Context: an optimization exercise on an open-source flow, tuned for small area, a short achievable clock period and few clock cycles per item. The choices shown serve that exercise and are no tape-out recipe. Where RTL was checked, it was by simulation tests only, not by an equivalence proof against the original. Some runs may be left out. An edit can pass the tests and still lose a function that they never use. For runs 3 to 9, only the layout was checked, not whether the RTL still works.

Fig. 1: run 1, port wiring
(3 px per µm)
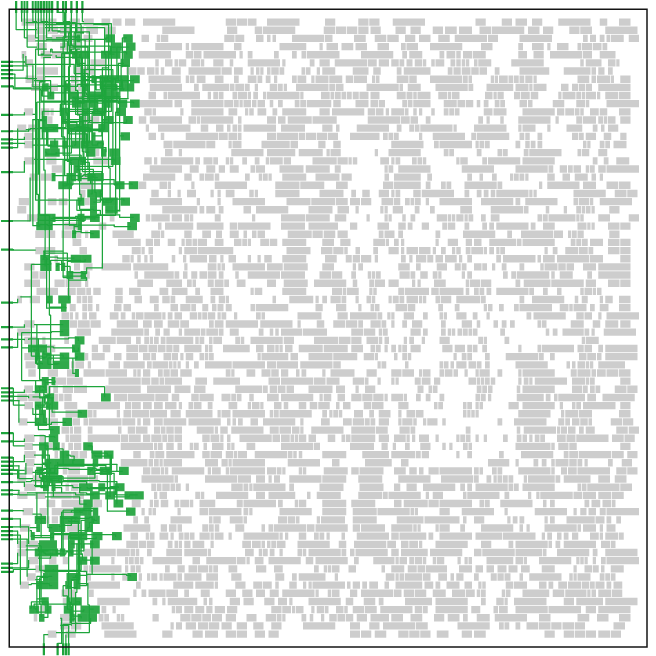
Fig. 2: run 1, pin map
(2 px per µm) Pins as bars across the die edge, other pins in gray.
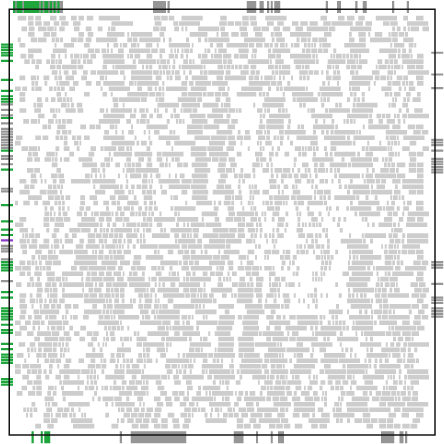
Fig. 3: run 1, cell classes on the final placement
(2 px per µm) Fill, decap, tap and diode cells in gray.
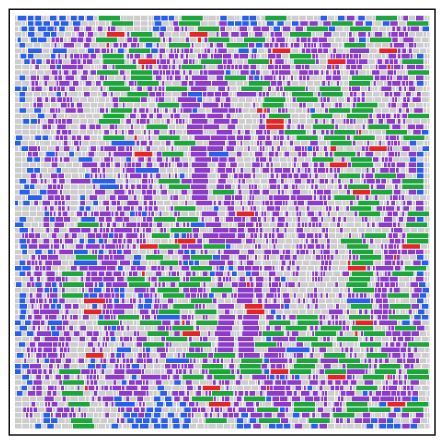
Fig. 4: run 1, clock nets
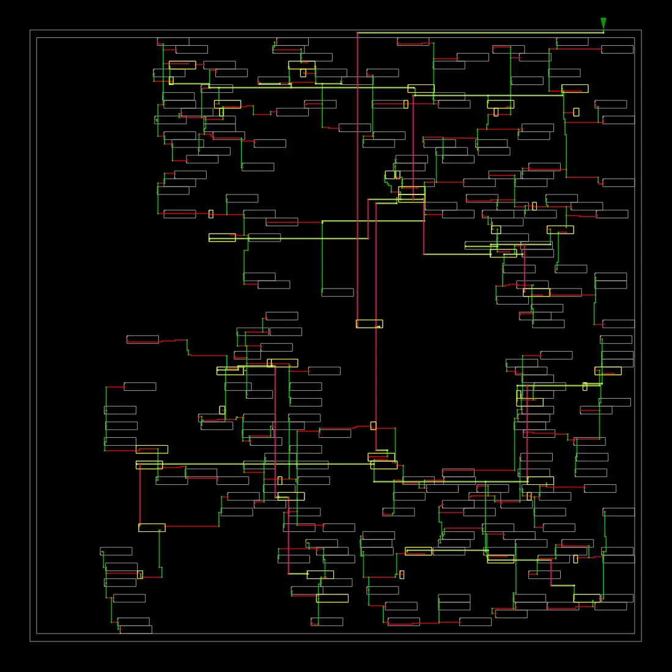
[flow/run.sh]
#!/bin/bash
# synth_recipe.tcl (not shown) runs the flow's synth.tcl, then flattens the netlist and writes it again
# the make line also repeats each setting of config.mk as NAME=value (left out here)
make -C /OpenROAD-flow-scripts/flow DESIGN_CONFIG=/design/flow/config.mk WORK_HOME=/design/flow/orfs CLKGATE_MAP_FILE= SYNTH_SCRIPT=/design/flow/synth_recipe.tcl finish
[flow/config.mk]
export PLATFORM = sky130hd
export DESIGN_NAME = ysyx_divunit
export DESIGN_NICKNAME = ysyx_divunit
export VERILOG_FILES = /design/flow/design.v
export SDC_FILE = /design/flow/constraint.sdc
export NUM_CORES = 8
export LEC_CHECK = 0
export CAP_MARGIN = 20
export CORE_MARGIN = 2
export CORE_UTILIZATION = 50
export PLACE_DENSITY = 0.6
export SETUP_SLACK_MARGIN = 5
export SLEW_MARGIN = 20
[flow/constraint.sdc]
create_clock -name core_clock -period 10.0 [get_ports {clk}]
set_input_delay 2.0000 -clock core_clock [delete_from_list [all_inputs] [get_ports {clk}]]
set_output_delay 2.0000 -clock core_clock [all_outputs]
set_load 0.01 [all_outputs]
[flow/design.v]
module ysyx_divunit (
    input             clk,
    input             rstn,
    input             div_valid,
    input             div_word,
    input             div_sign,
    input             alu_sec,
    input      [63:0] dividend,
    input      [63:0] divisor,
    output            res_rdy,
    output     [63:0] div_res
);
localparam S_IDLE = 3'd0, S_SHIFT = 3'd1, S_ITER = 3'd2, S_NEG = 3'd3, S_DONE = 3'd4;
reg  [2:0]  state;
reg  [63:0] rem;      
reg  [63:0] dsr;      
reg  [63:0] quo;      
reg  [5:0]  cnt;      
reg         nb_r, sec_r, w_r, cin_r, negq_r, negr_r, done_r;
reg  [2:0]  f1, f0;
wire [63:0] a64 = div_word ? {{32{div_sign & dividend[31]}}, dividend[31:0]} : dividend;
wire [63:0] b64 = div_word ? {{32{div_sign & divisor[31]}},  divisor[31:0]}  : divisor;
wire        na  = div_sign & a64[63];
wire        nb  = div_sign & b64[63];
wire [63:0] xa  = a64 ^ {64{na}};    
wire [63:0] xb  = b64 ^ {64{nb}};    
function [6:0] msb64(input [63:0] x);
    reg [31:0] v1; reg [1*32-1:0] p1;
    reg [15:0] v2; reg [2*16-1:0] p2;
    reg [7:0]  v3; reg [3*8-1:0]  p3;
    reg [3:0]  v4; reg [4*4-1:0]  p4;
    reg [1:0]  v5; reg [5*2-1:0]  p5;
    integer i;
    begin
        for (i = 0; i < 32; i = i + 1) begin
            v1[i] = x[2*i+1] | x[2*i];
            p1[i] = x[2*i+1];
        end
        for (i = 0; i < 16; i = i + 1) begin
            v2[i] = v1[2*i+1] | v1[2*i];
            p2[2*i +: 2] = v1[2*i+1] ? {1'b1, p1[(2*i+1)*1 +: 1]} : {1'b0, p1[(2*i)*1 +: 1]};
        end
        for (i = 0; i < 8; i = i + 1) begin
            v3[i] = v2[2*i+1] | v2[2*i];
            p3[3*i +: 3] = v2[2*i+1] ? {1'b1, p2[(2*i+1)*2 +: 2]} : {1'b0, p2[(2*i)*2 +: 2]};
        end
        for (i = 0; i < 4; i = i + 1) begin
            v4[i] = v3[2*i+1] | v3[2*i];
            p4[4*i +: 4] = v3[2*i+1] ? {1'b1, p3[(2*i+1)*3 +: 3]} : {1'b0, p3[(2*i)*3 +: 3]};
        end
        for (i = 0; i < 2; i = i + 1) begin
            v5[i] = v4[2*i+1] | v4[2*i];
            p5[5*i +: 5] = v4[2*i+1] ? {1'b1, p4[(2*i+1)*4 +: 4]} : {1'b0, p4[(2*i)*4 +: 4]};
        end
        msb64 = {v5[1] | v5[0], v5[1] ? {1'b1, p5[9:5]} : {1'b0, p5[4:0]}};
    end
endfunction
wire [63:0] xa2 = na ? {~a64[62:0], 1'b1} : a64;
wire [6:0] ma = msb64(xa2);
wire [6:0] mb = msb64(xb);
wire       va = ma[6], vb = mb[6];
wire [5:0] pa = ma[5:0];
wire [5:0] pb = vb ? mb[5:0] : 6'd0;
wire       bz   = ~vb & ~nb;                                  
wire [6:0] sdif = {1'b0, pa} - {1'b0, pb};                    
wire       k0   = bz | ~va | sdif[6];                         
wire [63:0] y0 = quo;
wire [63:0] y1 = cnt[0] ? {y0[62:0], {1{nb_r}}}  : y0;
wire [63:0] y2 = cnt[1] ? {y1[61:0], {2{nb_r}}}  : y1;
wire [63:0] y3 = cnt[2] ? {y2[59:0], {4{nb_r}}}  : y2;
wire [63:0] y4 = cnt[3] ? {y3[55:0], {8{nb_r}}}  : y3;
wire [63:0] y5 = cnt[4] ? {y4[47:0], {16{nb_r}}} : y4;
wire [63:0] y6 = cnt[5] ? {y5[31:0], {32{nb_r}}} : y5;
wire        q;
wire [63:0] t;
add_pfx #(.N(64)) u_add (.a(rem), .b(~dsr), .ci(cin_r), .s(t), .co(q));
wire last   = (cnt == 6'd0);
wire s_idle = (state == S_IDLE), s_sh = (state == S_SHIFT), s_iter = (state == S_ITER), s_neg = (state == S_NEG);
wire mvq    = s_iter & last & ~sec_r;                 
wire take   = (q & s_iter & ~mvq) | s_sh | s_neg;
wire [63:0] alt = s_idle ? xa : (mvq ? {quo[62:0], q} : rem);
always @(posedge clk or negedge rstn) begin
    if (!rstn) begin
        state  <= S_IDLE;
        done_r <= 1'b0;
    end else begin
        done_r <= 1'b0;
        case (state)
            S_IDLE:  if (div_valid) begin
                         if (k0) begin state <= S_DONE; done_r <= 1'b1; end else state <= S_SHIFT;
                     end
            S_SHIFT: state <= S_ITER;
            S_ITER:  if (last) begin
                         if (negq_r | negr_r) state <= S_NEG;
                         else begin state <= S_DONE; done_r <= 1'b1; end
                     end
            S_NEG:   begin state <= S_DONE; done_r <= 1'b1; end
            default: state <= S_IDLE;
        endcase
    end
end
always @(posedge clk) begin
    rem <= take ? t : alt;
    case (state)
        S_IDLE: begin
            quo    <= xb;
            dsr    <= {64{1'b1}};
            nb_r   <= nb;
            sec_r  <= alu_sec;
            w_r    <= div_word;
            cin_r  <= na;
            negq_r <= ~alu_sec & (na ^ nb);
            negr_r <= alu_sec & na;
            cnt    <= sdif[5:0];
            if (!k0) begin
                f1 <= 3'b111;
                f0 <= 3'b000;
            end else if (alu_sec) begin    
                f1 <= {~na & ~div_word, ~na, ~na};
                f0 <= {na & ~div_word, na, na};
            end else begin                 
                f1 <= {bz & ~na & ~div_word, bz & ~na, bz};
                f0 <= {bz & ~na & ~div_word, bz & ~na, bz};
            end
        end
        S_SHIFT: begin
            dsr   <= y6;
            quo   <= 64'd0;
            cin_r <= ~nb_r;
        end
        S_ITER: begin
            dsr <= last ? 64'd0 : {1'b0, dsr[63:1]};
            quo <= {quo[62:0], q};
            cnt <= cnt - 6'd1;
            if (last) cin_r <= 1'b0;
        end
        S_NEG: begin
            f1 <= 3'b000;
            f0 <= {~w_r, 2'b11};
        end
        default: ;
    endcase
end
genvar gi;
generate
    for (gi = 0; gi < 64; gi = gi + 1) begin : g_out
        localparam integer G = (gi == 0) ? 0 : (gi < 32) ? 1 : 2;
        assign div_res[gi] = rem[gi] ? f1[G] : f0[G];
    end
endgenerate
assign res_rdy = done_r;
endmodule
module add_pfx #(parameter N = 64) (
    input  [N-1:0] a,
    input  [N-1:0] b,
    input          ci,
    output [N-1:0] s,
    output         co
);
localparam M = N + 1;    
reg [M-1:0] g, p;
integer d, i;
always @* begin
    g = {a & b, ci};
    p = {a ^ b, 1'b0};
    for (d = 1; d < M; d = d * 2)
        for (i = M-1; i >= 0; i = i - 1)
            if ((i / d) % 2 == 1) begin
                g[i] = g[i] | (p[i] & g[(i/d)*d - 1]);
                p[i] = p[i] & p[(i/d)*d - 1];
            end
end
assign s  = (a ^ b) ^ g[M-2:0];
assign co = g[M-1];
endmodule
==> impl_metrics.tcl, run 1 <==
set metrics [dict create \
    cp.arrival_ns 6.32 \
    final_common_cell "nand2_1" \
    drc 0 \
    netlist_area_um2 21700 \
    grt_max_degree 85 \
    netlist_instances 2518 \
    reg.largest.list "dsr: 64 flops, quo: 64 flops, rem: 64 flops" \
    core.rowCount 76 \
    num_vias 21674 \
    hold_end "dsr[20]" \
    tns_ns 0 \
    rsz0062_at_grt "yes" \
    dpl-instance-area_um2 24000 \
    slew_headroom_pct 26.3 \
    min_from "dsr[21]" \
    r2r-start "rem[3]" \
    cts_htree_levels 1 \
    layout-drive-gt1-share_pct 18.7 \
    layoutNonFillerInstCount 3283 \
    routed-wl-met3_um 8120 \
    yosysUniqueCellTypes 86 \
    cts_tree "yes" \
    r2r_end "rem[37]" \
    seq_area_frac_synth_pct 29.6 \
    yosys_register_bits 214 \
    dp.cells 3129 \
    synth_top_area_cell "edfxtp_1" \
    fmax_ghz 0.171 \
    wl_met1_um 35200 \
    cp.required_ns 10.49 \
    avgRoutedWirePerCell_um 26.3 \
    slew_viol_final 0 \
    wl_met2_um 39100 \
    reg2reg_slack_ns 5.10 \
    maxCapViolCount 0 \
    root_buffer "clkbuf_16" \
    finalCritPeriodShare_pct 58.4 \
    synth_nets 2730 \
    top_layer "met5" \
    clk-insertion-delay-late_ns 0.57 \
    core-area_um2 42900 \
    status "complete, no violations" \
    setup_ws_ns 4.16 \
    path_class "in2reg" \
    async_reset_ff_share_pct 1.87 \
    path_max_fanout 8 \
    synth_ff_type "edfxtp_1" \
    via_per_inst 6.60 \
    routed_wl_um 86300 \
    worstPathCellList "buf_12 -> buf_12 -> buf_4 -> a2111oi_4 -> a41oi_2 -> a211oi_2 -> o211ai_1 -> or2_1 -> buf_4 -> a2111oi_0 -> o21ai_0 -> ha_4 -> a21oi_2 -> nor2_1 -> nor2_1 -> nor2b_1 -> o21a_1 -> o21a_1 -> o41a_4 -> or4b_4 -> a21oi_2" \
    fp.dieArea_um2 45000 \
    cts.clk_slew.worst_paths_ns 0.06 \
    syn_avg_cell_area_um2 8.60 \
    initial_core_util_pct 50.5 \
    hp-class "reg2reg" \
    tightest_slew_ns 1.11 \
    grt_antenna_before_repair 3 \
    ant_nets 0 \
    globalplace.congestion 1.03 \
    grt_pass1_wl_um 128000 \
    drt_iter0_markers 2898 \
    yosysWarnings 2 \
    clockBufferDepth 3 \
    report.final.hold_viol_count 0 \
    start_kind "input pin" \
    fin_worst_skew_ns 0.0288 \
    place_ws_ns 1.88 \
    slowest_stage "or4b_4" \
    area_growth_pct 24.2 \
    overflow 0 \
    dpl.hpwl_um 61300 \
    setup_violations 0 \
    grt_pass1_vias 20606 \
    fin_nets 2887 \
    reg2regPathDepth 20 \
    dr.pass1.iters 8 \
    holdPathStages 2 \
    critPathMaxStageDelay_ns 0.51 \
    synthTopCellsByArea "edfxtp_1 (29%), mux4_2 (6.3%), o21ai_0 (6.3%)" \
    fin_area_um2 26900 \
    layout_common_cells "nand2_1 (309), o21ai_0 (265), edfxtp_1 (210)" \
    finalCriticalPeriod_ns 5.84 \
    synth_top_area_share_pct 29.1 \
    utilization_pct 62.7 \
    synth_edf_count 210 \
    grt_usage_pct 37.7 \
    hold_slack_ns 0.574 \
    n_fill_cell 3722 \
    end_kind "flop" \
]
Testbench counts for the RTL of run 1, summed over its fixed seeds: cycles 36,333, divs 3,200.
## Picture notes: Fig. 1
divisor -> green  # bits 64, direction input, end cells 230, buffers 64, wire 4,670 µm
I/O Buffers: 198
Top Ports: 199

## Picture notes: Fig. 2
alu_sec -> purple  # pins 1, direction input, edge left
divisor -> green  # pins 64, direction input, edge 41 left, 18 top, 5 bottom
Die H: 212 µm
die outline width: 212 µm

## Picture notes: Fig. 3
other buffers and delay cells -> blue  # cells 319, share of their area 13%
flops -> green  # cells 214, share of their area 24%
clock drivers and dummy loads -> red  # cells 50, share of their area 3.2%
combinational and other logic -> purple  # cells 2,113, share of their area 60%

## Picture notes: Fig. 4
CLK BUF: 34
clk sinks: 214
seq_cells: 214
clock buffer count from CTS: 27

## run 1: final cells by class
cell class,instances,area (µm²),share of cell area [%]
timing repair inverter,1,8.76,0.0326
timing repair buffer,319,3290,12.2
clock inverter,16,129,0.479
antenna,2,5.00,0.0186
sequential,214,6410,23.8
inverter,129,524,1.95
clock buffer,34,702,2.61
tap,585,732,2.72
multi-input combinational,1983,15100,56.1
## run 1: worst max-delay path by stage
stage	start	endpoint	depth (start not counted)
floorplan	divisor[63]	done_r	23
global placement	div_word	done_r	24
detailed placement	div_word	done_r	24
CTS	div_word	done_r	25
global route	div_sign	done_r	21
finish	div_sign	done_r	21
## run 1: cell usage after synthesis, drive strengths merged, types with 21 or more instances
master  number
nand2      316
a211oi      41
a31oi       29
inv        129
a21oi      197
nand3       48
nand4       21
o31ai       44
mux2       105
nor3        44
o211ai      38
a21o        21
clkbuf     148
nor2       129
buf         49
mux4        61
xnor2      151
edfxtp     210
o21ai      275
mux2i       67
ha          70
## run 1: logic make-up after synthesis
group	Yosys count	share of synthesized area, %
compound gates	823	23.9
xor+xnor	165	6.67
fa+ha+maj	78	4.78
buf+inv	326	5.79
flops	214	29.6
mux	233	14.9
simple gates	679	14.4
## run 1: critical path: cells and delay by family
kind | cells | cell delay [ns]
AOI/OAI and AO/OA | 11 | 2.40
adders and majority gates | 1 | 0.29
buffers and inverters | 4 | 0.53
and+or+nand+nor | 5 | 1.10
## run 1: what timing repair did
| action | CTS | global route |
|---|---|---|
| pin swaps | 34 | 23 |
| endpoints found under the setup margin | 143 | 126 |
| setup buffers | 68 | 18 |
| gates resized for setup | 247 | 63 |
| hold buffers | 0 | 0 |
| cloned | 15 | 0 |
## run 1: routing by layer
| layer | vias up | GRT usage [%] |
|---|---|---|
| li1 | 9749 | - |
| met5 | - | 0 |
| met1 | 10395 | 51.5 |
| met3 | 239 | 5.54 |
| met2 | 1289 | 59.9 |
| met4 | 2 | 15.4 |
Fig. 5: run 1, selected gate families
(2 px per µm)
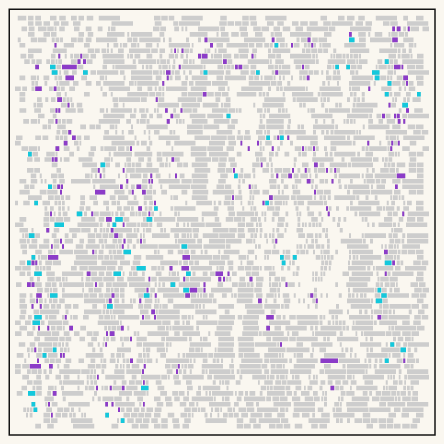

==> run 1 -> run 2 <==
--- a/flow/config.mk
+++ b/flow/config.mk
@@ -7,7 +7,7 @@
 export LEC_CHECK = 0
 export CAP_MARGIN = 20
 export CORE_MARGIN = 2
-export CORE_UTILIZATION = 50
-export PLACE_DENSITY = 0.6
+export CORE_UTILIZATION = 65
+export PLACE_DENSITY = 0.75
 export SETUP_SLACK_MARGIN = 5
 export SLEW_MARGIN = 20
Fig. 6: run 2, selected gate families
(2 px per µm)
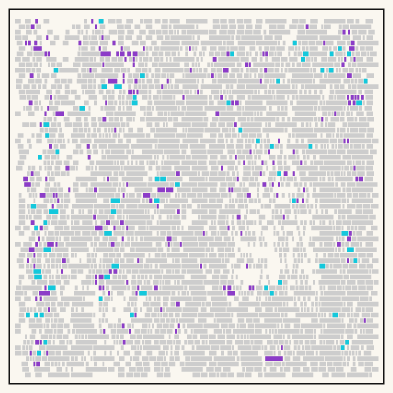
AND and OR gates -> cyan  # cells 66, where all over the die
NOR gates -> purple  # cells 213, most used nor2_1, where all over the die

Fig. 7: run 2, pin map
(2 px per µm) Pins as bars across the die edge, other pins in gray.
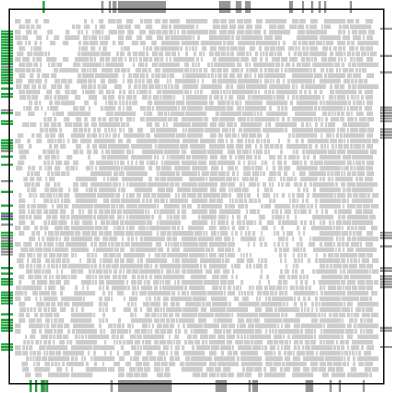
alu_sec -> purple  # pins 1, direction input, edge left
divisor -> green  # pins 64, direction input, edge 58 left, 5 bottom, 1 top
all pins by edge = 69 left, 53 bottom, 50 top, 27 right
die outline width: 187 µm
Die H: 187 µm

==> run 2 against run 1 <==
Final area decreased by 2.1%. Critical path depth grew 2. Utilization is 18 points higher. Maximum frequency shrank 3.4%. Wire length down 2.8%. Global-route usage up 7.2 points. Still clean on timing, DRC and antenna. Highest routed layer unchanged. Hold slack barely moved.
==> impl_metrics.tcl, run 2 <==
set metrics [dict create \
    n_fill_cell 2082 \
    yosysUniqueCellTypes 86 \
    netlist_instances 2518 \
    slew_headroom_pct 15.4 \
    core.rowCount 66 \
    synth_nets 2730 \
    fin_area_um2 26300 \
    cts_htree_levels 1 \
    io_pins 199 \
    flops_and_latches 214 \
    overflow 0 \
    fp.dieArea_um2 34800 \
    cts-hold-fix-buffers 0 \
    reg2regPathDepth 19 \
    rsz0062_at_grt "yes" \
    layout-drive-gt1-share_pct 17.8 \
    r2r_end "rem[45]" \
    start_kind "input pin" \
    synth_top_area_cell "edfxtp_1" \
    avgRoutedWirePerCell_um 26.9 \
    dpl-instance-area_um2 23800 \
    dr.pass1.iters 9 \
    synth_edf_count 210 \
    synth_ff_type "edfxtp_1" \
    routed-wl-met3_um 11800 \
    cts_tree "yes" \
    final_common_cell "nand2_1" \
    yosys_register_bits 214 \
    num_vias 22986 \
    ys_top_cells_by_count "nand2_1 (316), o21ai_0 (274), edfxtp_1 (210)" \
    diodes 2 \
    multi_input_area_share_pct 56.4 \
    status "complete, no violations" \
    r2r-start "dsr[5]" \
    slowest_stage "clkdlybuf4s50_1" \
    clock_cell_area_share_pct 3.35 \
    finalCriticalPeriod_ns 6.04 \
    yosysMostFrequentCell "nand2_1" \
    fin_nets 2873 \
    grt_pass1_vias 21382 \
    path_class "in2reg" \
    cts_buffers 24 \
    routed_wl_um 83900 \
    netlist_area_um2 21700 \
    hold_end "dsr[26]" \
    ant_nets 0 \
    yosysWarnings 2 \
    startpoint "dividend[61]" \
    min_from "dsr[27]" \
    core-area_um2 32700 \
    drc 0 \
    fmax_ghz 0.165 \
    tns_ns 0 \
    path_max_fanout 4 \
    syn_avg_cell_area_um2 8.60 \
    layout.nonclk_buf_share_pct 11.6 \
    multiInputCombCellCount 1982 \
    wl_met1_um 28400 \
    grt_max_degree 100 \
    hp-class "reg2reg" \
]
Fig. 8: run 2, cell classes on the final placement
(2 px per µm) Fill, decap, tap and diode cells in gray.
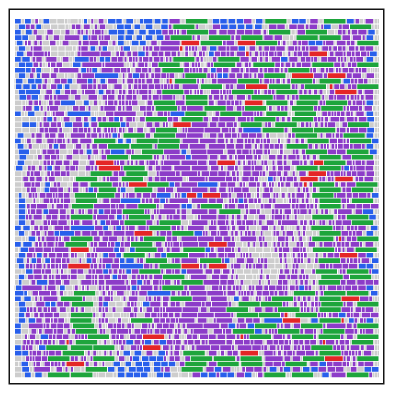
clock drivers and dummy loads -> red  # cells 44, share of their area 3.4%
other buffers and delay cells -> blue  # cells 306, share of their area 12%
combinational and other logic -> purple  # cells 2,115, share of their area 60%
flops -> green  # cells 214, share of their area 25%
register share of the cell area: 24.3%
Core Util, Final: 80.5%

Fig. 9: run 2, clock nets
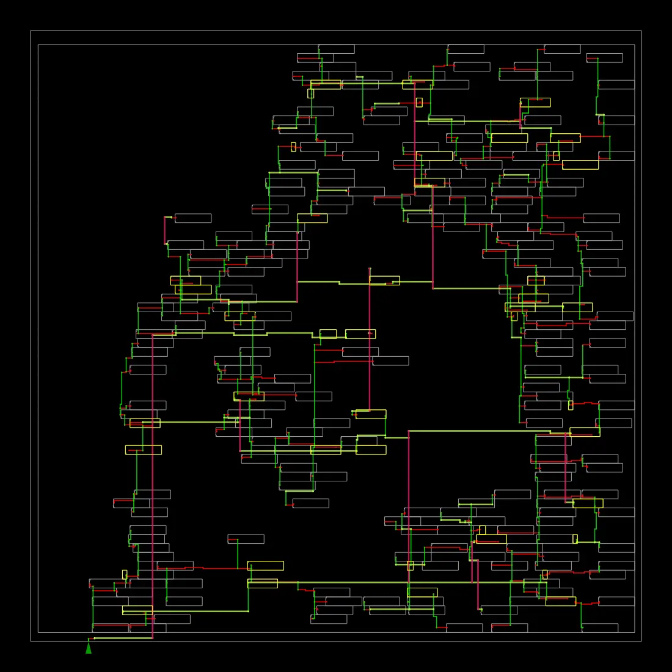
Setup Skew: 0.0199 ns
CLK BUF: 32
Skew-Pair Late Insertion Delay: 0.55 ns

==> run 2: cell counts after synthesis <==
No cell type changed its count.
==> run 2: worst reg2reg max path, stage by stage, from the launching register on <==
cell      delay (ns)
edfxtp_1        0.40
inv_1           0.07
ha_1            0.34
o21a_1          0.16
o21ai_1         0.14
nor4bb_4        0.53
o311ai_4        0.11
buf_4           0.19
a21o_1          0.24
a21oi_4         0.25
o41ai_4         0.09
a21oi_1         0.24
a211oi_2        0.09
fa_2            0.44
nor2_2          0.18
nor2_4          0.09
buf_12          0.16
or2_2           0.47
a2111o_1        0.41
and3_1          0.15
==> run 2: metrics by stage <==
stage	instances	hold slack, ns
5_1_grt	3121	0.584
4_1_cts	3099	0.562
3_3_place_gp	2985	0.549
3_5_place_dp	2985	0.554
2_1_floorplan	2518	0.529
6_report	3123	0.574
==> run 2: kinds of logic after synthesis <==
| kind of cell | Yosys count | share of synthesized area, % |
|---|---|---|
| adder cells (fa/ha/maj) | 78 | 4.78 |
| buffers and inverters | 326 | 5.79 |
| AO/OA/AOI/OAI | 823 | 23.9 |
| AND/OR/NAND/NOR | 679 | 14.4 |
| XOR/XNOR | 165 | 6.67 |
| flip-flops | 214 | 29.6 |
| multiplexers | 233 | 14.9 |
==> run 2: worst max-delay path by stage <==
stage                     depth (start not counted)  slack [ns]        to
after global routing                             22        3.98  state[2]
after CTS                                        23        4.28    done_r
after global placement                           23        2.40    done_r
final                                            23        3.96    cnt[4]
after floorplan                                  23        4.21    done_r
after detailed placement                         23        2.24    done_r
==> run 2: what timing repair did <==
item,in CTS,in global routing
pin swaps,40,31
setup endpoints to repair,143,133
buffers inserted,56,19
gates resized for setup,199,64
gates cloned,14,2
==> run 2: per-layer routing <==
| metal | vias to the layer above | GRT usage [%] |
|---|---|---|
| li1 | 9714 | - |
| met1 | 10627 | 55.9 |
| met2 | 2127 | 72.8 |
| met3 | 514 | 11.4 |
| met4 | 4 | 22.7 |
| met5 | - | 0 |
Fig. 10: run 2, port wiring
(4 px per µm)
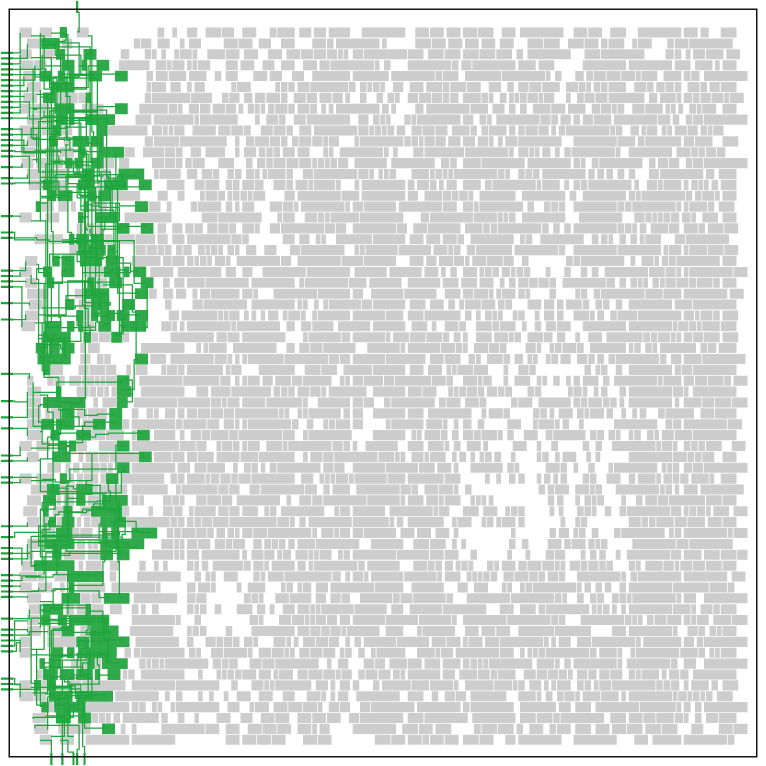

==> run 2 -> run 3 <==
--- a/flow/design.v
+++ b/flow/design.v
@@ -55,15 +55,16 @@
         msb64 = {v5[1] | v5[0], v5[1] ? {1'b1, p5[9:5]} : {1'b0, p5[4:0]}};
     end
 endfunction
-wire [63:0] xa2 = na ? {~a64[62:0], 1'b1} : a64;
-wire [6:0] ma = msb64(xa2);
+wire [6:0] ma = msb64(xa);
 wire [6:0] mb = msb64(xb);
 wire       va = ma[6], vb = mb[6];
-wire [5:0] pa = ma[5:0];
-wire [5:0] pb = vb ? mb[5:0] : 6'd0;
+wire [5:0] pa = ma[5:0], pb = mb[5:0];
 wire       bz   = ~vb & ~nb;                                  
-wire [6:0] sdif = {1'b0, pa} - {1'b0, pb};                    
-wire       k0   = bz | ~va | sdif[6];                         
+wire [6:0] dab  = {1'b0, pa} - {1'b0, pb};
+wire       lt0  = dab[6];                                     
+wire       lt1  = dab[6] & ~(&dab);                           
+wire       k0   = bz | (na ? (vb & (va ? lt1 : (pb != 6'd0))) : (~va | (vb & lt0)));
+wire [5:0] sdif = (va ? pa + 6'd1 : 6'd0) + {5'd0, na} - (vb ? pb + 6'd1 : 6'd1);
 wire [63:0] y0 = quo;
 wire [63:0] y1 = cnt[0] ? {y0[62:0], {1{nb_r}}}  : y0;
 wire [63:0] y2 = cnt[1] ? {y1[61:0], {2{nb_r}}}  : y1;
@@ -111,7 +112,7 @@
             cin_r  <= na;
             negq_r <= ~alu_sec & (na ^ nb);
             negr_r <= alu_sec & na;
-            cnt    <= sdif[5:0];
+            cnt    <= sdif;
             if (!k0) begin
                 f1 <= 3'b111;
                 f0 <= 3'b000;
--- a/flow/config.mk
+++ b/flow/config.mk
@@ -7,7 +7,7 @@
 export LEC_CHECK = 0
 export CAP_MARGIN = 20
 export CORE_MARGIN = 2
-export CORE_UTILIZATION = 65
-export PLACE_DENSITY = 0.75
+export CORE_UTILIZATION = 50
+export PLACE_DENSITY = 0.6
 export SETUP_SLACK_MARGIN = 5
 export SLEW_MARGIN = 20
Fig. 11: run 3, port wiring
(3 px per µm)
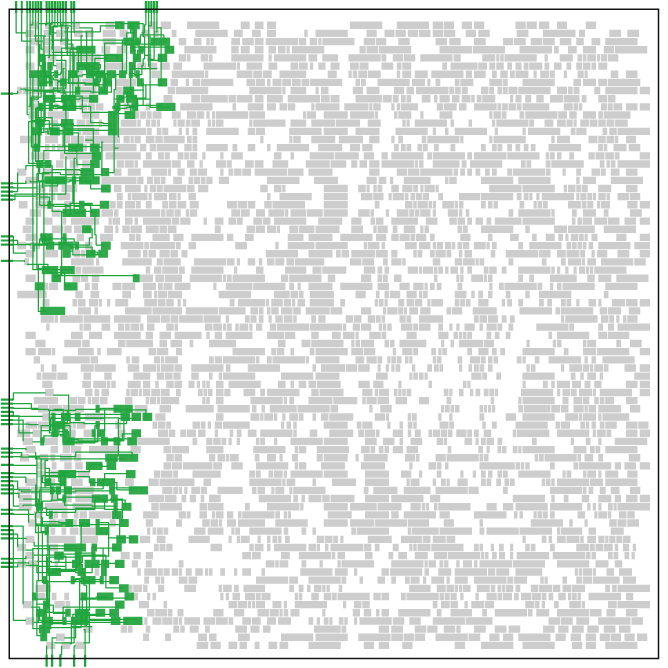
divisor -> green  # bits 64, direction input, end cells 226, buffers 70, wire 4,440 µm

Fig. 12: run 3, pin map
(2 px per µm) Pins as bars across the die edge, other pins in gray.
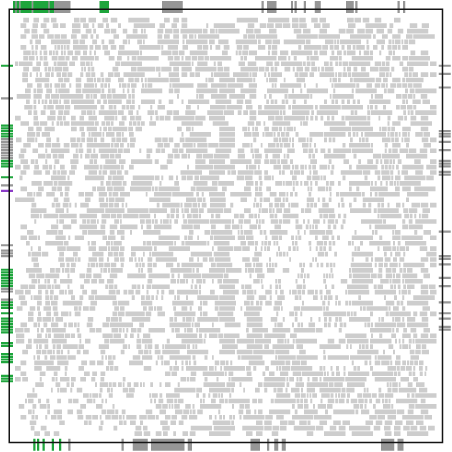
alu_sec -> purple  # pins 1, direction input, edge left
divisor -> green  # pins 64, direction input, edge 36 left, 23 top, 5 bottom

==> run 3 against run 2 <==
Still clean on timing, DRC and antenna. Sequential cell count stayed put. Maximum frequency is 1.7% higher. Via count is 4.6% lower. Non-clock buffer count is 14 higher. Synthesized cell count is 1.8% higher. Setup slack better by 0.10 ns. Global-route usage is 9.6 points lower. Highest routed layer unchanged.
==> impl_metrics.tcl, run 3 <==
set metrics [dict create \
    status "complete, no violations" \
    worstPathCellList "dlygate4sd2_1 -> nand4_1 -> buf_4 -> a31oi_1 -> o21ai_1 -> a221o_1 -> a211oi_2 -> o22ai_2 -> buf_6 -> ha_4 -> and2b_1 -> ha_4 -> ha_4 -> a21o_1 -> a21oi_2 -> o21bai_1 -> a21oi_1 -> xnor2_1 -> xnor2_2 -> mux2_4 -> nor3_2 -> nor3_2" \
    dr.pass1.iters 6 \
    critPathMaxStageDelay_ns 0.36 \
    ys_top_cells_by_count "nand2_1 (286), o21ai_0 (244), edfxtp_1 (210)" \
    tightest_slew_ns 1.08 \
    finalCriticalPeriod_ns 5.94 \
    globalRouteMet3Util_pct 6.78 \
    slew_viol_final 0 \
    via_per_inst 6.58 \
    routed_wl_um 84700 \
    syn_avg_cell_area_um2 8.76 \
    synth_edf_count 210 \
    synth_top_area_share_pct 28.1 \
    fin_nets 2946 \
    ctsResizeCount 392 \
    synth_ff_type "edfxtp_1" \
    diodes 0 \
    worst-path-buf-inv 3 \
    grt_usage_pct 35.3 \
    grt_max_degree 85 \
    cts_setup_buffers 69 \
    maxCapViolCount 0 \
    overflow 0 \
    synthTopCellsByArea "edfxtp_1 (28%), mux4_2 (6.1%), xnor2_1 (5.9%)" \
    n_fill_cell 3792 \
    grtUsageMet1_pct 48.4 \
    rsz0062_at_grt "yes" \
    path_max_fanout 3 \
    avgRoutedWirePerCell_um 25.4 \
    drc 0 \
    cp.required_ns 10.31 \
    hold_end "dsr[7]" \
    synth_nets 2788 \
    cts_buffers 27 \
    tns_ns 0 \
    reg2regPathDepth 19 \
    end_kind "flop" \
    cts.clk_slew.worst_paths_ns 0.06 \
    dpl.hpwl_um 60800 \
    start_kind "input pin" \
    yosys_register_bits 214 \
    r2r_end "rem[30]" \
    reg.largest.list "dsr: 64 flops, quo: 64 flops, rem: 64 flops" \
    io_pins 199 \
    grt_pass1_vias 21045 \
    fp.dieArea_um2 46600 \
    cts-hold-fix-buffers 0 \
]
Fig. 13: run 3, cell classes on the final placement
(2 px per µm) Fill, decap, tap and diode cells in gray.
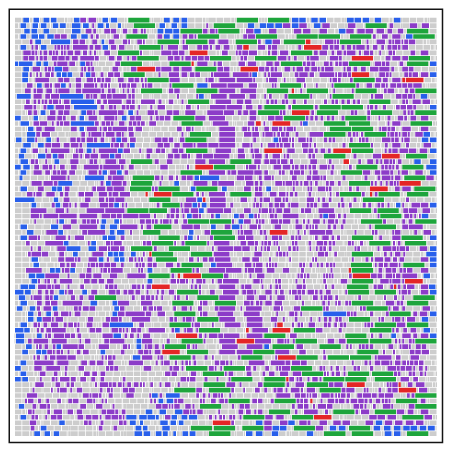
other buffers and delay cells -> blue  # cells 320, share of their area 12%
flops -> green  # cells 214, share of their area 24%
combinational and other logic -> purple  # cells 2,158, share of their area 61%
clock drivers and dummy loads -> red  # cells 49, share of their area 3.2%
final instance area: 27,600 µm²
core box area: 44,200 µm²
register share of the cell area: 23.2%
FP Rows: 77
Core Util, Final: 62.5%

Fig. 14: run 3, selected gate families
(1.5 px per µm)
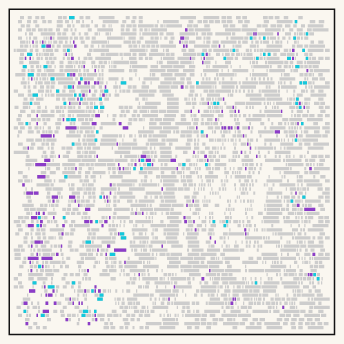
NOR gates -> purple  # cells 205, most used nor2_1, where all over the die
AND and OR gates -> cyan  # cells 91, most used and3_1, where all over the die

==> run 3: final cells by class <==
type                            instances  share of cell area [%]
Sequential cell                       214                    23.2
Multi-Input combinational cell       2010                    57.4
Tap cell                              592                    2.68
Clock inverter                         19                   0.638
Timing Repair inverter                  2                  0.0634
Timing Repair Buffer                  320                    11.4
Inverter                              146                    2.10
Clock buffer                           30                    2.48
==> run 3: through the flow <==
| step | worst slack [ns] | std cells | utilization, % | hold slack (ns) |
|---|---|---|---|---|
| 3_3_place_gp | 1.95 | 3183 | 55.9 | 0.550 |
| 5_1_grt | 3.94 | 3333 | 62.5 | 0.603 |
| 3_5_place_dp | 1.82 | 3183 | 55.9 | 0.563 |
| 6_report | 4.06 | 3333 | 62.5 | 0.569 |
| 2_1_floorplan | 3.74 | 2563 | - | 0.517 |
| 4_1_cts | 4.09 | 3315 | 61.7 | 0.572 |
==> run 3: kinds of logic (layout without fill, tap and decap cells) <==
logic type | Yosys count | in the layout | share of synthesized area [%]
AND/OR/NAND/NOR | 679 | 684 | 14.7
XOR/XNOR | 173 | 173 | 6.75
adder cells (fa/ha/maj) | 91 | 91 | 5.37
multiplexers | 236 | 236 | 14.5
flip-flops | 214 | 214 | 28.5
buffers and inverters | 344 | 517 | 6.08
AO/OA/AOI/OAI | 826 | 826 | 24.0
==> run 3: how the worst max path moves through the flow <==
stage,startpoint,end,slack [ns],cells after the start
floorplan,dividend[63],cnt[5],3.74,21
global placement,dividend[63],cnt[5],1.95,21
detailed placement,div_word,cnt[5],1.82,22
CTS,divisor[63],cnt[5],4.09,23
global route,dividend[21],cnt[5],3.94,23
finish,dividend[38],cnt[5],4.06,22
==> run 3: worst reg2reg max path: stages (launching register included) <==
cell	delay, ns
edfxtp_1	0.40
inv_1	0.12
ha_1	0.28
and4_1	0.27
and4_1	0.26
a221o_1	0.35
o21ba_2	0.24
o21ai_2	0.26
a31oi_4	0.16
o41ai_2	0.36
nor2_1	0.10
a211oi_2	0.29
fa_2	0.31
nor2_1	0.08
nor2_4	0.17
nor2_4	0.08
buf_4	0.20
a211oi_1	0.60
a31oi_1	0.08
nand3_1	0.11
==> run 3: layer usage <==
layer,wire (µm),part of all wire (%)
met1,34900,41
met2,38500,46
met3,8290,9.8
met4,2970,3.5
met5,8,0.0094
Fig. 15: run 3, clock nets
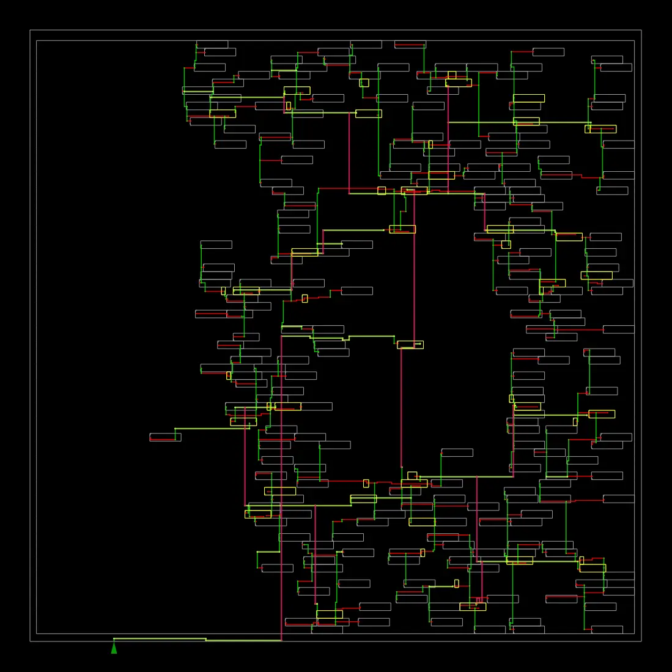

==> run 3 -> run 4 <==
--- a/flow/design.v
+++ b/flow/design.v
@@ -10,13 +10,13 @@
     output            res_rdy,
     output     [63:0] div_res
 );
-localparam S_IDLE = 3'd0, S_SHIFT = 3'd1, S_ITER = 3'd2, S_NEG = 3'd3, S_DONE = 3'd4;
+localparam S_IDLE = 3'd0, S_SHIFT = 3'd1, S_ITER = 3'd3, S_NEG = 3'd4, S_DONE = 3'd5;
 reg  [2:0]  state;
 reg  [63:0] rem;      
-reg  [63:0] dsr;      
+reg  [64:0] dsr;      
 reg  [63:0] quo;      
-reg  [5:0]  cnt;      
-reg         nb_r, sec_r, w_r, cin_r, negq_r, negr_r, done_r;
+reg  [4:0]  cnt;      
+reg         na_r, nb_r, sec_r, w_r, cin_r, done_r;
 reg  [2:0]  f1, f0;
 wire [63:0] a64 = div_word ? {{32{div_sign & dividend[31]}}, dividend[31:0]} : dividend;
 wire [63:0] b64 = div_word ? {{32{div_sign & divisor[31]}},  divisor[31:0]}  : divisor;
@@ -65,21 +65,38 @@
 wire       lt1  = dab[6] & ~(&dab);                           
 wire       k0   = bz | (na ? (vb & (va ? lt1 : (pb != 6'd0))) : (~va | (vb & lt0)));
 wire [5:0] sdif = (va ? pa + 6'd1 : 6'd0) + {5'd0, na} - (vb ? pb + 6'd1 : 6'd1);
-wire [63:0] y0 = quo;
-wire [63:0] y1 = cnt[0] ? {y0[62:0], {1{nb_r}}}  : y0;
-wire [63:0] y2 = cnt[1] ? {y1[61:0], {2{nb_r}}}  : y1;
-wire [63:0] y3 = cnt[2] ? {y2[59:0], {4{nb_r}}}  : y2;
-wire [63:0] y4 = cnt[3] ? {y3[55:0], {8{nb_r}}}  : y3;
-wire [63:0] y5 = cnt[4] ? {y4[47:0], {16{nb_r}}} : y4;
-wire [63:0] y6 = cnt[5] ? {y5[31:0], {32{nb_r}}} : y5;
-wire        q;
-wire [63:0] t;
-add_pfx #(.N(64)) u_add (.a(rem), .b(~dsr), .ci(cin_r), .s(t), .co(q));
-wire last   = (cnt == 6'd0);
+wire [4:0] t    = cnt;
+wire [64:0] y0 = {quo, nb_r};
+wire [64:0] y1 = t[0] ? {y0[62:0], {2{nb_r}}}  : y0;
+wire [64:0] y2 = t[1] ? {y1[60:0], {4{nb_r}}}  : y1;
+wire [64:0] y3 = t[2] ? {y2[56:0], {8{nb_r}}}  : y2;
+wire [64:0] y4 = t[3] ? {y3[48:0], {16{nb_r}}} : y3;
+wire [64:0] y5 = t[4] ? {y4[32:0], {32{nb_r}}} : y4;
+wire [64:0] e1  = {1'b0, dsr[64:1]};
+wire [64:0] r65 = {1'b0, rem};
+wire [64:0] x1  = ~dsr;
+wire [64:0] x2  = ~e1;
+wire [63:0] ta, tb, tc;
+wire        ca, cb, cc;
+add_pfx #(.N(65)) u_a (.a(r65), .b(x1), .ci(cin_r), .s({ta_hi, ta}), .co(ca));    
+add_pfx #(.N(65)) u_b (.a(r65), .b(x2), .ci(cin_r), .s({tb_hi, tb}), .co(cb));    
+wire [64:0] cs_s = r65 ^ x1 ^ x2;
+wire [64:0] cs_c = (r65 & x1) | (r65 & x2) | (x1 & x2);
+wire [1:0]  tc_hi;
+add_pfx #(.N(66)) u_c (.a({1'b0, cs_s}), .b({cs_c, cin_r}), .ci(cin_r), .s({tc_hi, tc}), .co(cc));  
+wire ta_hi, tb_hi;
+wire last  = (cnt == 5'd0);
 wire s_idle = (state == S_IDLE), s_sh = (state == S_SHIFT), s_iter = (state == S_ITER), s_neg = (state == S_NEG);
-wire mvq    = s_iter & last & ~sec_r;                 
-wire take   = (q & s_iter & ~mvq) | s_sh | s_neg;
-wire [63:0] alt = s_idle ? xa : (mvq ? {quo[62:0], q} : rem);
+wire mvq   = s_iter & last & ~sec_r;                
+wire act   = (s_iter & ~mvq) | s_neg;
+wire g3    = cc & act;
+wire g1    = (ca & act) | s_sh;
+wire gb    = cb & act;
+wire q1    = ca;
+wire q2    = ca ? cc : cb;
+wire [63:0] alt = s_idle ? xa : (mvq ? {quo[61:0], q1, q2} : rem);
+wire negq  = ~sec_r & (na_r ^ nb_r);
+wire negr  = sec_r & na_r;
 always @(posedge clk or negedge rstn) begin
     if (!rstn) begin
         state  <= S_IDLE;
@@ -92,7 +109,7 @@
                      end
             S_SHIFT: state <= S_ITER;
             S_ITER:  if (last) begin
-                         if (negq_r | negr_r) state <= S_NEG;
+                         if (negq | negr) state <= S_NEG;
                          else begin state <= S_DONE; done_r <= 1'b1; end
                      end
             S_NEG:   begin state <= S_DONE; done_r <= 1'b1; end
@@ -101,18 +118,17 @@
     end
 end
 always @(posedge clk) begin
-    rem <= take ? t : alt;
+    rem <= g3 ? tc : g1 ? ta : gb ? tb : alt;
     case (state)
         S_IDLE: begin
-            quo    <= xb;
-            dsr    <= {64{1'b1}};
-            nb_r   <= nb;
-            sec_r  <= alu_sec;
-            w_r    <= div_word;
-            cin_r  <= na;
-            negq_r <= ~alu_sec & (na ^ nb);
-            negr_r <= alu_sec & na;
-            cnt    <= sdif;
+            quo   <= xb;
+            dsr   <= {65{1'b1}};
+            na_r  <= na;
+            nb_r  <= nb;
+            sec_r <= alu_sec;
+            w_r   <= div_word;
+            cin_r <= na;
+            cnt   <= sdif[5:1];
             if (!k0) begin
                 f1 <= 3'b111;
                 f0 <= 3'b000;
@@ -125,19 +141,21 @@
             end
         end
         S_SHIFT: begin
-            dsr   <= y6;
+            dsr   <= y5;
             quo   <= 64'd0;
             cin_r <= ~nb_r;
         end
         S_ITER: begin
-            dsr <= last ? 64'd0 : {1'b0, dsr[63:1]};
-            quo <= {quo[62:0], q};
-            cnt <= cnt - 6'd1;
-            if (last) cin_r <= 1'b0;
+            dsr <= last ? 65'd1 : {2'b0, dsr[64:2]};
+            quo <= {quo[61:0], q1, q2};
+            cnt <= cnt - 5'd1;
+            if (last) cin_r <= 1'b1;
         end
-        S_NEG: begin
-            f1 <= 3'b000;
-            f0 <= {~w_r, 2'b11};
+        S_NEG: begin                       
+            if (ca) begin
+                f1 <= {1'b0, 1'b0, 1'b0};
+                f0 <= {~w_r, 1'b1, 1'b1};
+            end
         end
         default: ;
     endcase
Fig. 16: run 4, clock nets
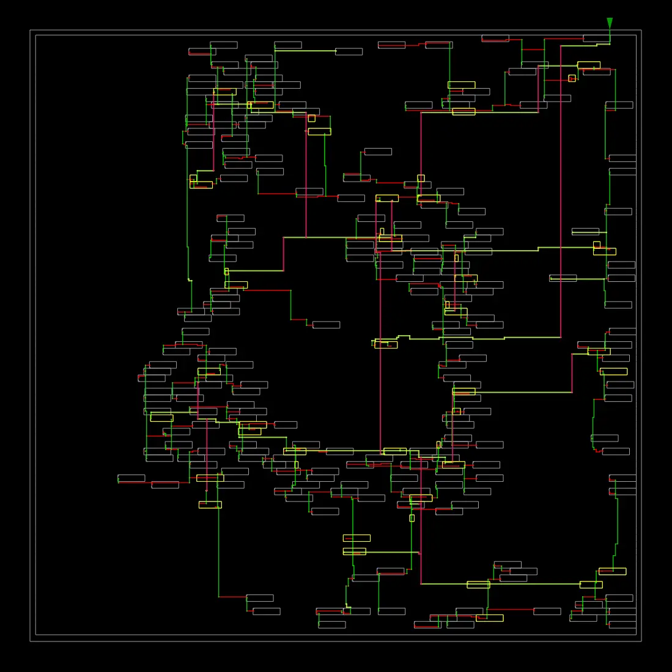
Setup Skew: 0.0245 ns
CLK BUF: 28
Skew-Pair Late Insertion Delay: 0.58 ns
seq_cells: 213

Fig. 17: run 4, selected gate families
(1.5 px per µm)
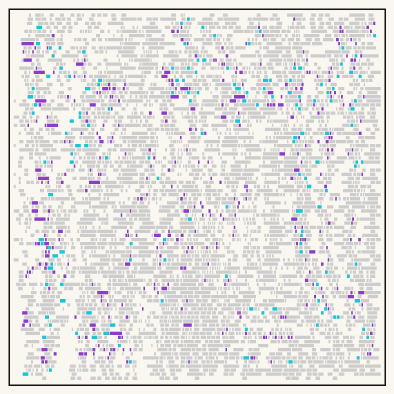
NOR gates -> purple  # cells 381, most used nor2_1, where all over the die
AND and OR gates -> cyan  # cells 151, most used or3_1, where all over the die
commonest non-fill, non-tap cell in the layout: nand2_1
post-route insts no fill: 4,692
fraction of area in multi-input gates: 64.0%

==> run 4 against run 3 <==
Register-to-register slack got worse by 0.40 ns. Critical path type unchanged. Global-route usage rose by 2.7 points. Largest cell class unchanged. Hold slack better by 0.0073 ns. Critical path depth increased by 5. Non-clock buffer count up 128.
==> impl_metrics.tcl, run 4 <==
set metrics [dict create \
    reg2reg_slack_ns 4.73 \
    tightest_slew_ns 1.03 \
    drc 0 \
    cts_tree "yes" \
    path_class "in2reg" \
    yosysMostFrequentCell "o21ai_0" \
    synthTopCellsByArea "edfxtp_1 (21%), ha_1 (8.7%), fa_1 (5.6%)" \
    min_from "w_r" \
    grt_usage_pct 37.9 \
    syn_avg_cell_area_um2 8.34 \
    root_buffer "clkbuf_16" \
    startpoint "dividend[63]" \
    finalCriticalPeriod_ns 6.39 \
    report.final.hold_viol_count 0 \
    hp-class "reg2reg" \
    finalCritPeriodShare_pct 63.9 \
    io_pins 199 \
    async_reset_ff_share_pct 1.88 \
    slew_headroom_pct 30.9 \
    n_fill_cell 5079 \
    area_growth_pct 25.9 \
    end_kind "flop" \
    rsz0062_at_grt "yes" \
    path_max_fanout 6 \
    setup_ws_ns 3.61 \
    hold_end "f0[2]" \
    cts_buffers 27 \
    drt_iter0_markers 4008 \
    setup_violations 0 \
    ant_nets 0 \
    seq_area_um2 6380 \
    clockBufferDepth 3 \
    tns_ns 0 \
    port-buffer-count 198 \
    seq_area_frac_synth_pct 21.1 \
    grt_max_degree 103 \
    dr.pass1.iters 6 \
    netlist_area_um2 30200 \
    grt_pass1_vias 30325 \
    synth_nets 4044 \
    start_kind "input pin" \
    num_vias 32009 \
    via_per_inst 6.82 \
    layout-drive-gt1-share_pct 19.9 \
    initial_core_util_pct 50.2 \
    yosysUniqueCellTypes 105 \
    grt_antenna_before_repair 1 \
    cts-hold-fix-buffers 0 \
    core-area_um2 60000 \
    netlist_instances 3617 \
    globalplace.congestion 0.973 \
    ys_top_cells_by_count "o21ai_0 (333), nand2_1 (303), a21oi_1 (293)" \
    synth_top_area_cell "edfxtp_1" \
    reg.largest.list "dsr: 65 flops, quo: 64 flops, rem: 64 flops" \
    synth_ff_type "edfxtp_1" \
    regMostFlops "dsr" \
    synth_edf_count 209 \
    cp.required_ns 10.33 \
    cts_htree_levels 1 \
    layout_common_cells "nand2_1 (297), o21ai_0 (278), a21oi_1 (274)" \
    maxCapViolCount 0 \
    multiInputGateArea_um2 24300 \
    holdPathStages 1 \
    place_ws_ns 1.37 \
    fp.dieArea_um2 62300 \
    grt_pass1_wl_um 184000 \
    slew_viol_final 0 \
    yosys_register_bits 213 \
    routed_wl_um 126000 \
    dpl.hpwl_um 87700 \
    reg2regPathDepth 23 \
    r2r_end "rem[53]" \
    yosysWarnings 3 \
    fmax_ghz 0.156 \
    fin_nets 4317 \
    overflow 0 \
    largest_reg_flops 65 \
    cp.arrival_ns 6.72 \
    status "complete, no violations" \
    avgRoutedWirePerCell_um 26.8 \
    cts.clk_slew.worst_paths_ns 0.07 \
    r2r-start "dsr[1]" \
    synth_top_area_share_pct 20.8 \
    core.rowCount 90 \
    cts_sinks 213 \
    crit_end "cnt[4]" \
]
Fig. 18: run 4, port wiring
(3 px per µm)
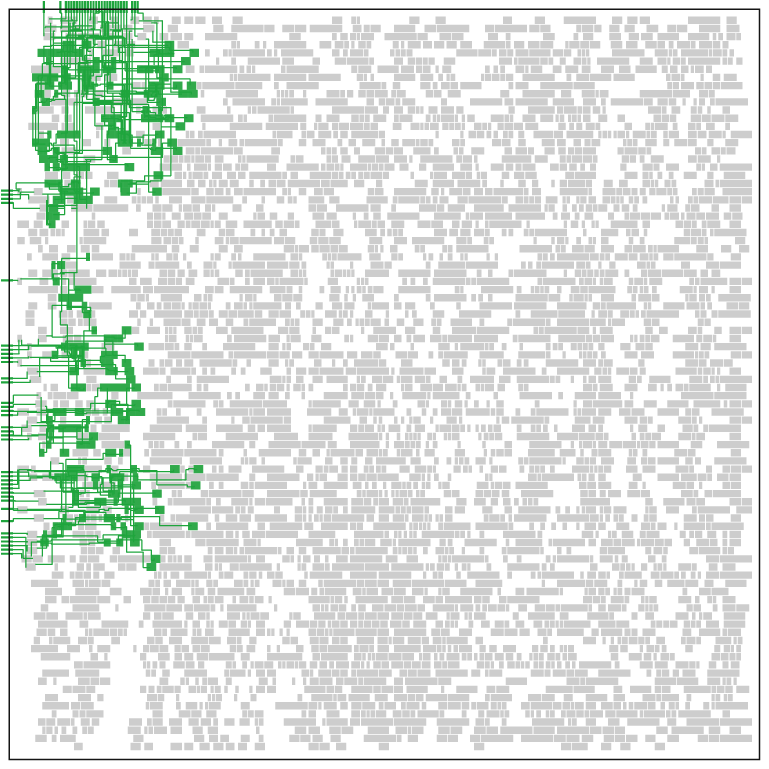
divisor -> green  # bits 64, direction input, end cells 225, buffers 70, wire 4,680 µm

Fig. 19: run 4, pin map
(2 px per µm) Pins as bars across the die edge, other pins in gray.
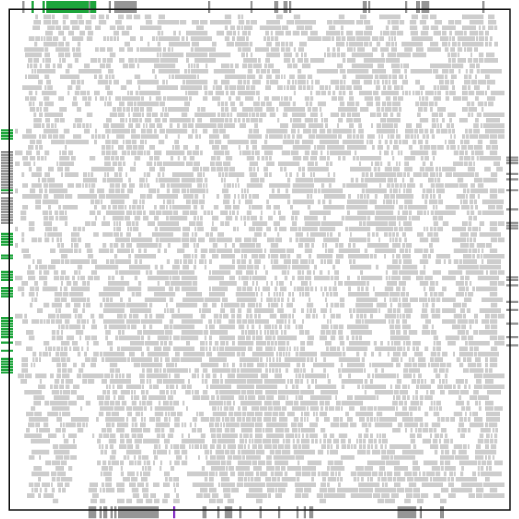
alu_sec -> purple  # pins 1, direction input, edge bottom
divisor -> green  # pins 64, direction input, edge 36 left, 28 top
Die H: 250 µm
die outline width: 250 µm

-- run 4: cell count changes after synthesis, sizes merged, moves of 46 or more --
| cell | before | now |
|---|---|---|
| ha | 82 | 209 |
| a21oi | 192 | 296 |
| nor2 | 120 | 218 |
| o21ai | 246 | 341 |
| fa | 9 | 84 |
| nand3 | 46 | 105 |
| o21a | 17 | 66 |
| nor3 | 34 | 80 |
-- run 4: routing by layer --
layer	track usage [%]	routed length, µm	vias to the layer above
li1	-	-	14293
met1	49.3	49300	15523
met2	61.7	57300	1808
met3	6.14	11500	385
met4	18.2	7770	0
met5	0	0	-
-- run 4: layout make-up --
class                      count  area share, %
antenna                        1        0.00659
clock buffer                  28           1.79
clock inverter                20          0.748
inverter                     163           1.70
multi-input combinational   3035           64.0
sequential                   213           16.8
tap                          782           2.58
timing repair buffer         448           12.3
timing repair inverter         2         0.0527
-- run 4: through the flow --
stage	area (µm²)	utilization, %	hold WS (ns)	cells
floorplan	30400	-	0.532	3617
global placement	32700	54.4	0.558	4414
detailed placement	32700	54.4	0.561	4414
CTS	36500	60.9	0.575	4626
global route	38000	63.2	0.590	4691
finish	38000	63.2	0.576	4692
-- run 4: worst max-delay path, cell delays in order --
cell,delay (ns)
buf_8,0.10
buf_12,0.12
buf_4,0.15
and4_4,0.19
a221oi_4,0.30
a21o_1,0.22
nor4_4,0.07
buf_4,0.16
buf_4,0.14
o21a_1,0.14
nor4_4,0.37
inv_2,0.09
ha_4,0.18
xor2_1,0.16
and2_4,0.17
ha_4,0.24
ha_4,0.24
nand2_4,0.07
o21ai_4,0.07
o41ai_4,0.37
xnor2_2,0.14
buf_4,0.15
nand3b_1,0.07
o221a_2,0.20
o21ai_2,0.06
or4_1,0.41
o311a_1,0.12
-- run 4: cells by family (layout without fill, tap and decap cells) --
kind of cell             Yosys count  count (layout)  share of synthesized area (%)
adder cells (fa/ha/maj)          293             293                           14.2
XOR/XNOR                         225             225                           6.53
buffers and inverters            379             661                           5.09
other                              0               1                              0
flip-flops                       213             213                           21.1
multiplexers                     230             231                           9.28
AND/OR/NAND/NOR                 1017            1026                           16.5
AO/OA/AOI/OAI                   1260            1260                           27.2
-- run 4: what timing repair did --
action,in CTS,in global routing
setup endpoints to repair,141,141
gates resized for setup,483,229
pin swaps,107,104
buffers inserted,142,54
cloned,22,9
Fig. 20: run 4, cell classes on the final placement
(2 px per µm) Fill, decap, tap and diode cells in gray.
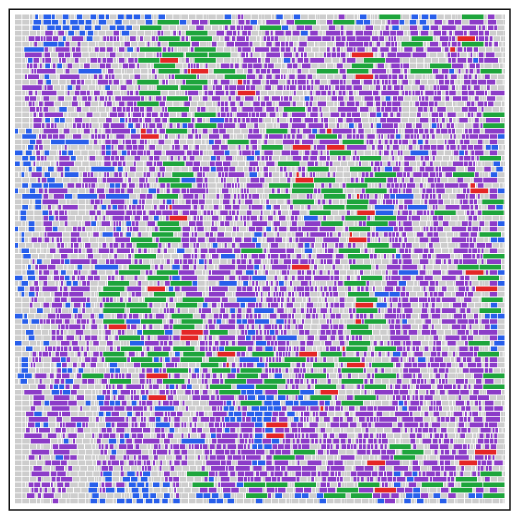

==> run 4 -> run 5 <==
--- a/flow/design.v
+++ b/flow/design.v
@@ -10,7 +10,7 @@
     output            res_rdy,
     output     [63:0] div_res
 );
-localparam S_IDLE = 3'd0, S_SHIFT = 3'd1, S_ITER = 3'd3, S_NEG = 3'd4, S_DONE = 3'd5;
+localparam S_IDLE = 3'd0, S_BL = 3'd1, S_ITER = 3'd3, S_NEG = 3'd4, S_DONE = 3'd5;
 reg  [2:0]  state;
 reg  [63:0] rem;      
 reg  [64:0] dsr;      
@@ -55,17 +55,17 @@
         msb64 = {v5[1] | v5[0], v5[1] ? {1'b1, p5[9:5]} : {1'b0, p5[4:0]}};
     end
 endfunction
-wire [6:0] ma = msb64(xa);
-wire [6:0] mb = msb64(xb);
+wire [6:0] ma = msb64(rem);
+wire [6:0] mb = msb64(quo);
 wire       va = ma[6], vb = mb[6];
 wire [5:0] pa = ma[5:0], pb = mb[5:0];
-wire       bz   = ~vb & ~nb;                                  
+wire       bz   = ~vb & ~nb_r;                                
 wire [6:0] dab  = {1'b0, pa} - {1'b0, pb};
 wire       lt0  = dab[6];                                     
 wire       lt1  = dab[6] & ~(&dab);                           
-wire       k0   = bz | (na ? (vb & (va ? lt1 : (pb != 6'd0))) : (~va | (vb & lt0)));
-wire [5:0] sdif = (va ? pa + 6'd1 : 6'd0) + {5'd0, na} - (vb ? pb + 6'd1 : 6'd1);
-wire [4:0] t    = cnt;
+wire       k0   = bz | (na_r ? (vb & (va ? lt1 : (pb != 6'd0))) : (~va | (vb & lt0)));
+wire [5:0] sdif = (va ? pa + 6'd1 : 6'd0) + {5'd0, na_r} - (vb ? pb + 6'd1 : 6'd1);
+wire [4:0] t    = sdif[5:1];
 wire [64:0] y0 = {quo, nb_r};
 wire [64:0] y1 = t[0] ? {y0[62:0], {2{nb_r}}}  : y0;
 wire [64:0] y2 = t[1] ? {y1[60:0], {4{nb_r}}}  : y1;
@@ -86,11 +86,11 @@
 add_pfx #(.N(66)) u_c (.a({1'b0, cs_s}), .b({cs_c, cin_r}), .ci(cin_r), .s({tc_hi, tc}), .co(cc));  
 wire ta_hi, tb_hi;
 wire last  = (cnt == 5'd0);
-wire s_idle = (state == S_IDLE), s_sh = (state == S_SHIFT), s_iter = (state == S_ITER), s_neg = (state == S_NEG);
+wire s_idle = (state == S_IDLE), s_bl = (state == S_BL), s_iter = (state == S_ITER), s_neg = (state == S_NEG);
 wire mvq   = s_iter & last & ~sec_r;                
 wire act   = (s_iter & ~mvq) | s_neg;
 wire g3    = cc & act;
-wire g1    = (ca & act) | s_sh;
+wire g1    = (ca & act) | (s_bl & ~k0);
 wire gb    = cb & act;
 wire q1    = ca;
 wire q2    = ca ? cc : cb;
@@ -104,10 +104,8 @@
     end else begin
         done_r <= 1'b0;
         case (state)
-            S_IDLE:  if (div_valid) begin
-                         if (k0) begin state <= S_DONE; done_r <= 1'b1; end else state <= S_SHIFT;
-                     end
-            S_SHIFT: state <= S_ITER;
+            S_IDLE:  if (div_valid) state <= S_BL;
+            S_BL:    if (k0) begin state <= S_DONE; done_r <= 1'b1; end else state <= S_ITER;
             S_ITER:  if (last) begin
                          if (negq | negr) state <= S_NEG;
                          else begin state <= S_DONE; done_r <= 1'b1; end
@@ -128,22 +126,23 @@
             sec_r <= alu_sec;
             w_r   <= div_word;
             cin_r <= na;
-            cnt   <= sdif[5:1];
-            if (!k0) begin
-                f1 <= 3'b111;
-                f0 <= 3'b000;
-            end else if (alu_sec) begin    
-                f1 <= {~na & ~div_word, ~na, ~na};
-                f0 <= {na & ~div_word, na, na};
-            end else begin                 
-                f1 <= {bz & ~na & ~div_word, bz & ~na, bz};
-                f0 <= {bz & ~na & ~div_word, bz & ~na, bz};
-            end
+            f1    <= 3'b111;
+            f0    <= 3'b000;
         end
-        S_SHIFT: begin
+        S_BL: begin
             dsr   <= y5;
             quo   <= 64'd0;
+            cnt   <= t;
             cin_r <= ~nb_r;
+            if (k0) begin
+                if (sec_r) begin           
+                    f1 <= {~na_r & ~w_r, ~na_r, ~na_r};
+                    f0 <= {na_r & ~w_r, na_r, na_r};
+                end else begin             
+                    f1 <= {bz & ~na_r & ~w_r, bz & ~na_r, bz};
+                    f0 <= {bz & ~na_r & ~w_r, bz & ~na_r, bz};
+                end
+            end
         end
         S_ITER: begin
             dsr <= last ? 65'd1 : {2'b0, dsr[64:2]};
Fig. 21: run 5, cell classes on the final placement
(2 px per µm) Fill, decap, tap and diode cells in gray.
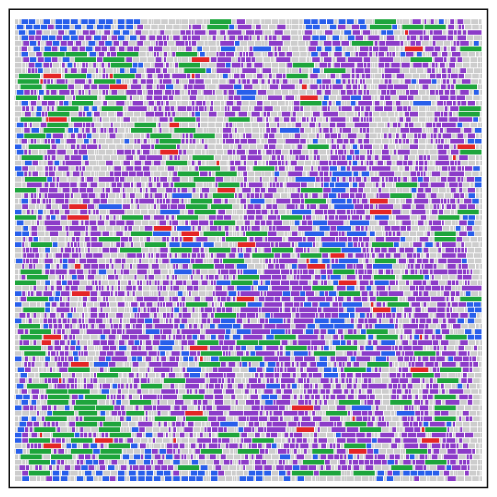
clock drivers and dummy loads -> red  # cells 54, share of their area 2.7%
other buffers and delay cells -> blue  # cells 486, share of their area 15%
combinational and other logic -> purple  # cells 2,800, share of their area 64%
flops -> green  # cells 213, share of their area 18%

Fig. 22: run 5, selected gate families
(1.5 px per µm)
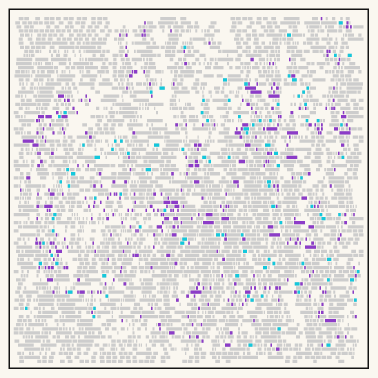
AND and OR gates -> cyan  # cells 101, most used and3_1
NOR gates -> purple  # cells 371, most used nor2_1
fraction of area in multi-input gates: 60.7%
post-route insts no fill: 4,252

Fig. 23: run 5, clock nets
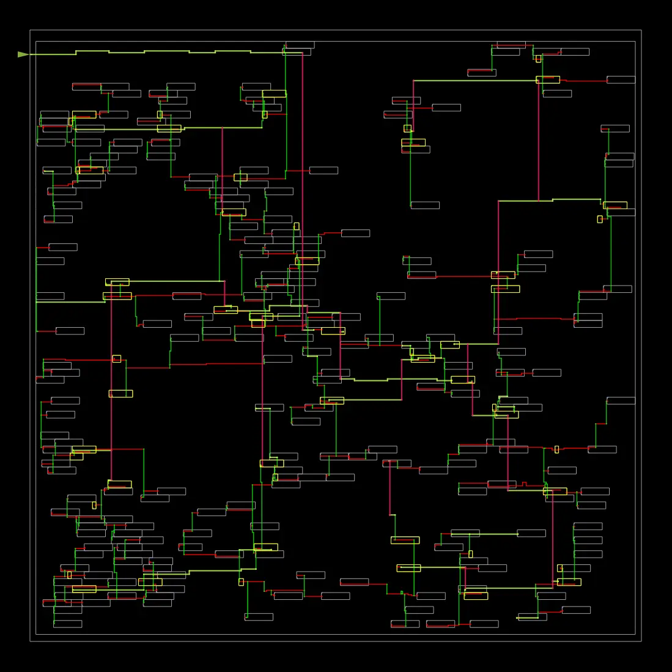
Setup Skew: 0.0139 ns

Fig. 24: run 5, pin map
(2 px per µm) Pins as bars across the die edge, other pins in gray.
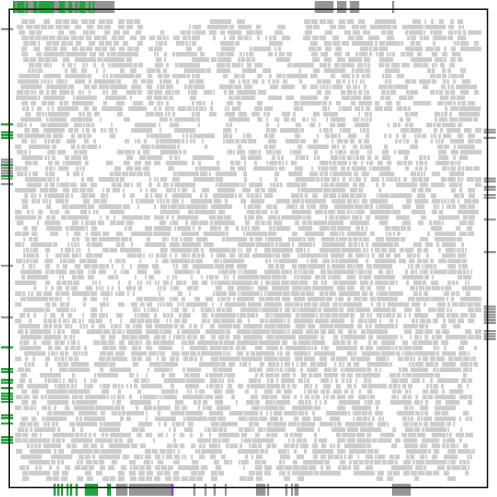
alu_sec -> purple  # pins 1, direction input, edge bottom
divisor -> green  # pins 64, direction input, edge 27 top, 22 left, 15 bottom
all pins by edge = 76 top, 69 bottom, 32 left, 22 right
die outline width: 238 µm
Die H: 238 µm

==> run 5 against run 4 <==
Still clean. Synthesized area down 8.9%. Utilization increased by 3.4 points. Via count is 8.0% lower. Final area is 5.1% lower. Wire length increased by 4.1%. Critical path type is now reg2reg.
==> impl_metrics.tcl, run 5 <==
set metrics [dict create \
    status "complete, no violations" \
    area_growth_pct 31.1 \
    dr.pass1.iters 8 \
    r2r-start "rem[37]" \
    end_kind "flop" \
    seq_area_frac_synth_pct 23.2 \
    slew_headroom_pct 23.4 \
    clock_cell_area_share_pct 2.68 \
    cts_tree "yes" \
    grt_antenna_before_repair 8 \
    finalCritPeriodShare_pct 58.7 \
    root_buffer "clkbuf_16" \
    multiInputCombCellCount 2654 \
    layout.nonclk_buf_share_pct 14.9 \
    drc 0 \
    num_vias 29435 \
    synth_nets 3618 \
    netlist_instances 3191 \
    drt_iter0_markers 4167 \
    dp.cells 3939 \
    regMostFlops "dsr" \
    slew_viol_final 0 \
    synth_top_area_share_pct 22.9 \
    via_per_inst 6.92 \
    grt_max_degree 79 \
    syn_avg_cell_area_um2 8.61 \
    setup_violations 0 \
    ant_nets 0 \
    core-area_um2 54000 \
    overflow 0 \
    ys_top_cells_by_count "nand2_1 (279), a21oi_1 (269), nor2_1 (221)" \
    io_pins 199 \
    tightest_slew_ns 1.14 \
    dpl-instance-area_um2 30100 \
    flops_and_latches 213 \
    fin_area_um2 36000 \
    grt_pass1_wl_um 187000 \
    largest_cell_class "multi-input gates" \
    grt_usage_pct 44.4 \
    yosysMostFrequentCell "nand2_1" \
    hp-class "reg2reg" \
    cts_htree_levels 1 \
    largest_reg_flops 65 \
    clkbuf_count 37 \
    setup_ws_ns 4.13 \
    rsz0062_at_grt "yes" \
    startpoint "rem[37]" \
    dpl.hpwl_um 86200 \
    start_kind "flop" \
    finalCriticalPeriod_ns 5.87 \
    seq_area_share_pct 17.7 \
    path_max_fanout 7 \
    yosys_register_bits 213 \
    fmax_ghz 0.170 \
    layout_common_cells "nand2_1 (258), a21oi_1 (248), edfxtp_1 (209)" \
    layout-drive-gt1-share_pct 20.5 \
    clk-insertion-delay-late_ns 0.62 \
    cts.clk_slew.worst_paths_ns 0.07 \
    synth_ff_type "edfxtp_1" \
    report.final.hold_viol_count 0 \
    cp.required_ns 10.46 \
    routed_wl_um 131000 \
    clockBufferDepth 3 \
    final_common_cell "nand2_1" \
    path_class "reg2reg" \
    fin_nets 3957 \
    netlist_area_um2 27500 \
    nNonClkInverters 146 \
    grt_pass1_vias 28279 \
    initial_core_util_pct 50.8 \
    async_reset_ff_share_pct 1.88 \
    taps 696 \
]
==> run 5: cell families (layout without fill, tap and decap cells) <==
group,count (synthesis),count (layout),synth area share (%)
buffers and inverters,330,686,4.79
other,0,3,0
AOI/OAI and AO/OA,987,990,23.5
and+or+nand+nor,878,880,15.4
adders and majority gates,293,293,15.6
xor gates and xnor gates,283,284,9.09
DFF,213,213,23.2
muxes,207,207,8.36
==> run 5: worst max-delay path: stages (launching register included) <==
cell and delay, ns:
edfxtp_1 0.58, nor4_2 0.35, nand2_1 0.27, a21oi_1 0.62, a2bb2oi_2 0.46, nand3_1 0.19
xnor2_1 0.18, ha_1 0.36, ha_4 0.33, inv_1 0.12, a31oi_1 0.16, o21ai_1 0.12
a211oi_4 0.25, mux2i_1 0.14, a21oi_2 0.16, o211ai_4 0.14, xnor2_4 0.32, buf_8 0.20
nand2_4 0.06, o21ai_4 0.28, buf_6 0.21, a211o_1 0.17
==> run 5: repair_timing <==
| action | 4_1_cts | 5_1_grt |
|---|---|---|
| gates cloned | 30 | 6 |
| gates resized for setup | 342 | 161 |
| buffers inserted | 184 | 34 |
| hold buffers | 0 | 0 |
| pin swaps | 93 | 61 |
| hold endpoints to repair | 0 | 0 |
| endpoints found under the setup margin | 207 | 200 |
==> run 5: through the flow <==
step                      util [%]
final                         66.7
after global placement        55.7
after floorplan                  -
after detailed placement      55.7
after CTS                     64.5
after global routing          66.6
==> run 5: path summary, 6_finish.rpt <==
check	depth (start not counted)	end	slack, ns
setup / recovery	21	dsr[15]	4.13
hold / removal	1	dsr[32]	0.57
setup reg to reg	21	dsr[15]	4.13
hold reg to reg	1	dsr[32]	0.57
max in group asynchronous	1	state[1]	8.13
min in group asynchronous	1	done_r	1.62
==> run 5: routing by layer <==
metal	global-route usage (%)	wire [µm]	vias up
li1	-	-	12632
met1	57.6	49200	14217
met2	66.0	55500	2109
met3	15.5	18700	469
met4	20.9	7620	8
met5	0	47	-
Fig. 25: run 5, port wiring
(3 px per µm)
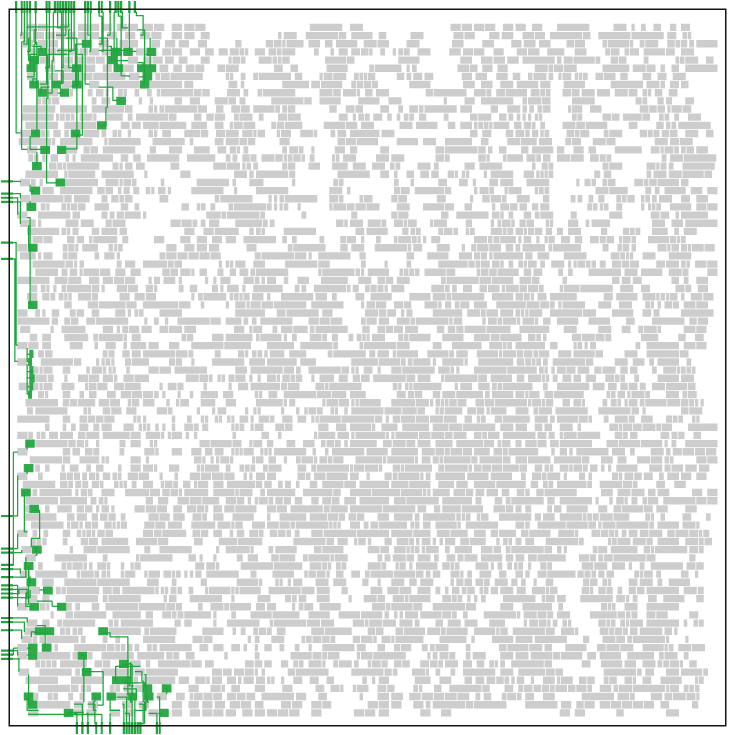

==> run 5 -> run 6 <==
--- a/flow/config.mk
+++ b/flow/config.mk
@@ -9,5 +9,5 @@
 export CORE_MARGIN = 2
 export CORE_UTILIZATION = 50
 export PLACE_DENSITY = 0.6
-export SETUP_SLACK_MARGIN = 5
+export SETUP_SLACK_MARGIN = 3
 export SLEW_MARGIN = 20
Fig. 26: run 6, port wiring
(3 px per µm)
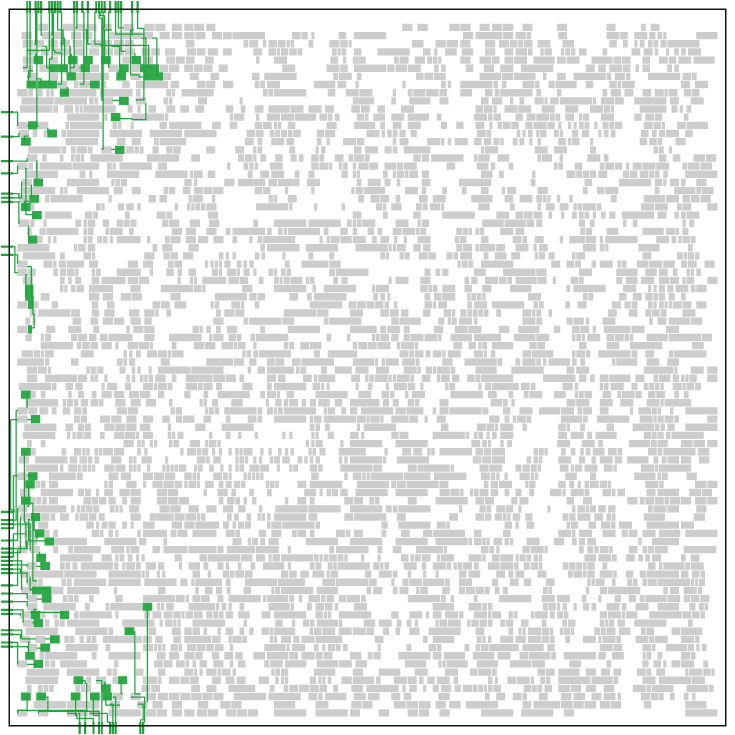
divisor -> green  # bits 64, direction input, end cells 68, buffers 64, wire 1,460 µm

Fig. 27: run 6, clock nets
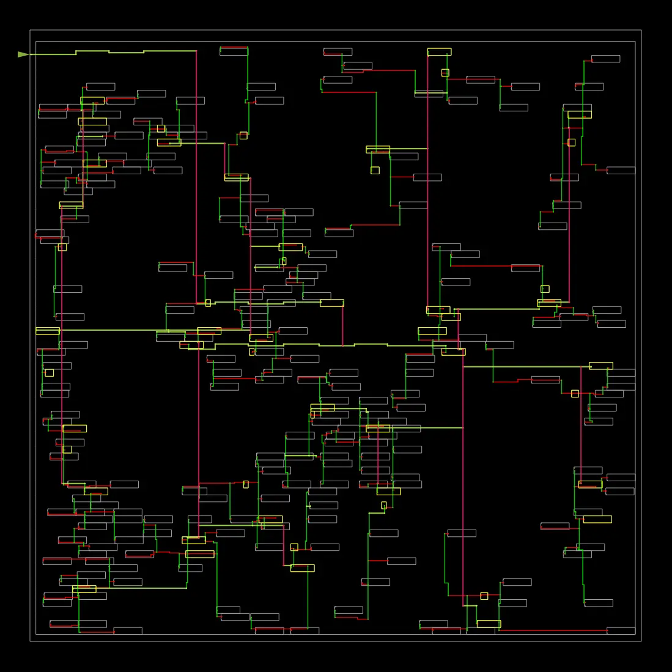
clk sinks: 213
Skew-Pair Late Insertion Delay: 0.62 ns
Setup Skew: 0.0151 ns

Fig. 28: run 6, cell classes on the final placement
(2 px per µm) Fill, decap, tap and diode cells in gray.
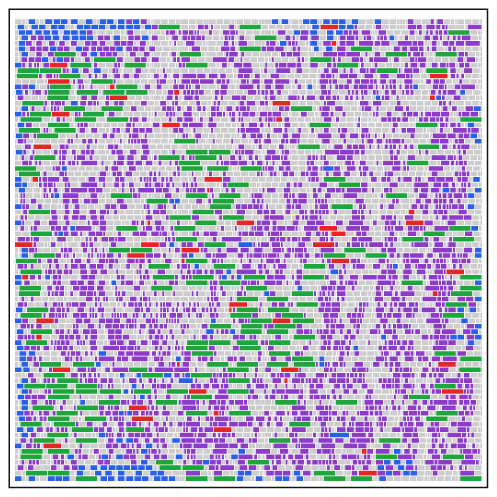
combinational and other logic -> purple  # cells 2,795, share of their area 68%
other buffers and delay cells -> blue  # cells 249, share of their area 8.0%
flops -> green  # cells 213, share of their area 21%
clock drivers and dummy loads -> red  # cells 52, share of their area 3.3%

Fig. 29: run 6, selected gate families
(1.5 px per µm)
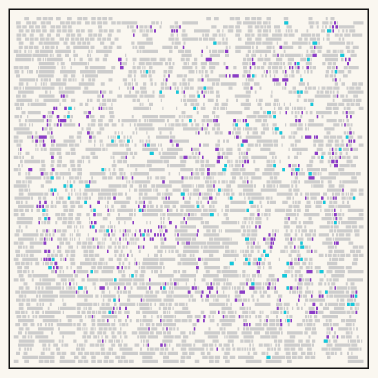
NOR gates -> purple  # cells 370, most used nor2_1, where all over the die
AND and OR gates -> cyan  # cells 101, most used and3_1

==> run 6 against run 5 <==
Register-to-register slack worse by 1.0 ns. Sequential cell count unchanged. Final area is 13% lower.
==> impl_metrics.tcl, run 6 <==
set metrics [dict create \
    ant_nets 0 \
    status "complete, no violations" \
    drt_iter0_markers 3005 \
    synth_nets 3618 \
    hold_slack_ns 0.567 \
    yosysUniqueCellTypes 92 \
    die_x_um 238 \
    finalCritPeriodShare_pct 68.6 \
    tns_ns 0 \
    synth_edf_count 209 \
    slew_viol_final 0 \
    layout-drive-gt1-share_pct 7.46 \
    cts_buffers 29 \
    report.final.hold_viol_count 0 \
    core-area_um2 54000 \
    slowest_stage "a2111oi_0" \
    dr.pass1.iters 6 \
    fin_nets 3715 \
    reg2reg_slack_ns 3.14 \
    path_common_cell "mux2i_1" \
    area_growth_pct 13.6 \
    grt_usage_pct 37.2 \
    port-buffer-count 198 \
    final_common_cell "nand2_1" \
    end_kind "flop" \
    ys_top_cells_by_count "nand2_1 (279), a21oi_1 (269), nor2_1 (221)" \
    multiInputGateArea_um2 20000 \
    slew_headroom_pct 22.7 \
    regMostFlops "dsr" \
    grt_pass1_wl_um 160000 \
    path_class "reg2reg" \
    drc 0 \
    hold_end "dsr[25]" \
    path_max_fanout 54 \
    clockBufferDepth 3 \
    netlist_area_um2 27500 \
    reg2regPathDepth 17 \
    routed_wl_um 108000 \
    worstPathCellList "nor4_2 -> nand2_1 -> a2111oi_0 -> o21ai_0 -> a32o_1 -> ha_1 -> and2_1 -> ha_1 -> fa_4 -> xnor2_2 -> buf_4 -> buf_6 -> mux2i_1 -> mux2i_1 -> mux2i_1 -> a2111oi_0 -> a2111o_1" \
    async_reset_ff_share_pct 1.88 \
    grt_antenna_before_repair 10 \
    holdPathStages 1 \
    setup_violations 0 \
    cp.arrival_ns 7.35 \
    yosysMostFrequentCell "nand2_1" \
    avgRoutedWirePerCell_um 27.0 \
    worst-path-buf-inv 2 \
    critPathMaxStageDelay_ns 0.83 \
    initial_core_util_pct 50.8 \
    core.rowCount 85 \
    layoutNonFillerInstCount 4005 \
    cp.required_ns 10.48 \
    synth_top_area_share_pct 22.9 \
    hp-class "reg2reg" \
    r2r-start "rem[51]" \
    yosys_register_bits 213 \
    via_per_inst 6.67 \
    cts_htree_levels 1 \
    largest_reg_flops 65 \
    start_kind "flop" \
    yosysWarnings 3 \
    grt_max_degree 78 \
    synth_ff_type "edfxtp_1" \
    grt_pass1_vias 25316 \
    die_y_um 238 \
    cts.clk_slew.worst_paths_ns 0.06 \
    root_buffer "clkbuf_16" \
    synthTopCellsByArea "edfxtp_1 (23%), ha_1 (9.5%), fa_1 (6.1%)" \
    diodes 0 \
    overflow 0 \
    globalplace.congestion 0.978 \
    rsz0062_at_grt "no" \
    seq_area_frac_synth_pct 23.2 \
    dpl.hpwl_um 82500 \
    reg.largest.list "dsr: 65 flops, quo: 64 flops, rem: 64 flops" \
    tightest_slew_ns 1.15 \
    n_fill_cell 4942 \
    synth_top_area_cell "edfxtp_1" \
    cts_tree "yes" \
    io_pins 199 \
    netlist_instances 3191 \
    layout_common_cells "nand2_1 (274), a21oi_1 (269), nor2_1 (217), o21ai_0 (217)" \
    fp.dieArea_um2 56800 \
    cpLargestDelayFamily "compound AO/OA/AOI/OAI gates" \
    num_vias 26732 \
    syn_avg_cell_area_um2 8.61 \
    fmax_ghz 0.146 \
    r2r_end "dsr[54]" \
    min_from "dsr[27]" \
    dp.cells 3947 \
    finalCriticalPeriod_ns 6.86 \
    seq_area_um2 6380 \
]
## run 6: cell counts after synthesis
No cell type changed its count.
## run 6: stage by stage
stage	area, µm²	utilization, %	setup WS, ns
final	31200	57.7	3.14
after global placement	30000	55.5	2.75
after detailed placement	30000	55.6	2.71
after global routing	31200	57.7	3.00
after floorplan	27500	-	3.71
after CTS	31100	57.5	3.06
## run 6: timing repair
action,CTS,global route
cloned,1,0
hold buffers,0,0
hold endpoints to repair,0,0
pin swaps,1,2
buffers inserted,0,4
resized for setup,5,11
setup endpoints to repair,23,91
## run 6: layer usage
layer / routed length, µm / vias to the layer above / track usage, % / part of all wire, %
met1: 46000 / 13052 / 53.1 / 43
met2: 47700 / 1376 / 57.1 / 44
met5: 55 / - / 0 / 0.051
met4: 4100 / 8 / 12.8 / 3.8
met3: 10200 / 200 / 6.09 / 9.4
li1: - / 12096 / - / -
## run 6: kinds of logic after synthesis
| family | after synthesis | share of synthesized area (%) |
|---|---|---|
| flops | 213 | 23.2 |
| buf+inv | 330 | 4.79 |
| mux | 207 | 8.36 |
| xor+xnor | 283 | 9.09 |
| simple gates | 878 | 15.4 |
| compound gates | 987 | 23.5 |
| fa+ha+maj | 293 | 15.6 |
## run 6: area by class of cell
class                   instances  share of cell area (%)
repair buffers                249                    7.81
clock buffers                  29                    2.33
well taps                     696                    2.79
flip-flops and latches        213                    20.4
clock inverters                23                   0.847
inverters                     146                    1.76
multi-input cells            2649                    64.0
## run 6: worst max-delay path by stage
stage	from	end	depth (start not counted)
3_3_place_gp	rem[51]	dsr[4]	22
6_report	rem[51]	dsr[54]	17
4_1_cts	rem[58]	dsr[4]	22
5_1_grt	quo[49]	rem[22]	22
2_1_floorplan	quo[55]	rem[0]	19
3_5_place_dp	rem[51]	dsr[4]	22
Fig. 30: run 6, pin map
(2 px per µm) Pins as bars across the die edge, other pins in gray.
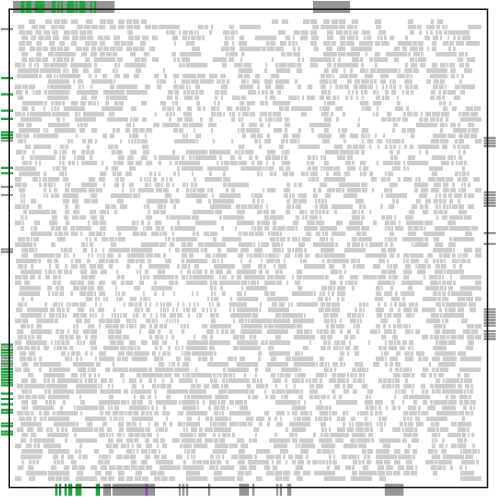

==> run 7: a larger rewrite; changed files in full <==
==> flow/design.v <==
module ysyx_divunit (
    input             clk,
    input             rstn,
    input             div_valid,
    input             div_word,
    input             div_sign,
    input             alu_sec,
    input      [63:0] dividend,
    input      [63:0] divisor,
    output            res_rdy,
    output     [63:0] div_res
);
localparam S_IDLE = 3'd0, S_BL = 3'd1, S_SHIFT = 3'd2, S_ITER = 3'd3, S_NEG = 3'd4, S_DONE = 3'd5;
reg  [2:0]  state;
reg  [63:0] rem;      
reg  [63:0] dsr;      
reg  [63:0] quo;      
reg  [5:0]  cnt;      
reg         na_r, nb_r, sec_r, w_r, cin_r, negd_r, done_r;
wire [63:0] a64 = div_word ? {{32{div_sign & dividend[31]}}, dividend[31:0]} : dividend;
wire [63:0] b64 = div_word ? {{32{div_sign & divisor[31]}},  divisor[31:0]}  : divisor;
wire        na  = div_sign & a64[63];
wire        nb  = div_sign & b64[63];
wire [63:0] xa  = a64 ^ {64{na}};    
wire [63:0] xb  = b64 ^ {64{nb}};    
function [6:0] msb64(input [63:0] x);    
    reg [31:0] v1; reg [1*32-1:0] p1;
    reg [15:0] v2; reg [2*16-1:0] p2;
    reg [7:0]  v3; reg [3*8-1:0]  p3;
    reg [3:0]  v4; reg [4*4-1:0]  p4;
    reg [1:0]  v5; reg [5*2-1:0]  p5;
    integer i;
    begin
        for (i = 0; i < 32; i = i + 1) begin
            v1[i] = x[2*i+1] | x[2*i];
            p1[i] = x[2*i+1];
        end
        for (i = 0; i < 16; i = i + 1) begin
            v2[i] = v1[2*i+1] | v1[2*i];
            p2[2*i +: 2] = v1[2*i+1] ? {1'b1, p1[(2*i+1)*1 +: 1]} : {1'b0, p1[(2*i)*1 +: 1]};
        end
        for (i = 0; i < 8; i = i + 1) begin
            v3[i] = v2[2*i+1] | v2[2*i];
            p3[3*i +: 3] = v2[2*i+1] ? {1'b1, p2[(2*i+1)*2 +: 2]} : {1'b0, p2[(2*i)*2 +: 2]};
        end
        for (i = 0; i < 4; i = i + 1) begin
            v4[i] = v3[2*i+1] | v3[2*i];
            p4[4*i +: 4] = v3[2*i+1] ? {1'b1, p3[(2*i+1)*3 +: 3]} : {1'b0, p3[(2*i)*3 +: 3]};
        end
        for (i = 0; i < 2; i = i + 1) begin
            v5[i] = v4[2*i+1] | v4[2*i];
            p5[5*i +: 5] = v4[2*i+1] ? {1'b1, p4[(2*i+1)*4 +: 4]} : {1'b0, p4[(2*i)*4 +: 4]};
        end
        msb64 = {v5[1] | v5[0], v5[1] ? {1'b1, p5[9:5]} : {1'b0, p5[4:0]}};
    end
endfunction
wire [6:0] ma = msb64(rem);
wire [6:0] mb = msb64(quo);
wire       va = ma[6], vb = mb[6];
wire [5:0] pa = ma[5:0], pb = mb[5:0];
wire       bz   = ~vb & ~nb_r;                                
wire       lt0  = pa < pb;
wire       lt1  = {1'b0, pa} + 7'd1 < {1'b0, pb};
wire       k0   = bz | (na_r ? (vb & (va ? lt1 : (pb != 6'd0))) : (~va | (vb & lt0)));
wire [5:0] sdif = (va ? pa + 6'd1 : 6'd0) + {5'd0, na_r} - (vb ? pb + 6'd1 : 6'd1);
wire [63:0] y0 = quo;
wire [63:0] y1 = cnt[0] ? {y0[62:0], {1{nb_r}}}  : y0;
wire [63:0] y2 = cnt[1] ? {y1[61:0], {2{nb_r}}}  : y1;
wire [63:0] y3 = cnt[2] ? {y2[59:0], {4{nb_r}}}  : y2;
wire [63:0] y4 = cnt[3] ? {y3[55:0], {8{nb_r}}}  : y3;
wire [63:0] y5 = cnt[4] ? {y4[47:0], {16{nb_r}}} : y4;
wire [63:0] y6 = cnt[5] ? {y5[31:0], {32{nb_r}}} : y5;
wire [65:0] sum = {1'b0, rem, 1'b1} + {1'b0, ~dsr, cin_r};
wire        q   = sum[65];
wire [63:0] t   = sum[64:1];
wire last  = (cnt == 6'd0);
wire negq  = ~sec_r & (na_r ^ nb_r);
wire negr  = sec_r & na_r;
wire s_idle = (state == S_IDLE), s_bl = (state == S_BL), s_iter = (state == S_ITER), s_neg = (state == S_NEG);
wire mvq   = s_iter & last & ~sec_r;                   
wire take  = (q & s_iter & ~mvq) | (s_bl & ~k0) | s_neg;
wire [63:0] k0q = {{32{bz & ~na_r & ~w_r}}, {31{bz & ~na_r}}, bz};
wire [63:0] alt = s_idle ? xa : s_bl ? (sec_r ? rem : k0q) : mvq ? {quo[62:0], q} : rem;
always @(posedge clk or negedge rstn) begin
    if (!rstn) begin
        state  <= S_IDLE;
        done_r <= 1'b0;
    end else begin
        done_r <= 1'b0;
        case (state)
            S_IDLE:  if (div_valid) state <= S_BL;
            S_BL:    if (k0) begin state <= S_DONE; done_r <= 1'b1; end else state <= S_SHIFT;
            S_SHIFT: state <= S_ITER;
            S_ITER:  if (last) begin
                         if (negq | negr) state <= S_NEG;
                         else begin state <= S_DONE; done_r <= 1'b1; end
                     end
            S_NEG:   begin state <= S_DONE; done_r <= 1'b1; end
            default: state <= S_IDLE;
        endcase
    end
end
always @(posedge clk) begin
    rem <= take ? t : alt;
    case (state)
        S_IDLE: begin
            quo    <= xb;
            dsr    <= {64{1'b1}};
            na_r   <= na;
            nb_r   <= nb;
            sec_r  <= alu_sec;
            w_r    <= div_word;
            cin_r  <= na;
        end
        S_BL: begin
            dsr    <= 64'd0;
            cnt    <= sdif;
            cin_r  <= ~nb_r;
            negd_r <= k0 & negr;
        end
        S_SHIFT: begin
            dsr <= y6;
            quo <= 64'd0;
        end
        S_ITER: begin
            dsr <= last ? 64'd0 : {1'b0, dsr[63:1]};
            quo <= {quo[62:0], q};
            cnt <= cnt - 6'd1;
            if (last) cin_r <= 1'b0;
        end
        S_NEG: begin
            negd_r <= 1'b1;
        end
        default: ;
    endcase
end
assign div_res = {(rem[63:32] ^ {32{negd_r}}) & {32{~w_r}}, rem[31:0] ^ {32{negd_r}}};
assign res_rdy = done_r;
endmodule
==> flow/config.mk <==
export PLATFORM = sky130hd
export DESIGN_NAME = ysyx_divunit
export DESIGN_NICKNAME = ysyx_divunit
export VERILOG_FILES = /design/flow/design.v
export SDC_FILE = /design/flow/constraint.sdc
export NUM_CORES = 8
export LEC_CHECK = 0
export CAP_MARGIN = 20
export CORE_MARGIN = 2
export CORE_UTILIZATION = 50
export PLACE_DENSITY = 0.6
export SETUP_SLACK_MARGIN = 5
export SLEW_MARGIN = 20
Fig. 31: run 7, pin map
(2 px per µm) Pins as bars across the die edge, other pins in gray.
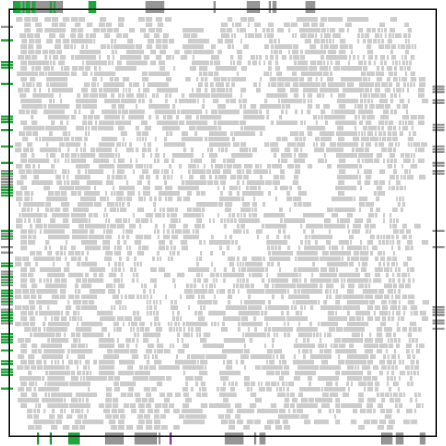
alu_sec -> purple  # pins 1, direction input, edge bottom
divisor -> green  # pins 64, direction input, edge 41 left, 15 top, 8 bottom
all pins by edge = 59 bottom, 59 left, 57 top, 24 right

Fig. 32: run 7, selected gate families
(2 px per µm)
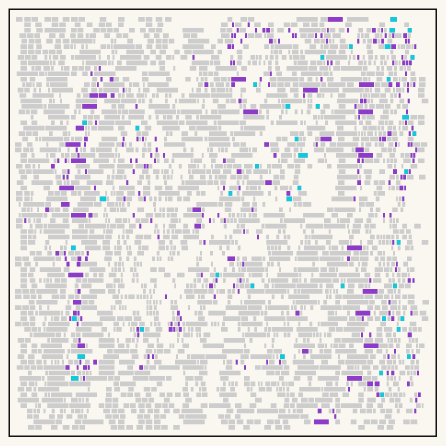
AND and OR gates -> cyan  # cells 40, where all over the die
NOR gates -> purple  # cells 268, most used nor2_1, where all over the die
post-route insts no fill: 3,243
fraction of area in multi-input gates: 57.3%

Fig. 33: run 7, cell classes on the final placement
(2 px per µm) Fill, decap, tap and diode cells in gray.
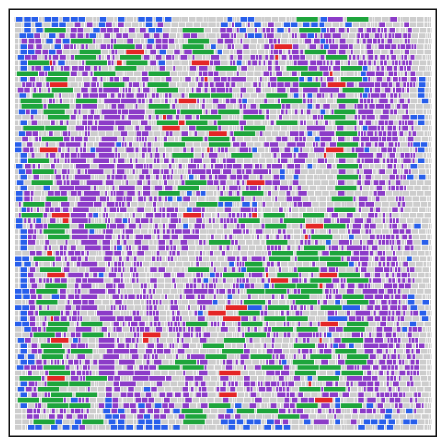
other buffers and delay cells -> blue  # cells 277, share of their area 11%
flops -> green  # cells 208, share of their area 25%
clock drivers and dummy loads -> red  # cells 46, share of their area 3.2%
combinational and other logic -> purple  # cells 2,124, share of their area 61%
FP Rows: 76
final instance area: 25,600 µm²
register share of the cell area: 24.3%
Core Util, Final: 59.4%
core box area: 43,100 µm²

Fig. 34: run 7, port wiring
(3 px per µm)
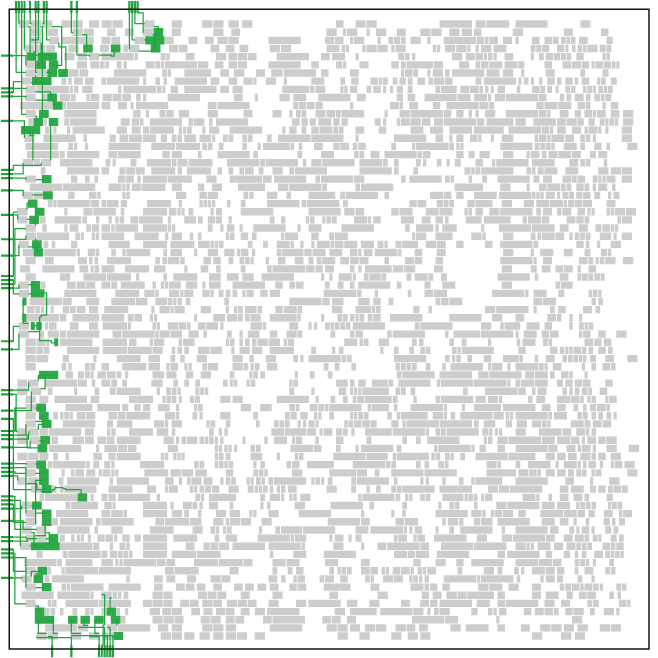
divisor -> green  # bits 64, direction input, end cells 68, buffers 64, wire 1,120 µm

==> run 7 against run 6 <==
Via count is 22% lower. Clock-buffer cell count is 1 lower. Maximum frequency is 34% higher. Largest cell class unchanged. Utilization is 1.7 points higher. Synthesized area is 21% lower. Die area is 20% lower. Cell count is 19% lower. Critical path depth is 3 lower. Critical path type unchanged. Register-to-register slack better by 1.8 ns.
==> impl_metrics.tcl, run 7 <==
set metrics [dict create \
    grt_antenna_before_repair 7 \
    cts-hold-fix-buffers 0 \
    dr.pass1.iters 6 \
    layout-drive-gt1-share_pct 11.3 \
    seq_area_um2 6230 \
    synth_top_area_cell "edfxtp_1" \
    clockBufferDepth 3 \
    fmax_ghz 0.196 \
    cp.required_ns 10.30 \
    synth_edf_count 204 \
    globalplace.congestion 1.00 \
    synth_ff_type "edfxtp_1" \
    start_kind "flop" \
    holdPathStages 2 \
    netlist_area_um2 21800 \
    r2r_end "cnt[5]" \
    rsz0062_at_grt "yes" \
    ys_top_cells_by_count "nand2_1 (280), o21ai_0 (237), a21oi_1 (213)" \
    overflow 0 \
    clk-insertion-delay-late_ns 0.56 \
    num_vias 20862 \
    finalCriticalPeriod_ns 5.11 \
    grt_pass1_wl_um 119000 \
    status "complete, no violations" \
    port-buffer-count 198 \
    layout_common_cells "nand2_1 (272), o21ai_0 (234), a21oi_1 (212)" \
    cts_sinks 208 \
    die_x_um 213 \
    crit_end "cnt[5]" \
    slew_headroom_pct 25.5 \
    avgRoutedWirePerCell_um 25.1 \
    async_reset_ff_share_pct 1.92 \
    end_kind "flop" \
    finalCritPeriodShare_pct 51.1 \
    startpoint "quo[55]" \
    tightest_slew_ns 1.12 \
    r2r-start "quo[55]" \
    grt_max_degree 89 \
    via_per_inst 6.43 \
    initial_core_util_pct 50.6 \
    root_buffer "clkbuf_16" \
    grt_usage_pct 35.1 \
    hp-class "reg2reg" \
    ant_nets 0 \
    drt_iter0_markers 2968 \
    synthTopCellsByArea "edfxtp_1 (28%), mux4_2 (5.7%), mux2i_1 (5.6%)" \
    slew_viol_final 0 \
    yosys_register_bits 208 \
    final_common_cell "nand2_1" \
    seq_area_frac_synth_pct 28.6 \
    hold_end "dsr[56]" \
    die_y_um 213 \
    yosysMostFrequentCell "nand2_1" \
    cts_htree_levels 1 \
    min_from "dsr[57]" \
    path_max_fanout 8 \
    setup_violations 0 \
    synth_top_area_share_pct 28.1 \
    maxCapViolCount 0 \
    cts_buffers 25 \
    report.final.hold_viol_count 0 \
    routed_wl_um 81300 \
    reg2regPathDepth 14 \
    reg.largest.list "dsr: 64 flops, quo: 64 flops, rem: 64 flops" \
    grt_pass1_vias 19295 \
    synth_nets 2743 \
    cts.clk_slew.worst_paths_ns 0.07 \
    cp.arrival_ns 5.41 \
    area_growth_pct 17.4 \
    path_class "reg2reg" \
    netlist_instances 2521 \
    fp.dieArea_um2 45300 \
    drc 0 \
    multiInputGateArea_um2 14700 \
    fin_nets 2858 \
    tns_ns 0 \
    n_fill_cell 3914 \
    cts_tree "yes" \
    syn_avg_cell_area_um2 8.64 \
    dpl.hpwl_um 61800 \
    reg2reg_slack_ns 4.89 \
    io_pins 199 \
    yosysUniqueCellTypes 93 \
    fin_worst_skew_ns 0.0198 \
    yosysWarnings 1 \
]
-- run 7: changes by cell type after synthesis, moves of 26 or more --
cell / previous run / this run
a211o_1: 31 / 1
a211oi_1: 76 / 27
a21oi_1: 269 / 213
a221oi_1: 29 / 66
fa_1: 84 / 2
ha_1: 209 / 86
mux2_2: 69 / 39
mux4_2: 11 / 55
nand3_1: 65 / 23
nor2_1: 221 / 174
nor3_1: 55 / 27
o211ai_1: 62 / 9
xnor2_1: 114 / 140
xor2_1: 168 / 125
-- run 7: critical path, stage by stage, from the launching register on --
cell and delay [ns]:
edfxtp_1 0.59, nor4_2 0.46, nand4_1 0.34, nor3_1 0.83, nand4_1 0.66, nand2_1 0.24, ha_1 0.27, ha_1 0.30
a21o_1 0.18, a21oi_1 0.21, o21bai_1 0.10, a21oi_1 0.18, xnor2_1 0.10, xnor2_1 0.29, a21oi_1 0.11
-- run 7: cells by family (layout without fill, tap and decap cells) --
family,count (synthesis),count (layout),synth area share [%]
compound gates,756,757,21.8
xor+xnor,265,265,10.7
fa+ha+maj,88,88,5.12
buf+inv,335,467,6.38
flops,208,208,28.6
mux,220,220,13.5
other cells,0,3,0
simple gates,649,650,14.0
-- run 7: area by class of cell --
cell class | instances | area share [%]
Inverter | 144 | 2.12
Tap cell | 585 | 2.86
Sequential cell | 208 | 24.3
Clock buffer | 28 | 2.49
Antenna cell | 3 | 0.0293
Timing Repair Buffer | 277 | 10.3
Multi-Input combinational cell | 1980 | 57.3
Clock inverter | 18 | 0.606
-- run 7: per-layer routing --
metal | GRT usage [%] | vias to the layer above | share of wire [%]
met3 | 6.53 | 130 | 11
met5 | 0 | - | 0.070
li1 | - | 9501 | -
met2 | 54.1 | 1091 | 45
met1 | 50.8 | 10132 | 42
met4 | 8.66 | 8 | 2.4
-- run 7: stage by stage --
step | worst slack, ns | cells | area, µm² | hold WS, ns
detailed placement | 3.63 | 3144 | 24000 | 0.570
global route | 4.99 | 3240 | 25600 | 0.615
CTS | 4.98 | 3205 | 25100 | 0.585
floorplan | 5.18 | 2521 | 21800 | 0.532
global placement | 3.73 | 3143 | 24000 | 0.550
finish | 4.89 | 3243 | 25600 | 0.580
-- run 7: repair_timing --
item                                    CTS  global route
buffers inserted                         13            34
pin swaps                                 6            15
gates cloned                              2             1
gates resized for setup                  36            35
endpoints found under the setup margin  158           130
Fig. 35: run 7, clock nets
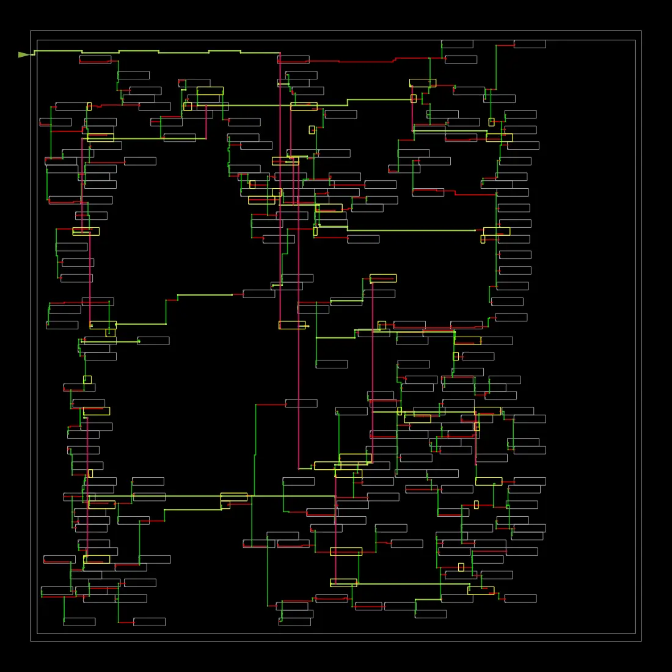

==> run 7 -> run 8 <==
==> flow/flow/run.sh (new file) <==
#!/bin/bash
# Standard ORFS layout, with timing repair aimed below the clock period.
set -euo pipefail
bash standard.sh SETUP_SLACK_MARGIN=6.7 finish > standard.log 2>&1
==> flow/standard.sh (new file) <==
#!/bin/bash
# synth_recipe.tcl (not shown) runs the flow's synth.tcl, then flattens the netlist and writes it again
# the make line also repeats each setting of config.mk as NAME=value (left out here)
make -C /OpenROAD-flow-scripts/flow DESIGN_CONFIG=/design/flow/config.mk WORK_HOME=/design/flow/orfs CLKGATE_MAP_FILE= SYNTH_SCRIPT=/design/flow/synth_recipe.tcl "${@:-finish}"
--- a/flow/config.mk
+++ b/flow/config.mk
@@ -9,5 +9,4 @@
 export CORE_MARGIN = 2
 export CORE_UTILIZATION = 50
 export PLACE_DENSITY = 0.6
-export SETUP_SLACK_MARGIN = 5
 export SLEW_MARGIN = 20
removed: flow/run.sh
Fig. 36: run 8, clock nets
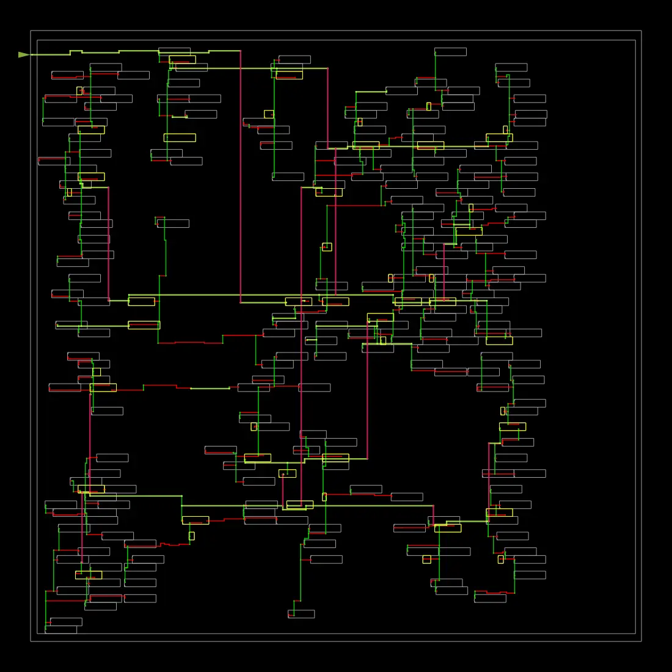
seq_cells: 208
clk sinks: 208
CLK BUF: 31
clock buffer count from CTS: 26

Fig. 37: run 8, selected gate families
(2 px per µm)
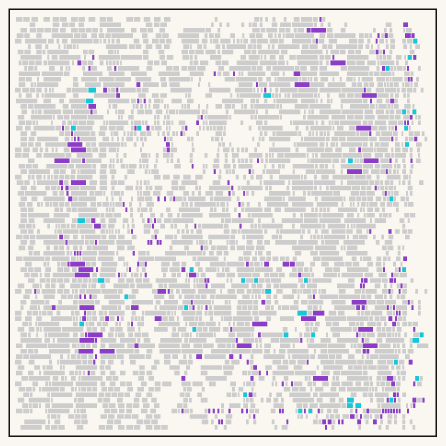
NOR gates -> purple  # cells 268, most used nor2_1, where all over the die
AND and OR gates -> cyan  # cells 40, most used or3_1, where all over the die

Fig. 38: run 8, port wiring
(3 px per µm)
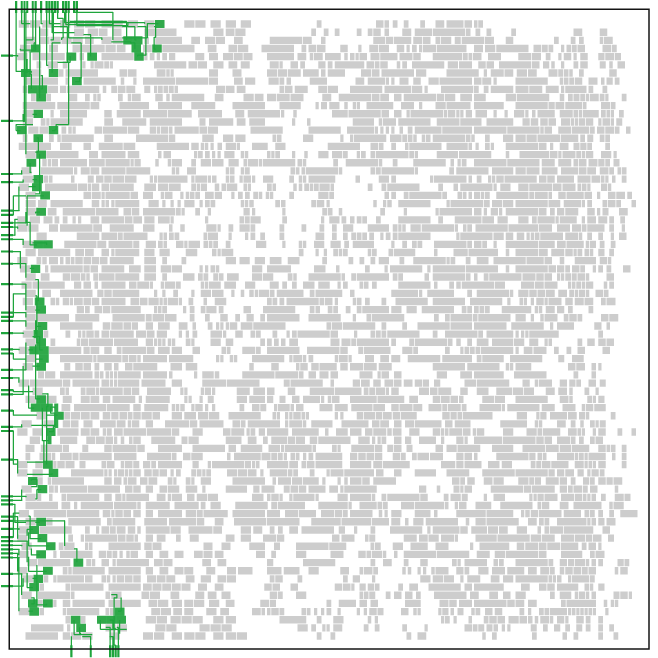
divisor -> green  # bits 64, direction input, end cells 68, buffers 64, wire 1,320 µm

Fig. 39: run 8, cell classes on the final placement
(2 px per µm) Fill, decap, tap and diode cells in gray.
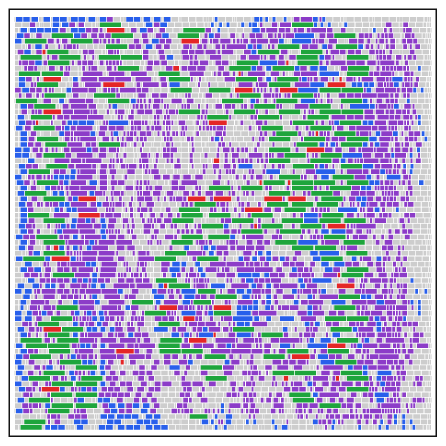
other buffers and delay cells -> blue  # cells 484, share of their area 16%
combinational and other logic -> purple  # cells 2,129, share of their area 58%
flops -> green  # cells 208, share of their area 22%
clock drivers and dummy loads -> red  # cells 47, share of their area 2.9%
Core Util, Final: 66.4%
final instance area: 28,600 µm²
register share of the cell area: 21.8%

==> run 8 against run 7 <==
Still clean. Critical endpoint is now rem[27]. Clock-buffer cell count rose by 3. Setup slack gained 0.32 ns. Sequential share of layout area shrank 2.5 points. Clock skew is 0.0064 ns higher.
==> impl_metrics.tcl, run 8 <==
set metrics [dict create \
    met2_usage_pct 57.5 \
    fp.dieArea_um2 45300 \
    finalCriticalPeriod_ns 4.79 \
    rsz0062_at_grt "yes" \
    grt_usage_pct 36.7 \
    path_class "reg2reg" \
    synth.area.mux_share_pct 13.5 \
    reg.largest.list "dsr: 64 flops, quo: 64 flops, rem: 64 flops" \
    grt_max_degree 90 \
    drc 0 \
    report.final.hold_viol_count 0 \
    grt_pass1_vias 19963 \
    maxCapViolCount 0 \
    globalplace.congestion 1.02 \
    cts_htree_levels 1 \
    grt_pass1_wl_um 124000 \
    tns_ns 0 \
    dpl.hpwl_um 61100 \
    io_pins 199 \
    via_per_inst 6.38 \
    setup_violations 0 \
    synthAdderAreaFrac_pct 5.12 \
    layout_common_cells "nand2_1 (269), o21ai_0 (221), buf_4 (214)" \
    num_vias 22037 \
    grt_most_used_layer "met2" \
    tightest_slew_ns 1.16 \
    synth_nets 2743 \
    yosysMostFrequentCell "nand2_1" \
    cp.required_ns 10.27 \
    slew_headroom_pct 22.6 \
    hp-class "reg2reg" \
    yosysWarnings 1 \
    synth-compound-area-share_pct 21.8 \
    root_buffer "clkbuf_16" \
    end_kind "flop" \
    synth_ff_type "edfxtp_1" \
    synth_edf_count 204 \
    status "complete, no violations" \
    synth_top_area_share_pct 28.1 \
    async_reset_ff_share_pct 1.92 \
    netlist_instances 2521 \
    ys_top_cells_by_count "nand2_1 (280), o21ai_0 (237), a21oi_1 (213)" \
    slew_viol_final 0 \
    synth_top_family_by_area "compound AO/OA/AOI/OAI gates" \
    area_growth_pct 31.2 \
    overflow 0 \
    grtUsageMet1_pct 50.8 \
    synth-simple-area-share_pct 14.0 \
    cts_tree "yes" \
    fin_worst_skew_ns 0.0261 \
    finalCritPeriodShare_pct 47.9 \
    final_common_cell "nand2_1" \
    clk-insertion-delay-late_ns 0.58 \
    fin_nets 3071 \
    die_y_um 213 \
    layout-drive-gt1-share_pct 23.8 \
    seq_area_frac_synth_pct 28.6 \
    drt_iter0_markers 2961 \
    avgRoutedWirePerCell_um 25.4 \
    ant_nets 0 \
    yosysUniqueCellTypes 93 \
    cts.clk_slew.worst_paths_ns 0.06 \
    netlist_area_um2 21800 \
    fmax_ghz 0.209 \
    cts-hold-fix-buffers 0 \
    dr.pass1.iters 6 \
    start_kind "flop" \
    port-buffer-count 198 \
    globalRouteMet3Util_pct 7.56 \
    synth-xor-area-share_pct 10.7 \
    synth_top_area_cell "edfxtp_1" \
    cp.arrival_ns 5.06 \
    core-area_um2 43100 \
    routed_wl_um 87600 \
    hold_slack_ns 0.575 \
    core.rowCount 76 \
    initial_core_util_pct 50.6 \
    synthTopCellsByArea "edfxtp_1 (28%), mux4_2 (5.7%), mux2i_1 (5.6%)" \
    die_x_um 213 \
    path_max_fanout 9 \
    grt_antenna_before_repair 6 \
    clockBufferDepth 3 \
    dpl-instance-area_um2 24200 \
    syn_avg_cell_area_um2 8.64 \
    yosys_register_bits 208 \
]
-- run 8: cell counts after synthesis --
No cell type changed its count.
-- run 8: path summary, 6_finish.rpt --
path | from | end | slack (ns) | cells past startpoint
min in group asynchronous | rstn | done_r | 1.67 | 1
setup / recovery | quo[15] | rem[27] | 5.21 | 18
setup reg to reg | quo[15] | rem[27] | 5.21 | 18
max in group asynchronous | rstn | state[2] | 8.12 | 1
hold / removal | dsr[17] | dsr[16] | 0.57 | 2
hold reg to reg | dsr[17] | dsr[16] | 0.57 | 2
-- run 8: through the flow --
step                      instances  worst slack [ns]  util, %
final                          3454              5.21     66.4
after CTS                      3279              5.28     61.6
after floorplan                2521              5.60        -
after global routing           3453              5.15     66.3
after detailed placement       3143              4.00     56.1
after global placement         3143              4.14     56.1
-- run 8: critical path, stage by stage (launching register included) --
cell and delay [ns]:
edfxtp_1 0.55, or4_4 0.62, nor2_4 0.23, o311ai_1 0.25, a211oi_4 0.55, ha_1 0.33, a21o_1 0.16, a21oi_1 0.14
nor2b_1 0.06, o21ai_1 0.12, nand3_1 0.08, a311o_2 0.38, o211ai_4 0.23, o21a_4 0.19, buf_4 0.12, buf_12 0.12
buf_12 0.12, buf_16 0.13, mux2i_1 0.08
-- run 8: timing repair --
action,4_1_cts,5_1_grt
endpoints found under the setup margin,322,266
resized for setup,381,154
pin swaps,24,72
cloned,18,2
endpoints found under the hold margin,0,0
setup buffers,71,170
-- run 8: cell type report --
cell class / instances / area (µm²)
Multi-Input combinational cell: 1985 / 15700
Fill cell: 3468 / 14500
Sequential cell: 208 / 6230
Timing Repair Buffer: 484 / 4540
Tap cell: 585 / 732
Clock buffer: 31 / 669
Inverter: 144 / 549
Clock inverter: 16 / 149
Antenna cell: 1 / 2.50
-- run 8: routing by layer --
metal | vias up | part of all wire, % | wire length, µm
met1 | 10702 | 41 | 35700
met3 | 187 | 10 | 8730
met4 | 4 | 3.9 | 3430
met2 | 1242 | 45 | 39700
li1 | 9902 | - | -
met5 | - | 0.033 | 29
Fig. 40: run 8, pin map
(2 px per µm) Pins as bars across the die edge, other pins in gray.
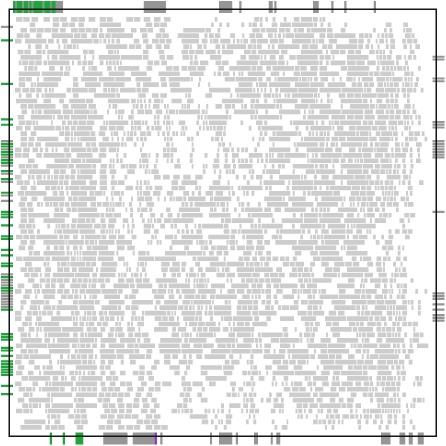

==> run 8 -> run 9 <==
--- a/flow/design.v
+++ b/flow/design.v
@@ -59,8 +59,9 @@
 wire       va = ma[6], vb = mb[6];
 wire [5:0] pa = ma[5:0], pb = mb[5:0];
 wire       bz   = ~vb & ~nb_r;                                
-wire       lt0  = pa < pb;
-wire       lt1  = {1'b0, pa} + 7'd1 < {1'b0, pb};
+wire [6:0] dab  = {1'b0, pa} - {1'b0, pb};
+wire       lt0  = dab[6];                   
+wire       lt1  = dab[6] & ~(&dab);         
 wire       k0   = bz | (na_r ? (vb & (va ? lt1 : (pb != 6'd0))) : (~va | (vb & lt0)));
 wire [5:0] sdif = (va ? pa + 6'd1 : 6'd0) + {5'd0, na_r} - (vb ? pb + 6'd1 : 6'd1);
 wire [63:0] y0 = quo;
@@ -70,9 +71,9 @@
 wire [63:0] y4 = cnt[3] ? {y3[55:0], {8{nb_r}}}  : y3;
 wire [63:0] y5 = cnt[4] ? {y4[47:0], {16{nb_r}}} : y4;
 wire [63:0] y6 = cnt[5] ? {y5[31:0], {32{nb_r}}} : y5;
-wire [65:0] sum = {1'b0, rem, 1'b1} + {1'b0, ~dsr, cin_r};
-wire        q   = sum[65];
-wire [63:0] t   = sum[64:1];
+wire        q;
+wire [63:0] t;
+add64 u_add (.a(rem), .b(~dsr), .ci(cin_r), .s(t), .co(q));
 wire last  = (cnt == 6'd0);
 wire negq  = ~sec_r & (na_r ^ nb_r);
 wire negr  = sec_r & na_r;
@@ -137,3 +138,26 @@
 assign div_res = {(rem[63:32] ^ {32{negd_r}}) & {32{~w_r}}, rem[31:0] ^ {32{negd_r}}};
 assign res_rdy = done_r;
 endmodule
+module add64 (
+    input  [63:0] a,
+    input  [63:0] b,
+    input         ci,
+    output [63:0] s,
+    output        co
+);
+localparam N = 65;    
+reg [N-1:0] g, p;
+integer d, i;
+always @* begin
+    g = {a & b, ci};
+    p = {a ^ b, 1'b0};
+    for (d = 1; d < N; d = d * 2)
+        for (i = N-1; i >= 0; i = i - 1)
+            if ((i / d) % 2 == 1) begin
+                g[i] = g[i] | (p[i] & g[(i/d)*d - 1]);
+                p[i] = p[i] & p[(i/d)*d - 1];
+            end
+end
+assign s  = (a ^ b) ^ g[N-2:0];
+assign co = g[N-1];
+endmodule
==> flow/flow/run.sh (replaced) <==
#!/bin/bash
# Standard ORFS layout, with timing repair aimed below the clock period.
set -euo pipefail
bash standard.sh SETUP_SLACK_MARGIN=6.7 TNS_END_PERCENT=100 finish > standard.log 2>&1
Fig. 41: run 9, pin map
(2 px per µm) Pins as bars across the die edge, other pins in gray.
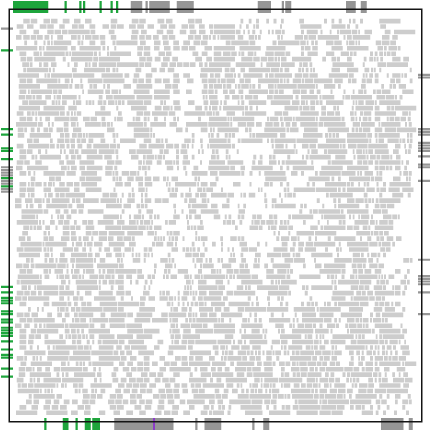
alu_sec -> purple  # pins 1, direction input, edge bottom
divisor -> green  # pins 64, direction input, edge 27 left, 25 top, 12 bottom
all pins by edge = 72 bottom, 71 top, 36 left, 20 right
Die H: 205 µm
die outline width: 205 µm

Fig. 42: run 9, selected gate families
(2 px per µm)
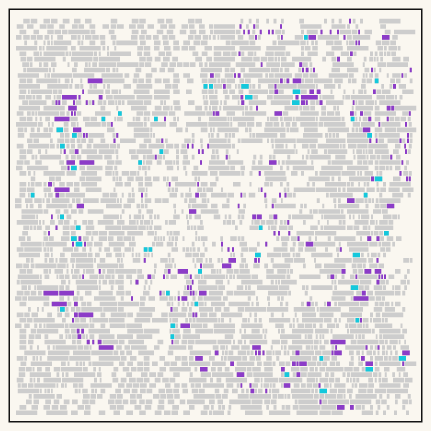
AND and OR gates -> cyan  # cells 45, most used or4_4, where all over the die
NOR gates -> purple  # cells 248, most used nor2_1, where all over the die

Fig. 43: run 9, port wiring
(3 px per µm)
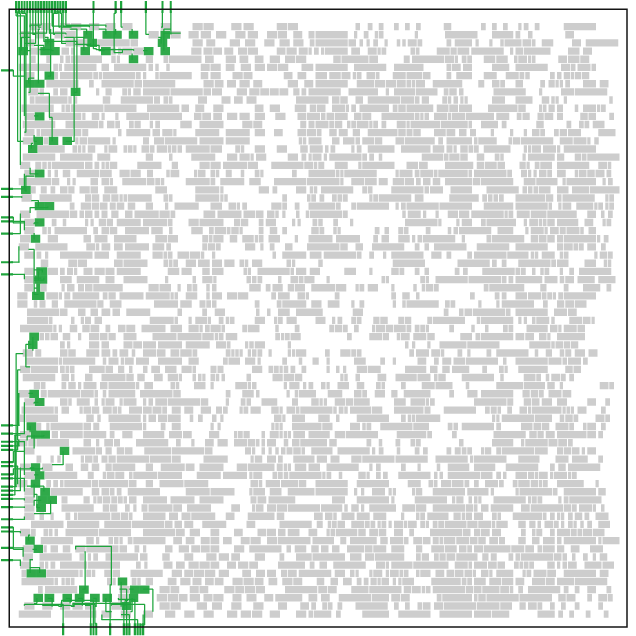
divisor -> green  # bits 64, direction input, end cells 67, buffers 64, wire 1,380 µm

Fig. 44: run 9, cell classes on the final placement
(2 px per µm) Fill, decap, tap and diode cells in gray.
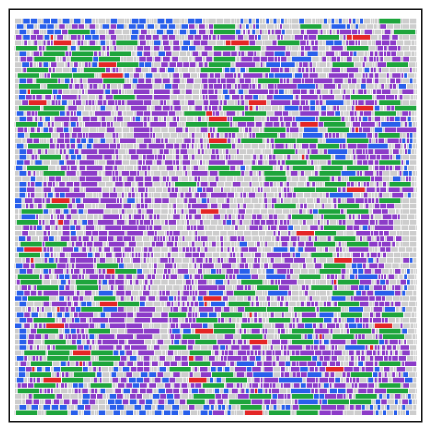
clock drivers and dummy loads -> red  # cells 50, share of their area 3.1%
combinational and other logic -> purple  # cells 1,917, share of their area 57%
flops -> green  # cells 208, share of their area 24%
other buffers and delay cells -> blue  # cells 436, share of their area 16%

==> run 9 against run 8 <==
Now fails the layout checks on capacitance limit, slew limit. Critical path depth down 1. Clock skew up 0.0025 ns. Clock-buffer cell count shrank 1. Register-to-register slack worse by 0.14 ns. Utilization up 0.72 points. Critical path type unchanged. Largest cell class unchanged.
==> impl_metrics.tcl, run 9 <==
set metrics [dict create \
    cp.required_ns 10.39 \
    path_max_fanout 8 \
    tightest_slew_ns 1.56 \
    worstPathCellList "or4_4 -> nor2_4 -> o31ai_2 -> a21oi_2 -> nor3b_1 -> or3_4 -> ha_1 -> o21ai_0 -> a2111o_1 -> o211ai_1 -> nand4_1 -> a221o_1 -> a2111oi_4 -> nor2_4 -> buf_12 -> bufbuf_16 -> o31ai_2" \
    yosysWarnings 2 \
    cts_htree_levels 1 \
    port-buffer-count 198 \
    worst-path-buf-inv 2 \
    status "finished with violations" \
    yosysUniqueCellTypes 78 \
    rsz0062_at_grt "yes" \
    cts_sinks 208 \
    finalCriticalPeriod_ns 4.93 \
    holdPathStages 2 \
    hold_end "dsr[28]" \
    via_per_inst 6.47 \
    dpl.hpwl_um 54300 \
    yosys_register_bits 208 \
    critPathMaxStageDelay_ns 0.60 \
    end_kind "flop" \
    report.final.hold_viol_count 0 \
    reg.largest.list "dsr: 64 flops, quo: 64 flops, rem: 64 flops" \
    cts_tree "yes" \
    fmax_ghz 0.203 \
    tns_ns 0 \
    drt_iter0_markers 2364 \
    setup_ws_ns 5.07 \
    finalCritPeriodShare_pct 49.3 \
    overflow 0 \
    place_ws_ns 3.77 \
    fin_area_um2 26800 \
    ys_top_cells_by_count "nand2_1 (252), o21ai_0 (213), edfxtp_1 (204)" \
    final_common_cell "nand2_1" \
    drc 0 \
    netlist_area_um2 20300 \
    slew_viol_final 9 \
    layout_common_cells "nand2_1 (228), edfxtp_1 (204), o21ai_0 (202)" \
    cts-hold-fix-buffers 0 \
    root_buffer "clkbuf_16" \
    path_class "reg2reg" \
    clockBufferDepth 3 \
    so_faults "capacitance limit, slew limit" \
    r2r_end "rem[41]" \
    globalplace.congestion 0.986 \
    reg2reg_slack_ns 5.07 \
    grt_antenna_before_repair 1 \
    cts.clk_slew.worst_paths_ns 0.06 \
    hp-class "reg2reg" \
    utilization_pct 67.1 \
    fin_nets 2816 \
    yosysMostFrequentCell "nand2_1" \
    synthTopCellsByArea "edfxtp_1 (30%), mux4_2 (6.8%), xnor2_1 (5.6%)" \
    setup_violations 0 \
    maxCapViolCount 1 \
    ant_nets 0 \
    dpl-instance-area_um2 22600 \
    seq_area_um2 6230 \
    synth_nets 2514 \
    n_fill_cell 3280 \
    routed_wl_um 82700 \
    r2r-start "rem[14]" \
    area_growth_pct 31.9 \
]
[run 9: cell families (layout without fill, tap and decap cells)]
kind of cell,Yosys count,count (layout),synth area share (%)
flops,208,208,30.7
mux,170,170,12.4
other cells,0,1,0
xor+xnor,253,253,10.9
buf+inv,304,620,5.79
compound gates,674,674,20.9
fa+ha+maj,92,92,6.01
simple gates,587,594,13.3
[run 9: routing by layer]
metal / routed length [µm] / part of all wire, % / track usage (%) / vias up
met5: 0 / 0 / 0 / -
met3: 9210 / 11 / 8.57 / 178
met4: 3020 / 3.7 / 11.4 / 0
met1: 32200 / 39 / 50.8 / 9898
met2: 38300 / 46 / 60.4 / 1173
li1: - / - / - / 9037
[run 9: layout make-up]
| cell class | instances | share of cell area [%] |
|---|---|---|
| clock buffers | 30 | 2.57 |
| diodes | 1 | 0.00935 |
| repair buffers | 436 | 15.8 |
| multi-input cells | 1783 | 53.5 |
| well taps | 525 | 2.45 |
| clock inverters | 20 | 0.505 |
| flip-flops and latches | 208 | 23.3 |
| inverters | 134 | 1.91 |
[run 9: through the flow]
step           cells
6_report        3137
5_1_grt         3137
4_1_cts         3089
3_5_place_dp    2871
3_3_place_gp    2871
2_1_floorplan   2288
[run 9: worst max path at each step]
stage                     startpoint       to  slack [ns]  cells past startpoint
after floorplan              quo[15]   rem[0]        5.27                     18
after global placement       rem[31]  rem[35]        3.68                     17
after detailed placement     rem[31]  rem[35]        3.77                     15
after CTS                    rem[18]  rem[29]        5.15                     18
after global routing         quo[59]  rem[57]        4.94                     21
final                        rem[14]  rem[41]        5.07                     17
[run 9: tightest hold or removal path, delay by kind of cell (launching register included)]
kind               cells  cell delay [ns]
AOI/OAI and AO/OA      1             0.07
and+or+nand+nor        1             0.06
DFF                    1             0.34
[run 9: what timing repair did]
item | in CTS | in global routing
buffers inserted | 149 | 38
gates resized for setup | 449 | 122
hold endpoints to repair | 0 | 0
cloned | 19 | 9
pin swaps | 52 | 25
endpoints found under the setup margin | 305 | 211

-- separate check: timing with driven ports --
In the flow no input, the clock included, has a driving cell. The finished layouts below were timed again as built, in two steps. Step 1 (the two cells are an assumption about what drives the block):
set clk [get_ports {clk}]
set_driving_cell -lib_cell sky130_fd_sc_hd__clkbuf_16 $clk
set_driving_cell -lib_cell sky130_fd_sc_hd__buf_2 [delete_from_list [all_inputs] $clk]
Step 2 adds t to the input delays and takes it off the output delays; t is the mean of the earliest and latest rising clock arrival at the registers after step 1. Input paths then give back, and output paths get back, about the clock's delay inside the block. a / b / c = no drivers / after step 1 / after step 2; a / b = the first two.
| run | shift t [ns] | setup slack, ns | worst hold slack (ns) | clock arrival spread, ns |
|---|---|---|---|---|
| run 1 | 0.613 | 4.163 / 4.163 / 3.550 | 0.574 / 0.574 / 0.574 | 0.029 / 0.029 |
| run 2 | 0.593 | 3.955 / 3.981 / 3.387 | 0.574 / 0.574 / 0.574 | 0.020 / 0.019 |
| run 3 | 0.613 | 4.057 / 4.002 / 3.389 | 0.569 / 0.569 / 0.569 | 0.026 / 0.026 |
| run 4 | 0.635 | 3.610 / 3.587 / 2.951 | 0.576 / 0.576 / 0.576 | 0.025 / 0.025 |
| run 5 | 0.673 | 4.134 / 4.134 / 4.134 | 0.573 / 0.573 / 0.573 | 0.014 / 0.014 |
| run 6 | 0.677 | 3.136 / 3.136 / 3.136 | 0.567 / 0.567 / 0.567 | 0.016 / 0.016 |
| run 7 | 0.608 | 4.891 / 4.891 / 4.618 | 0.580 / 0.580 / 0.580 | 0.020 / 0.020 |
| run 8 | 0.621 | 5.208 / 5.208 / 5.160 | 0.575 / 0.575 / 0.575 | 0.027 / 0.026 |
| run 9 | 0.622 | 5.066 / 5.066 / 5.066 | 0.562 / 0.562 / 0.562 | 0.028 / 0.028 |
For run 3, which loses most, drivers alone change the setup slack by -0.055 ns; drivers and shift together by -0.668 ns.
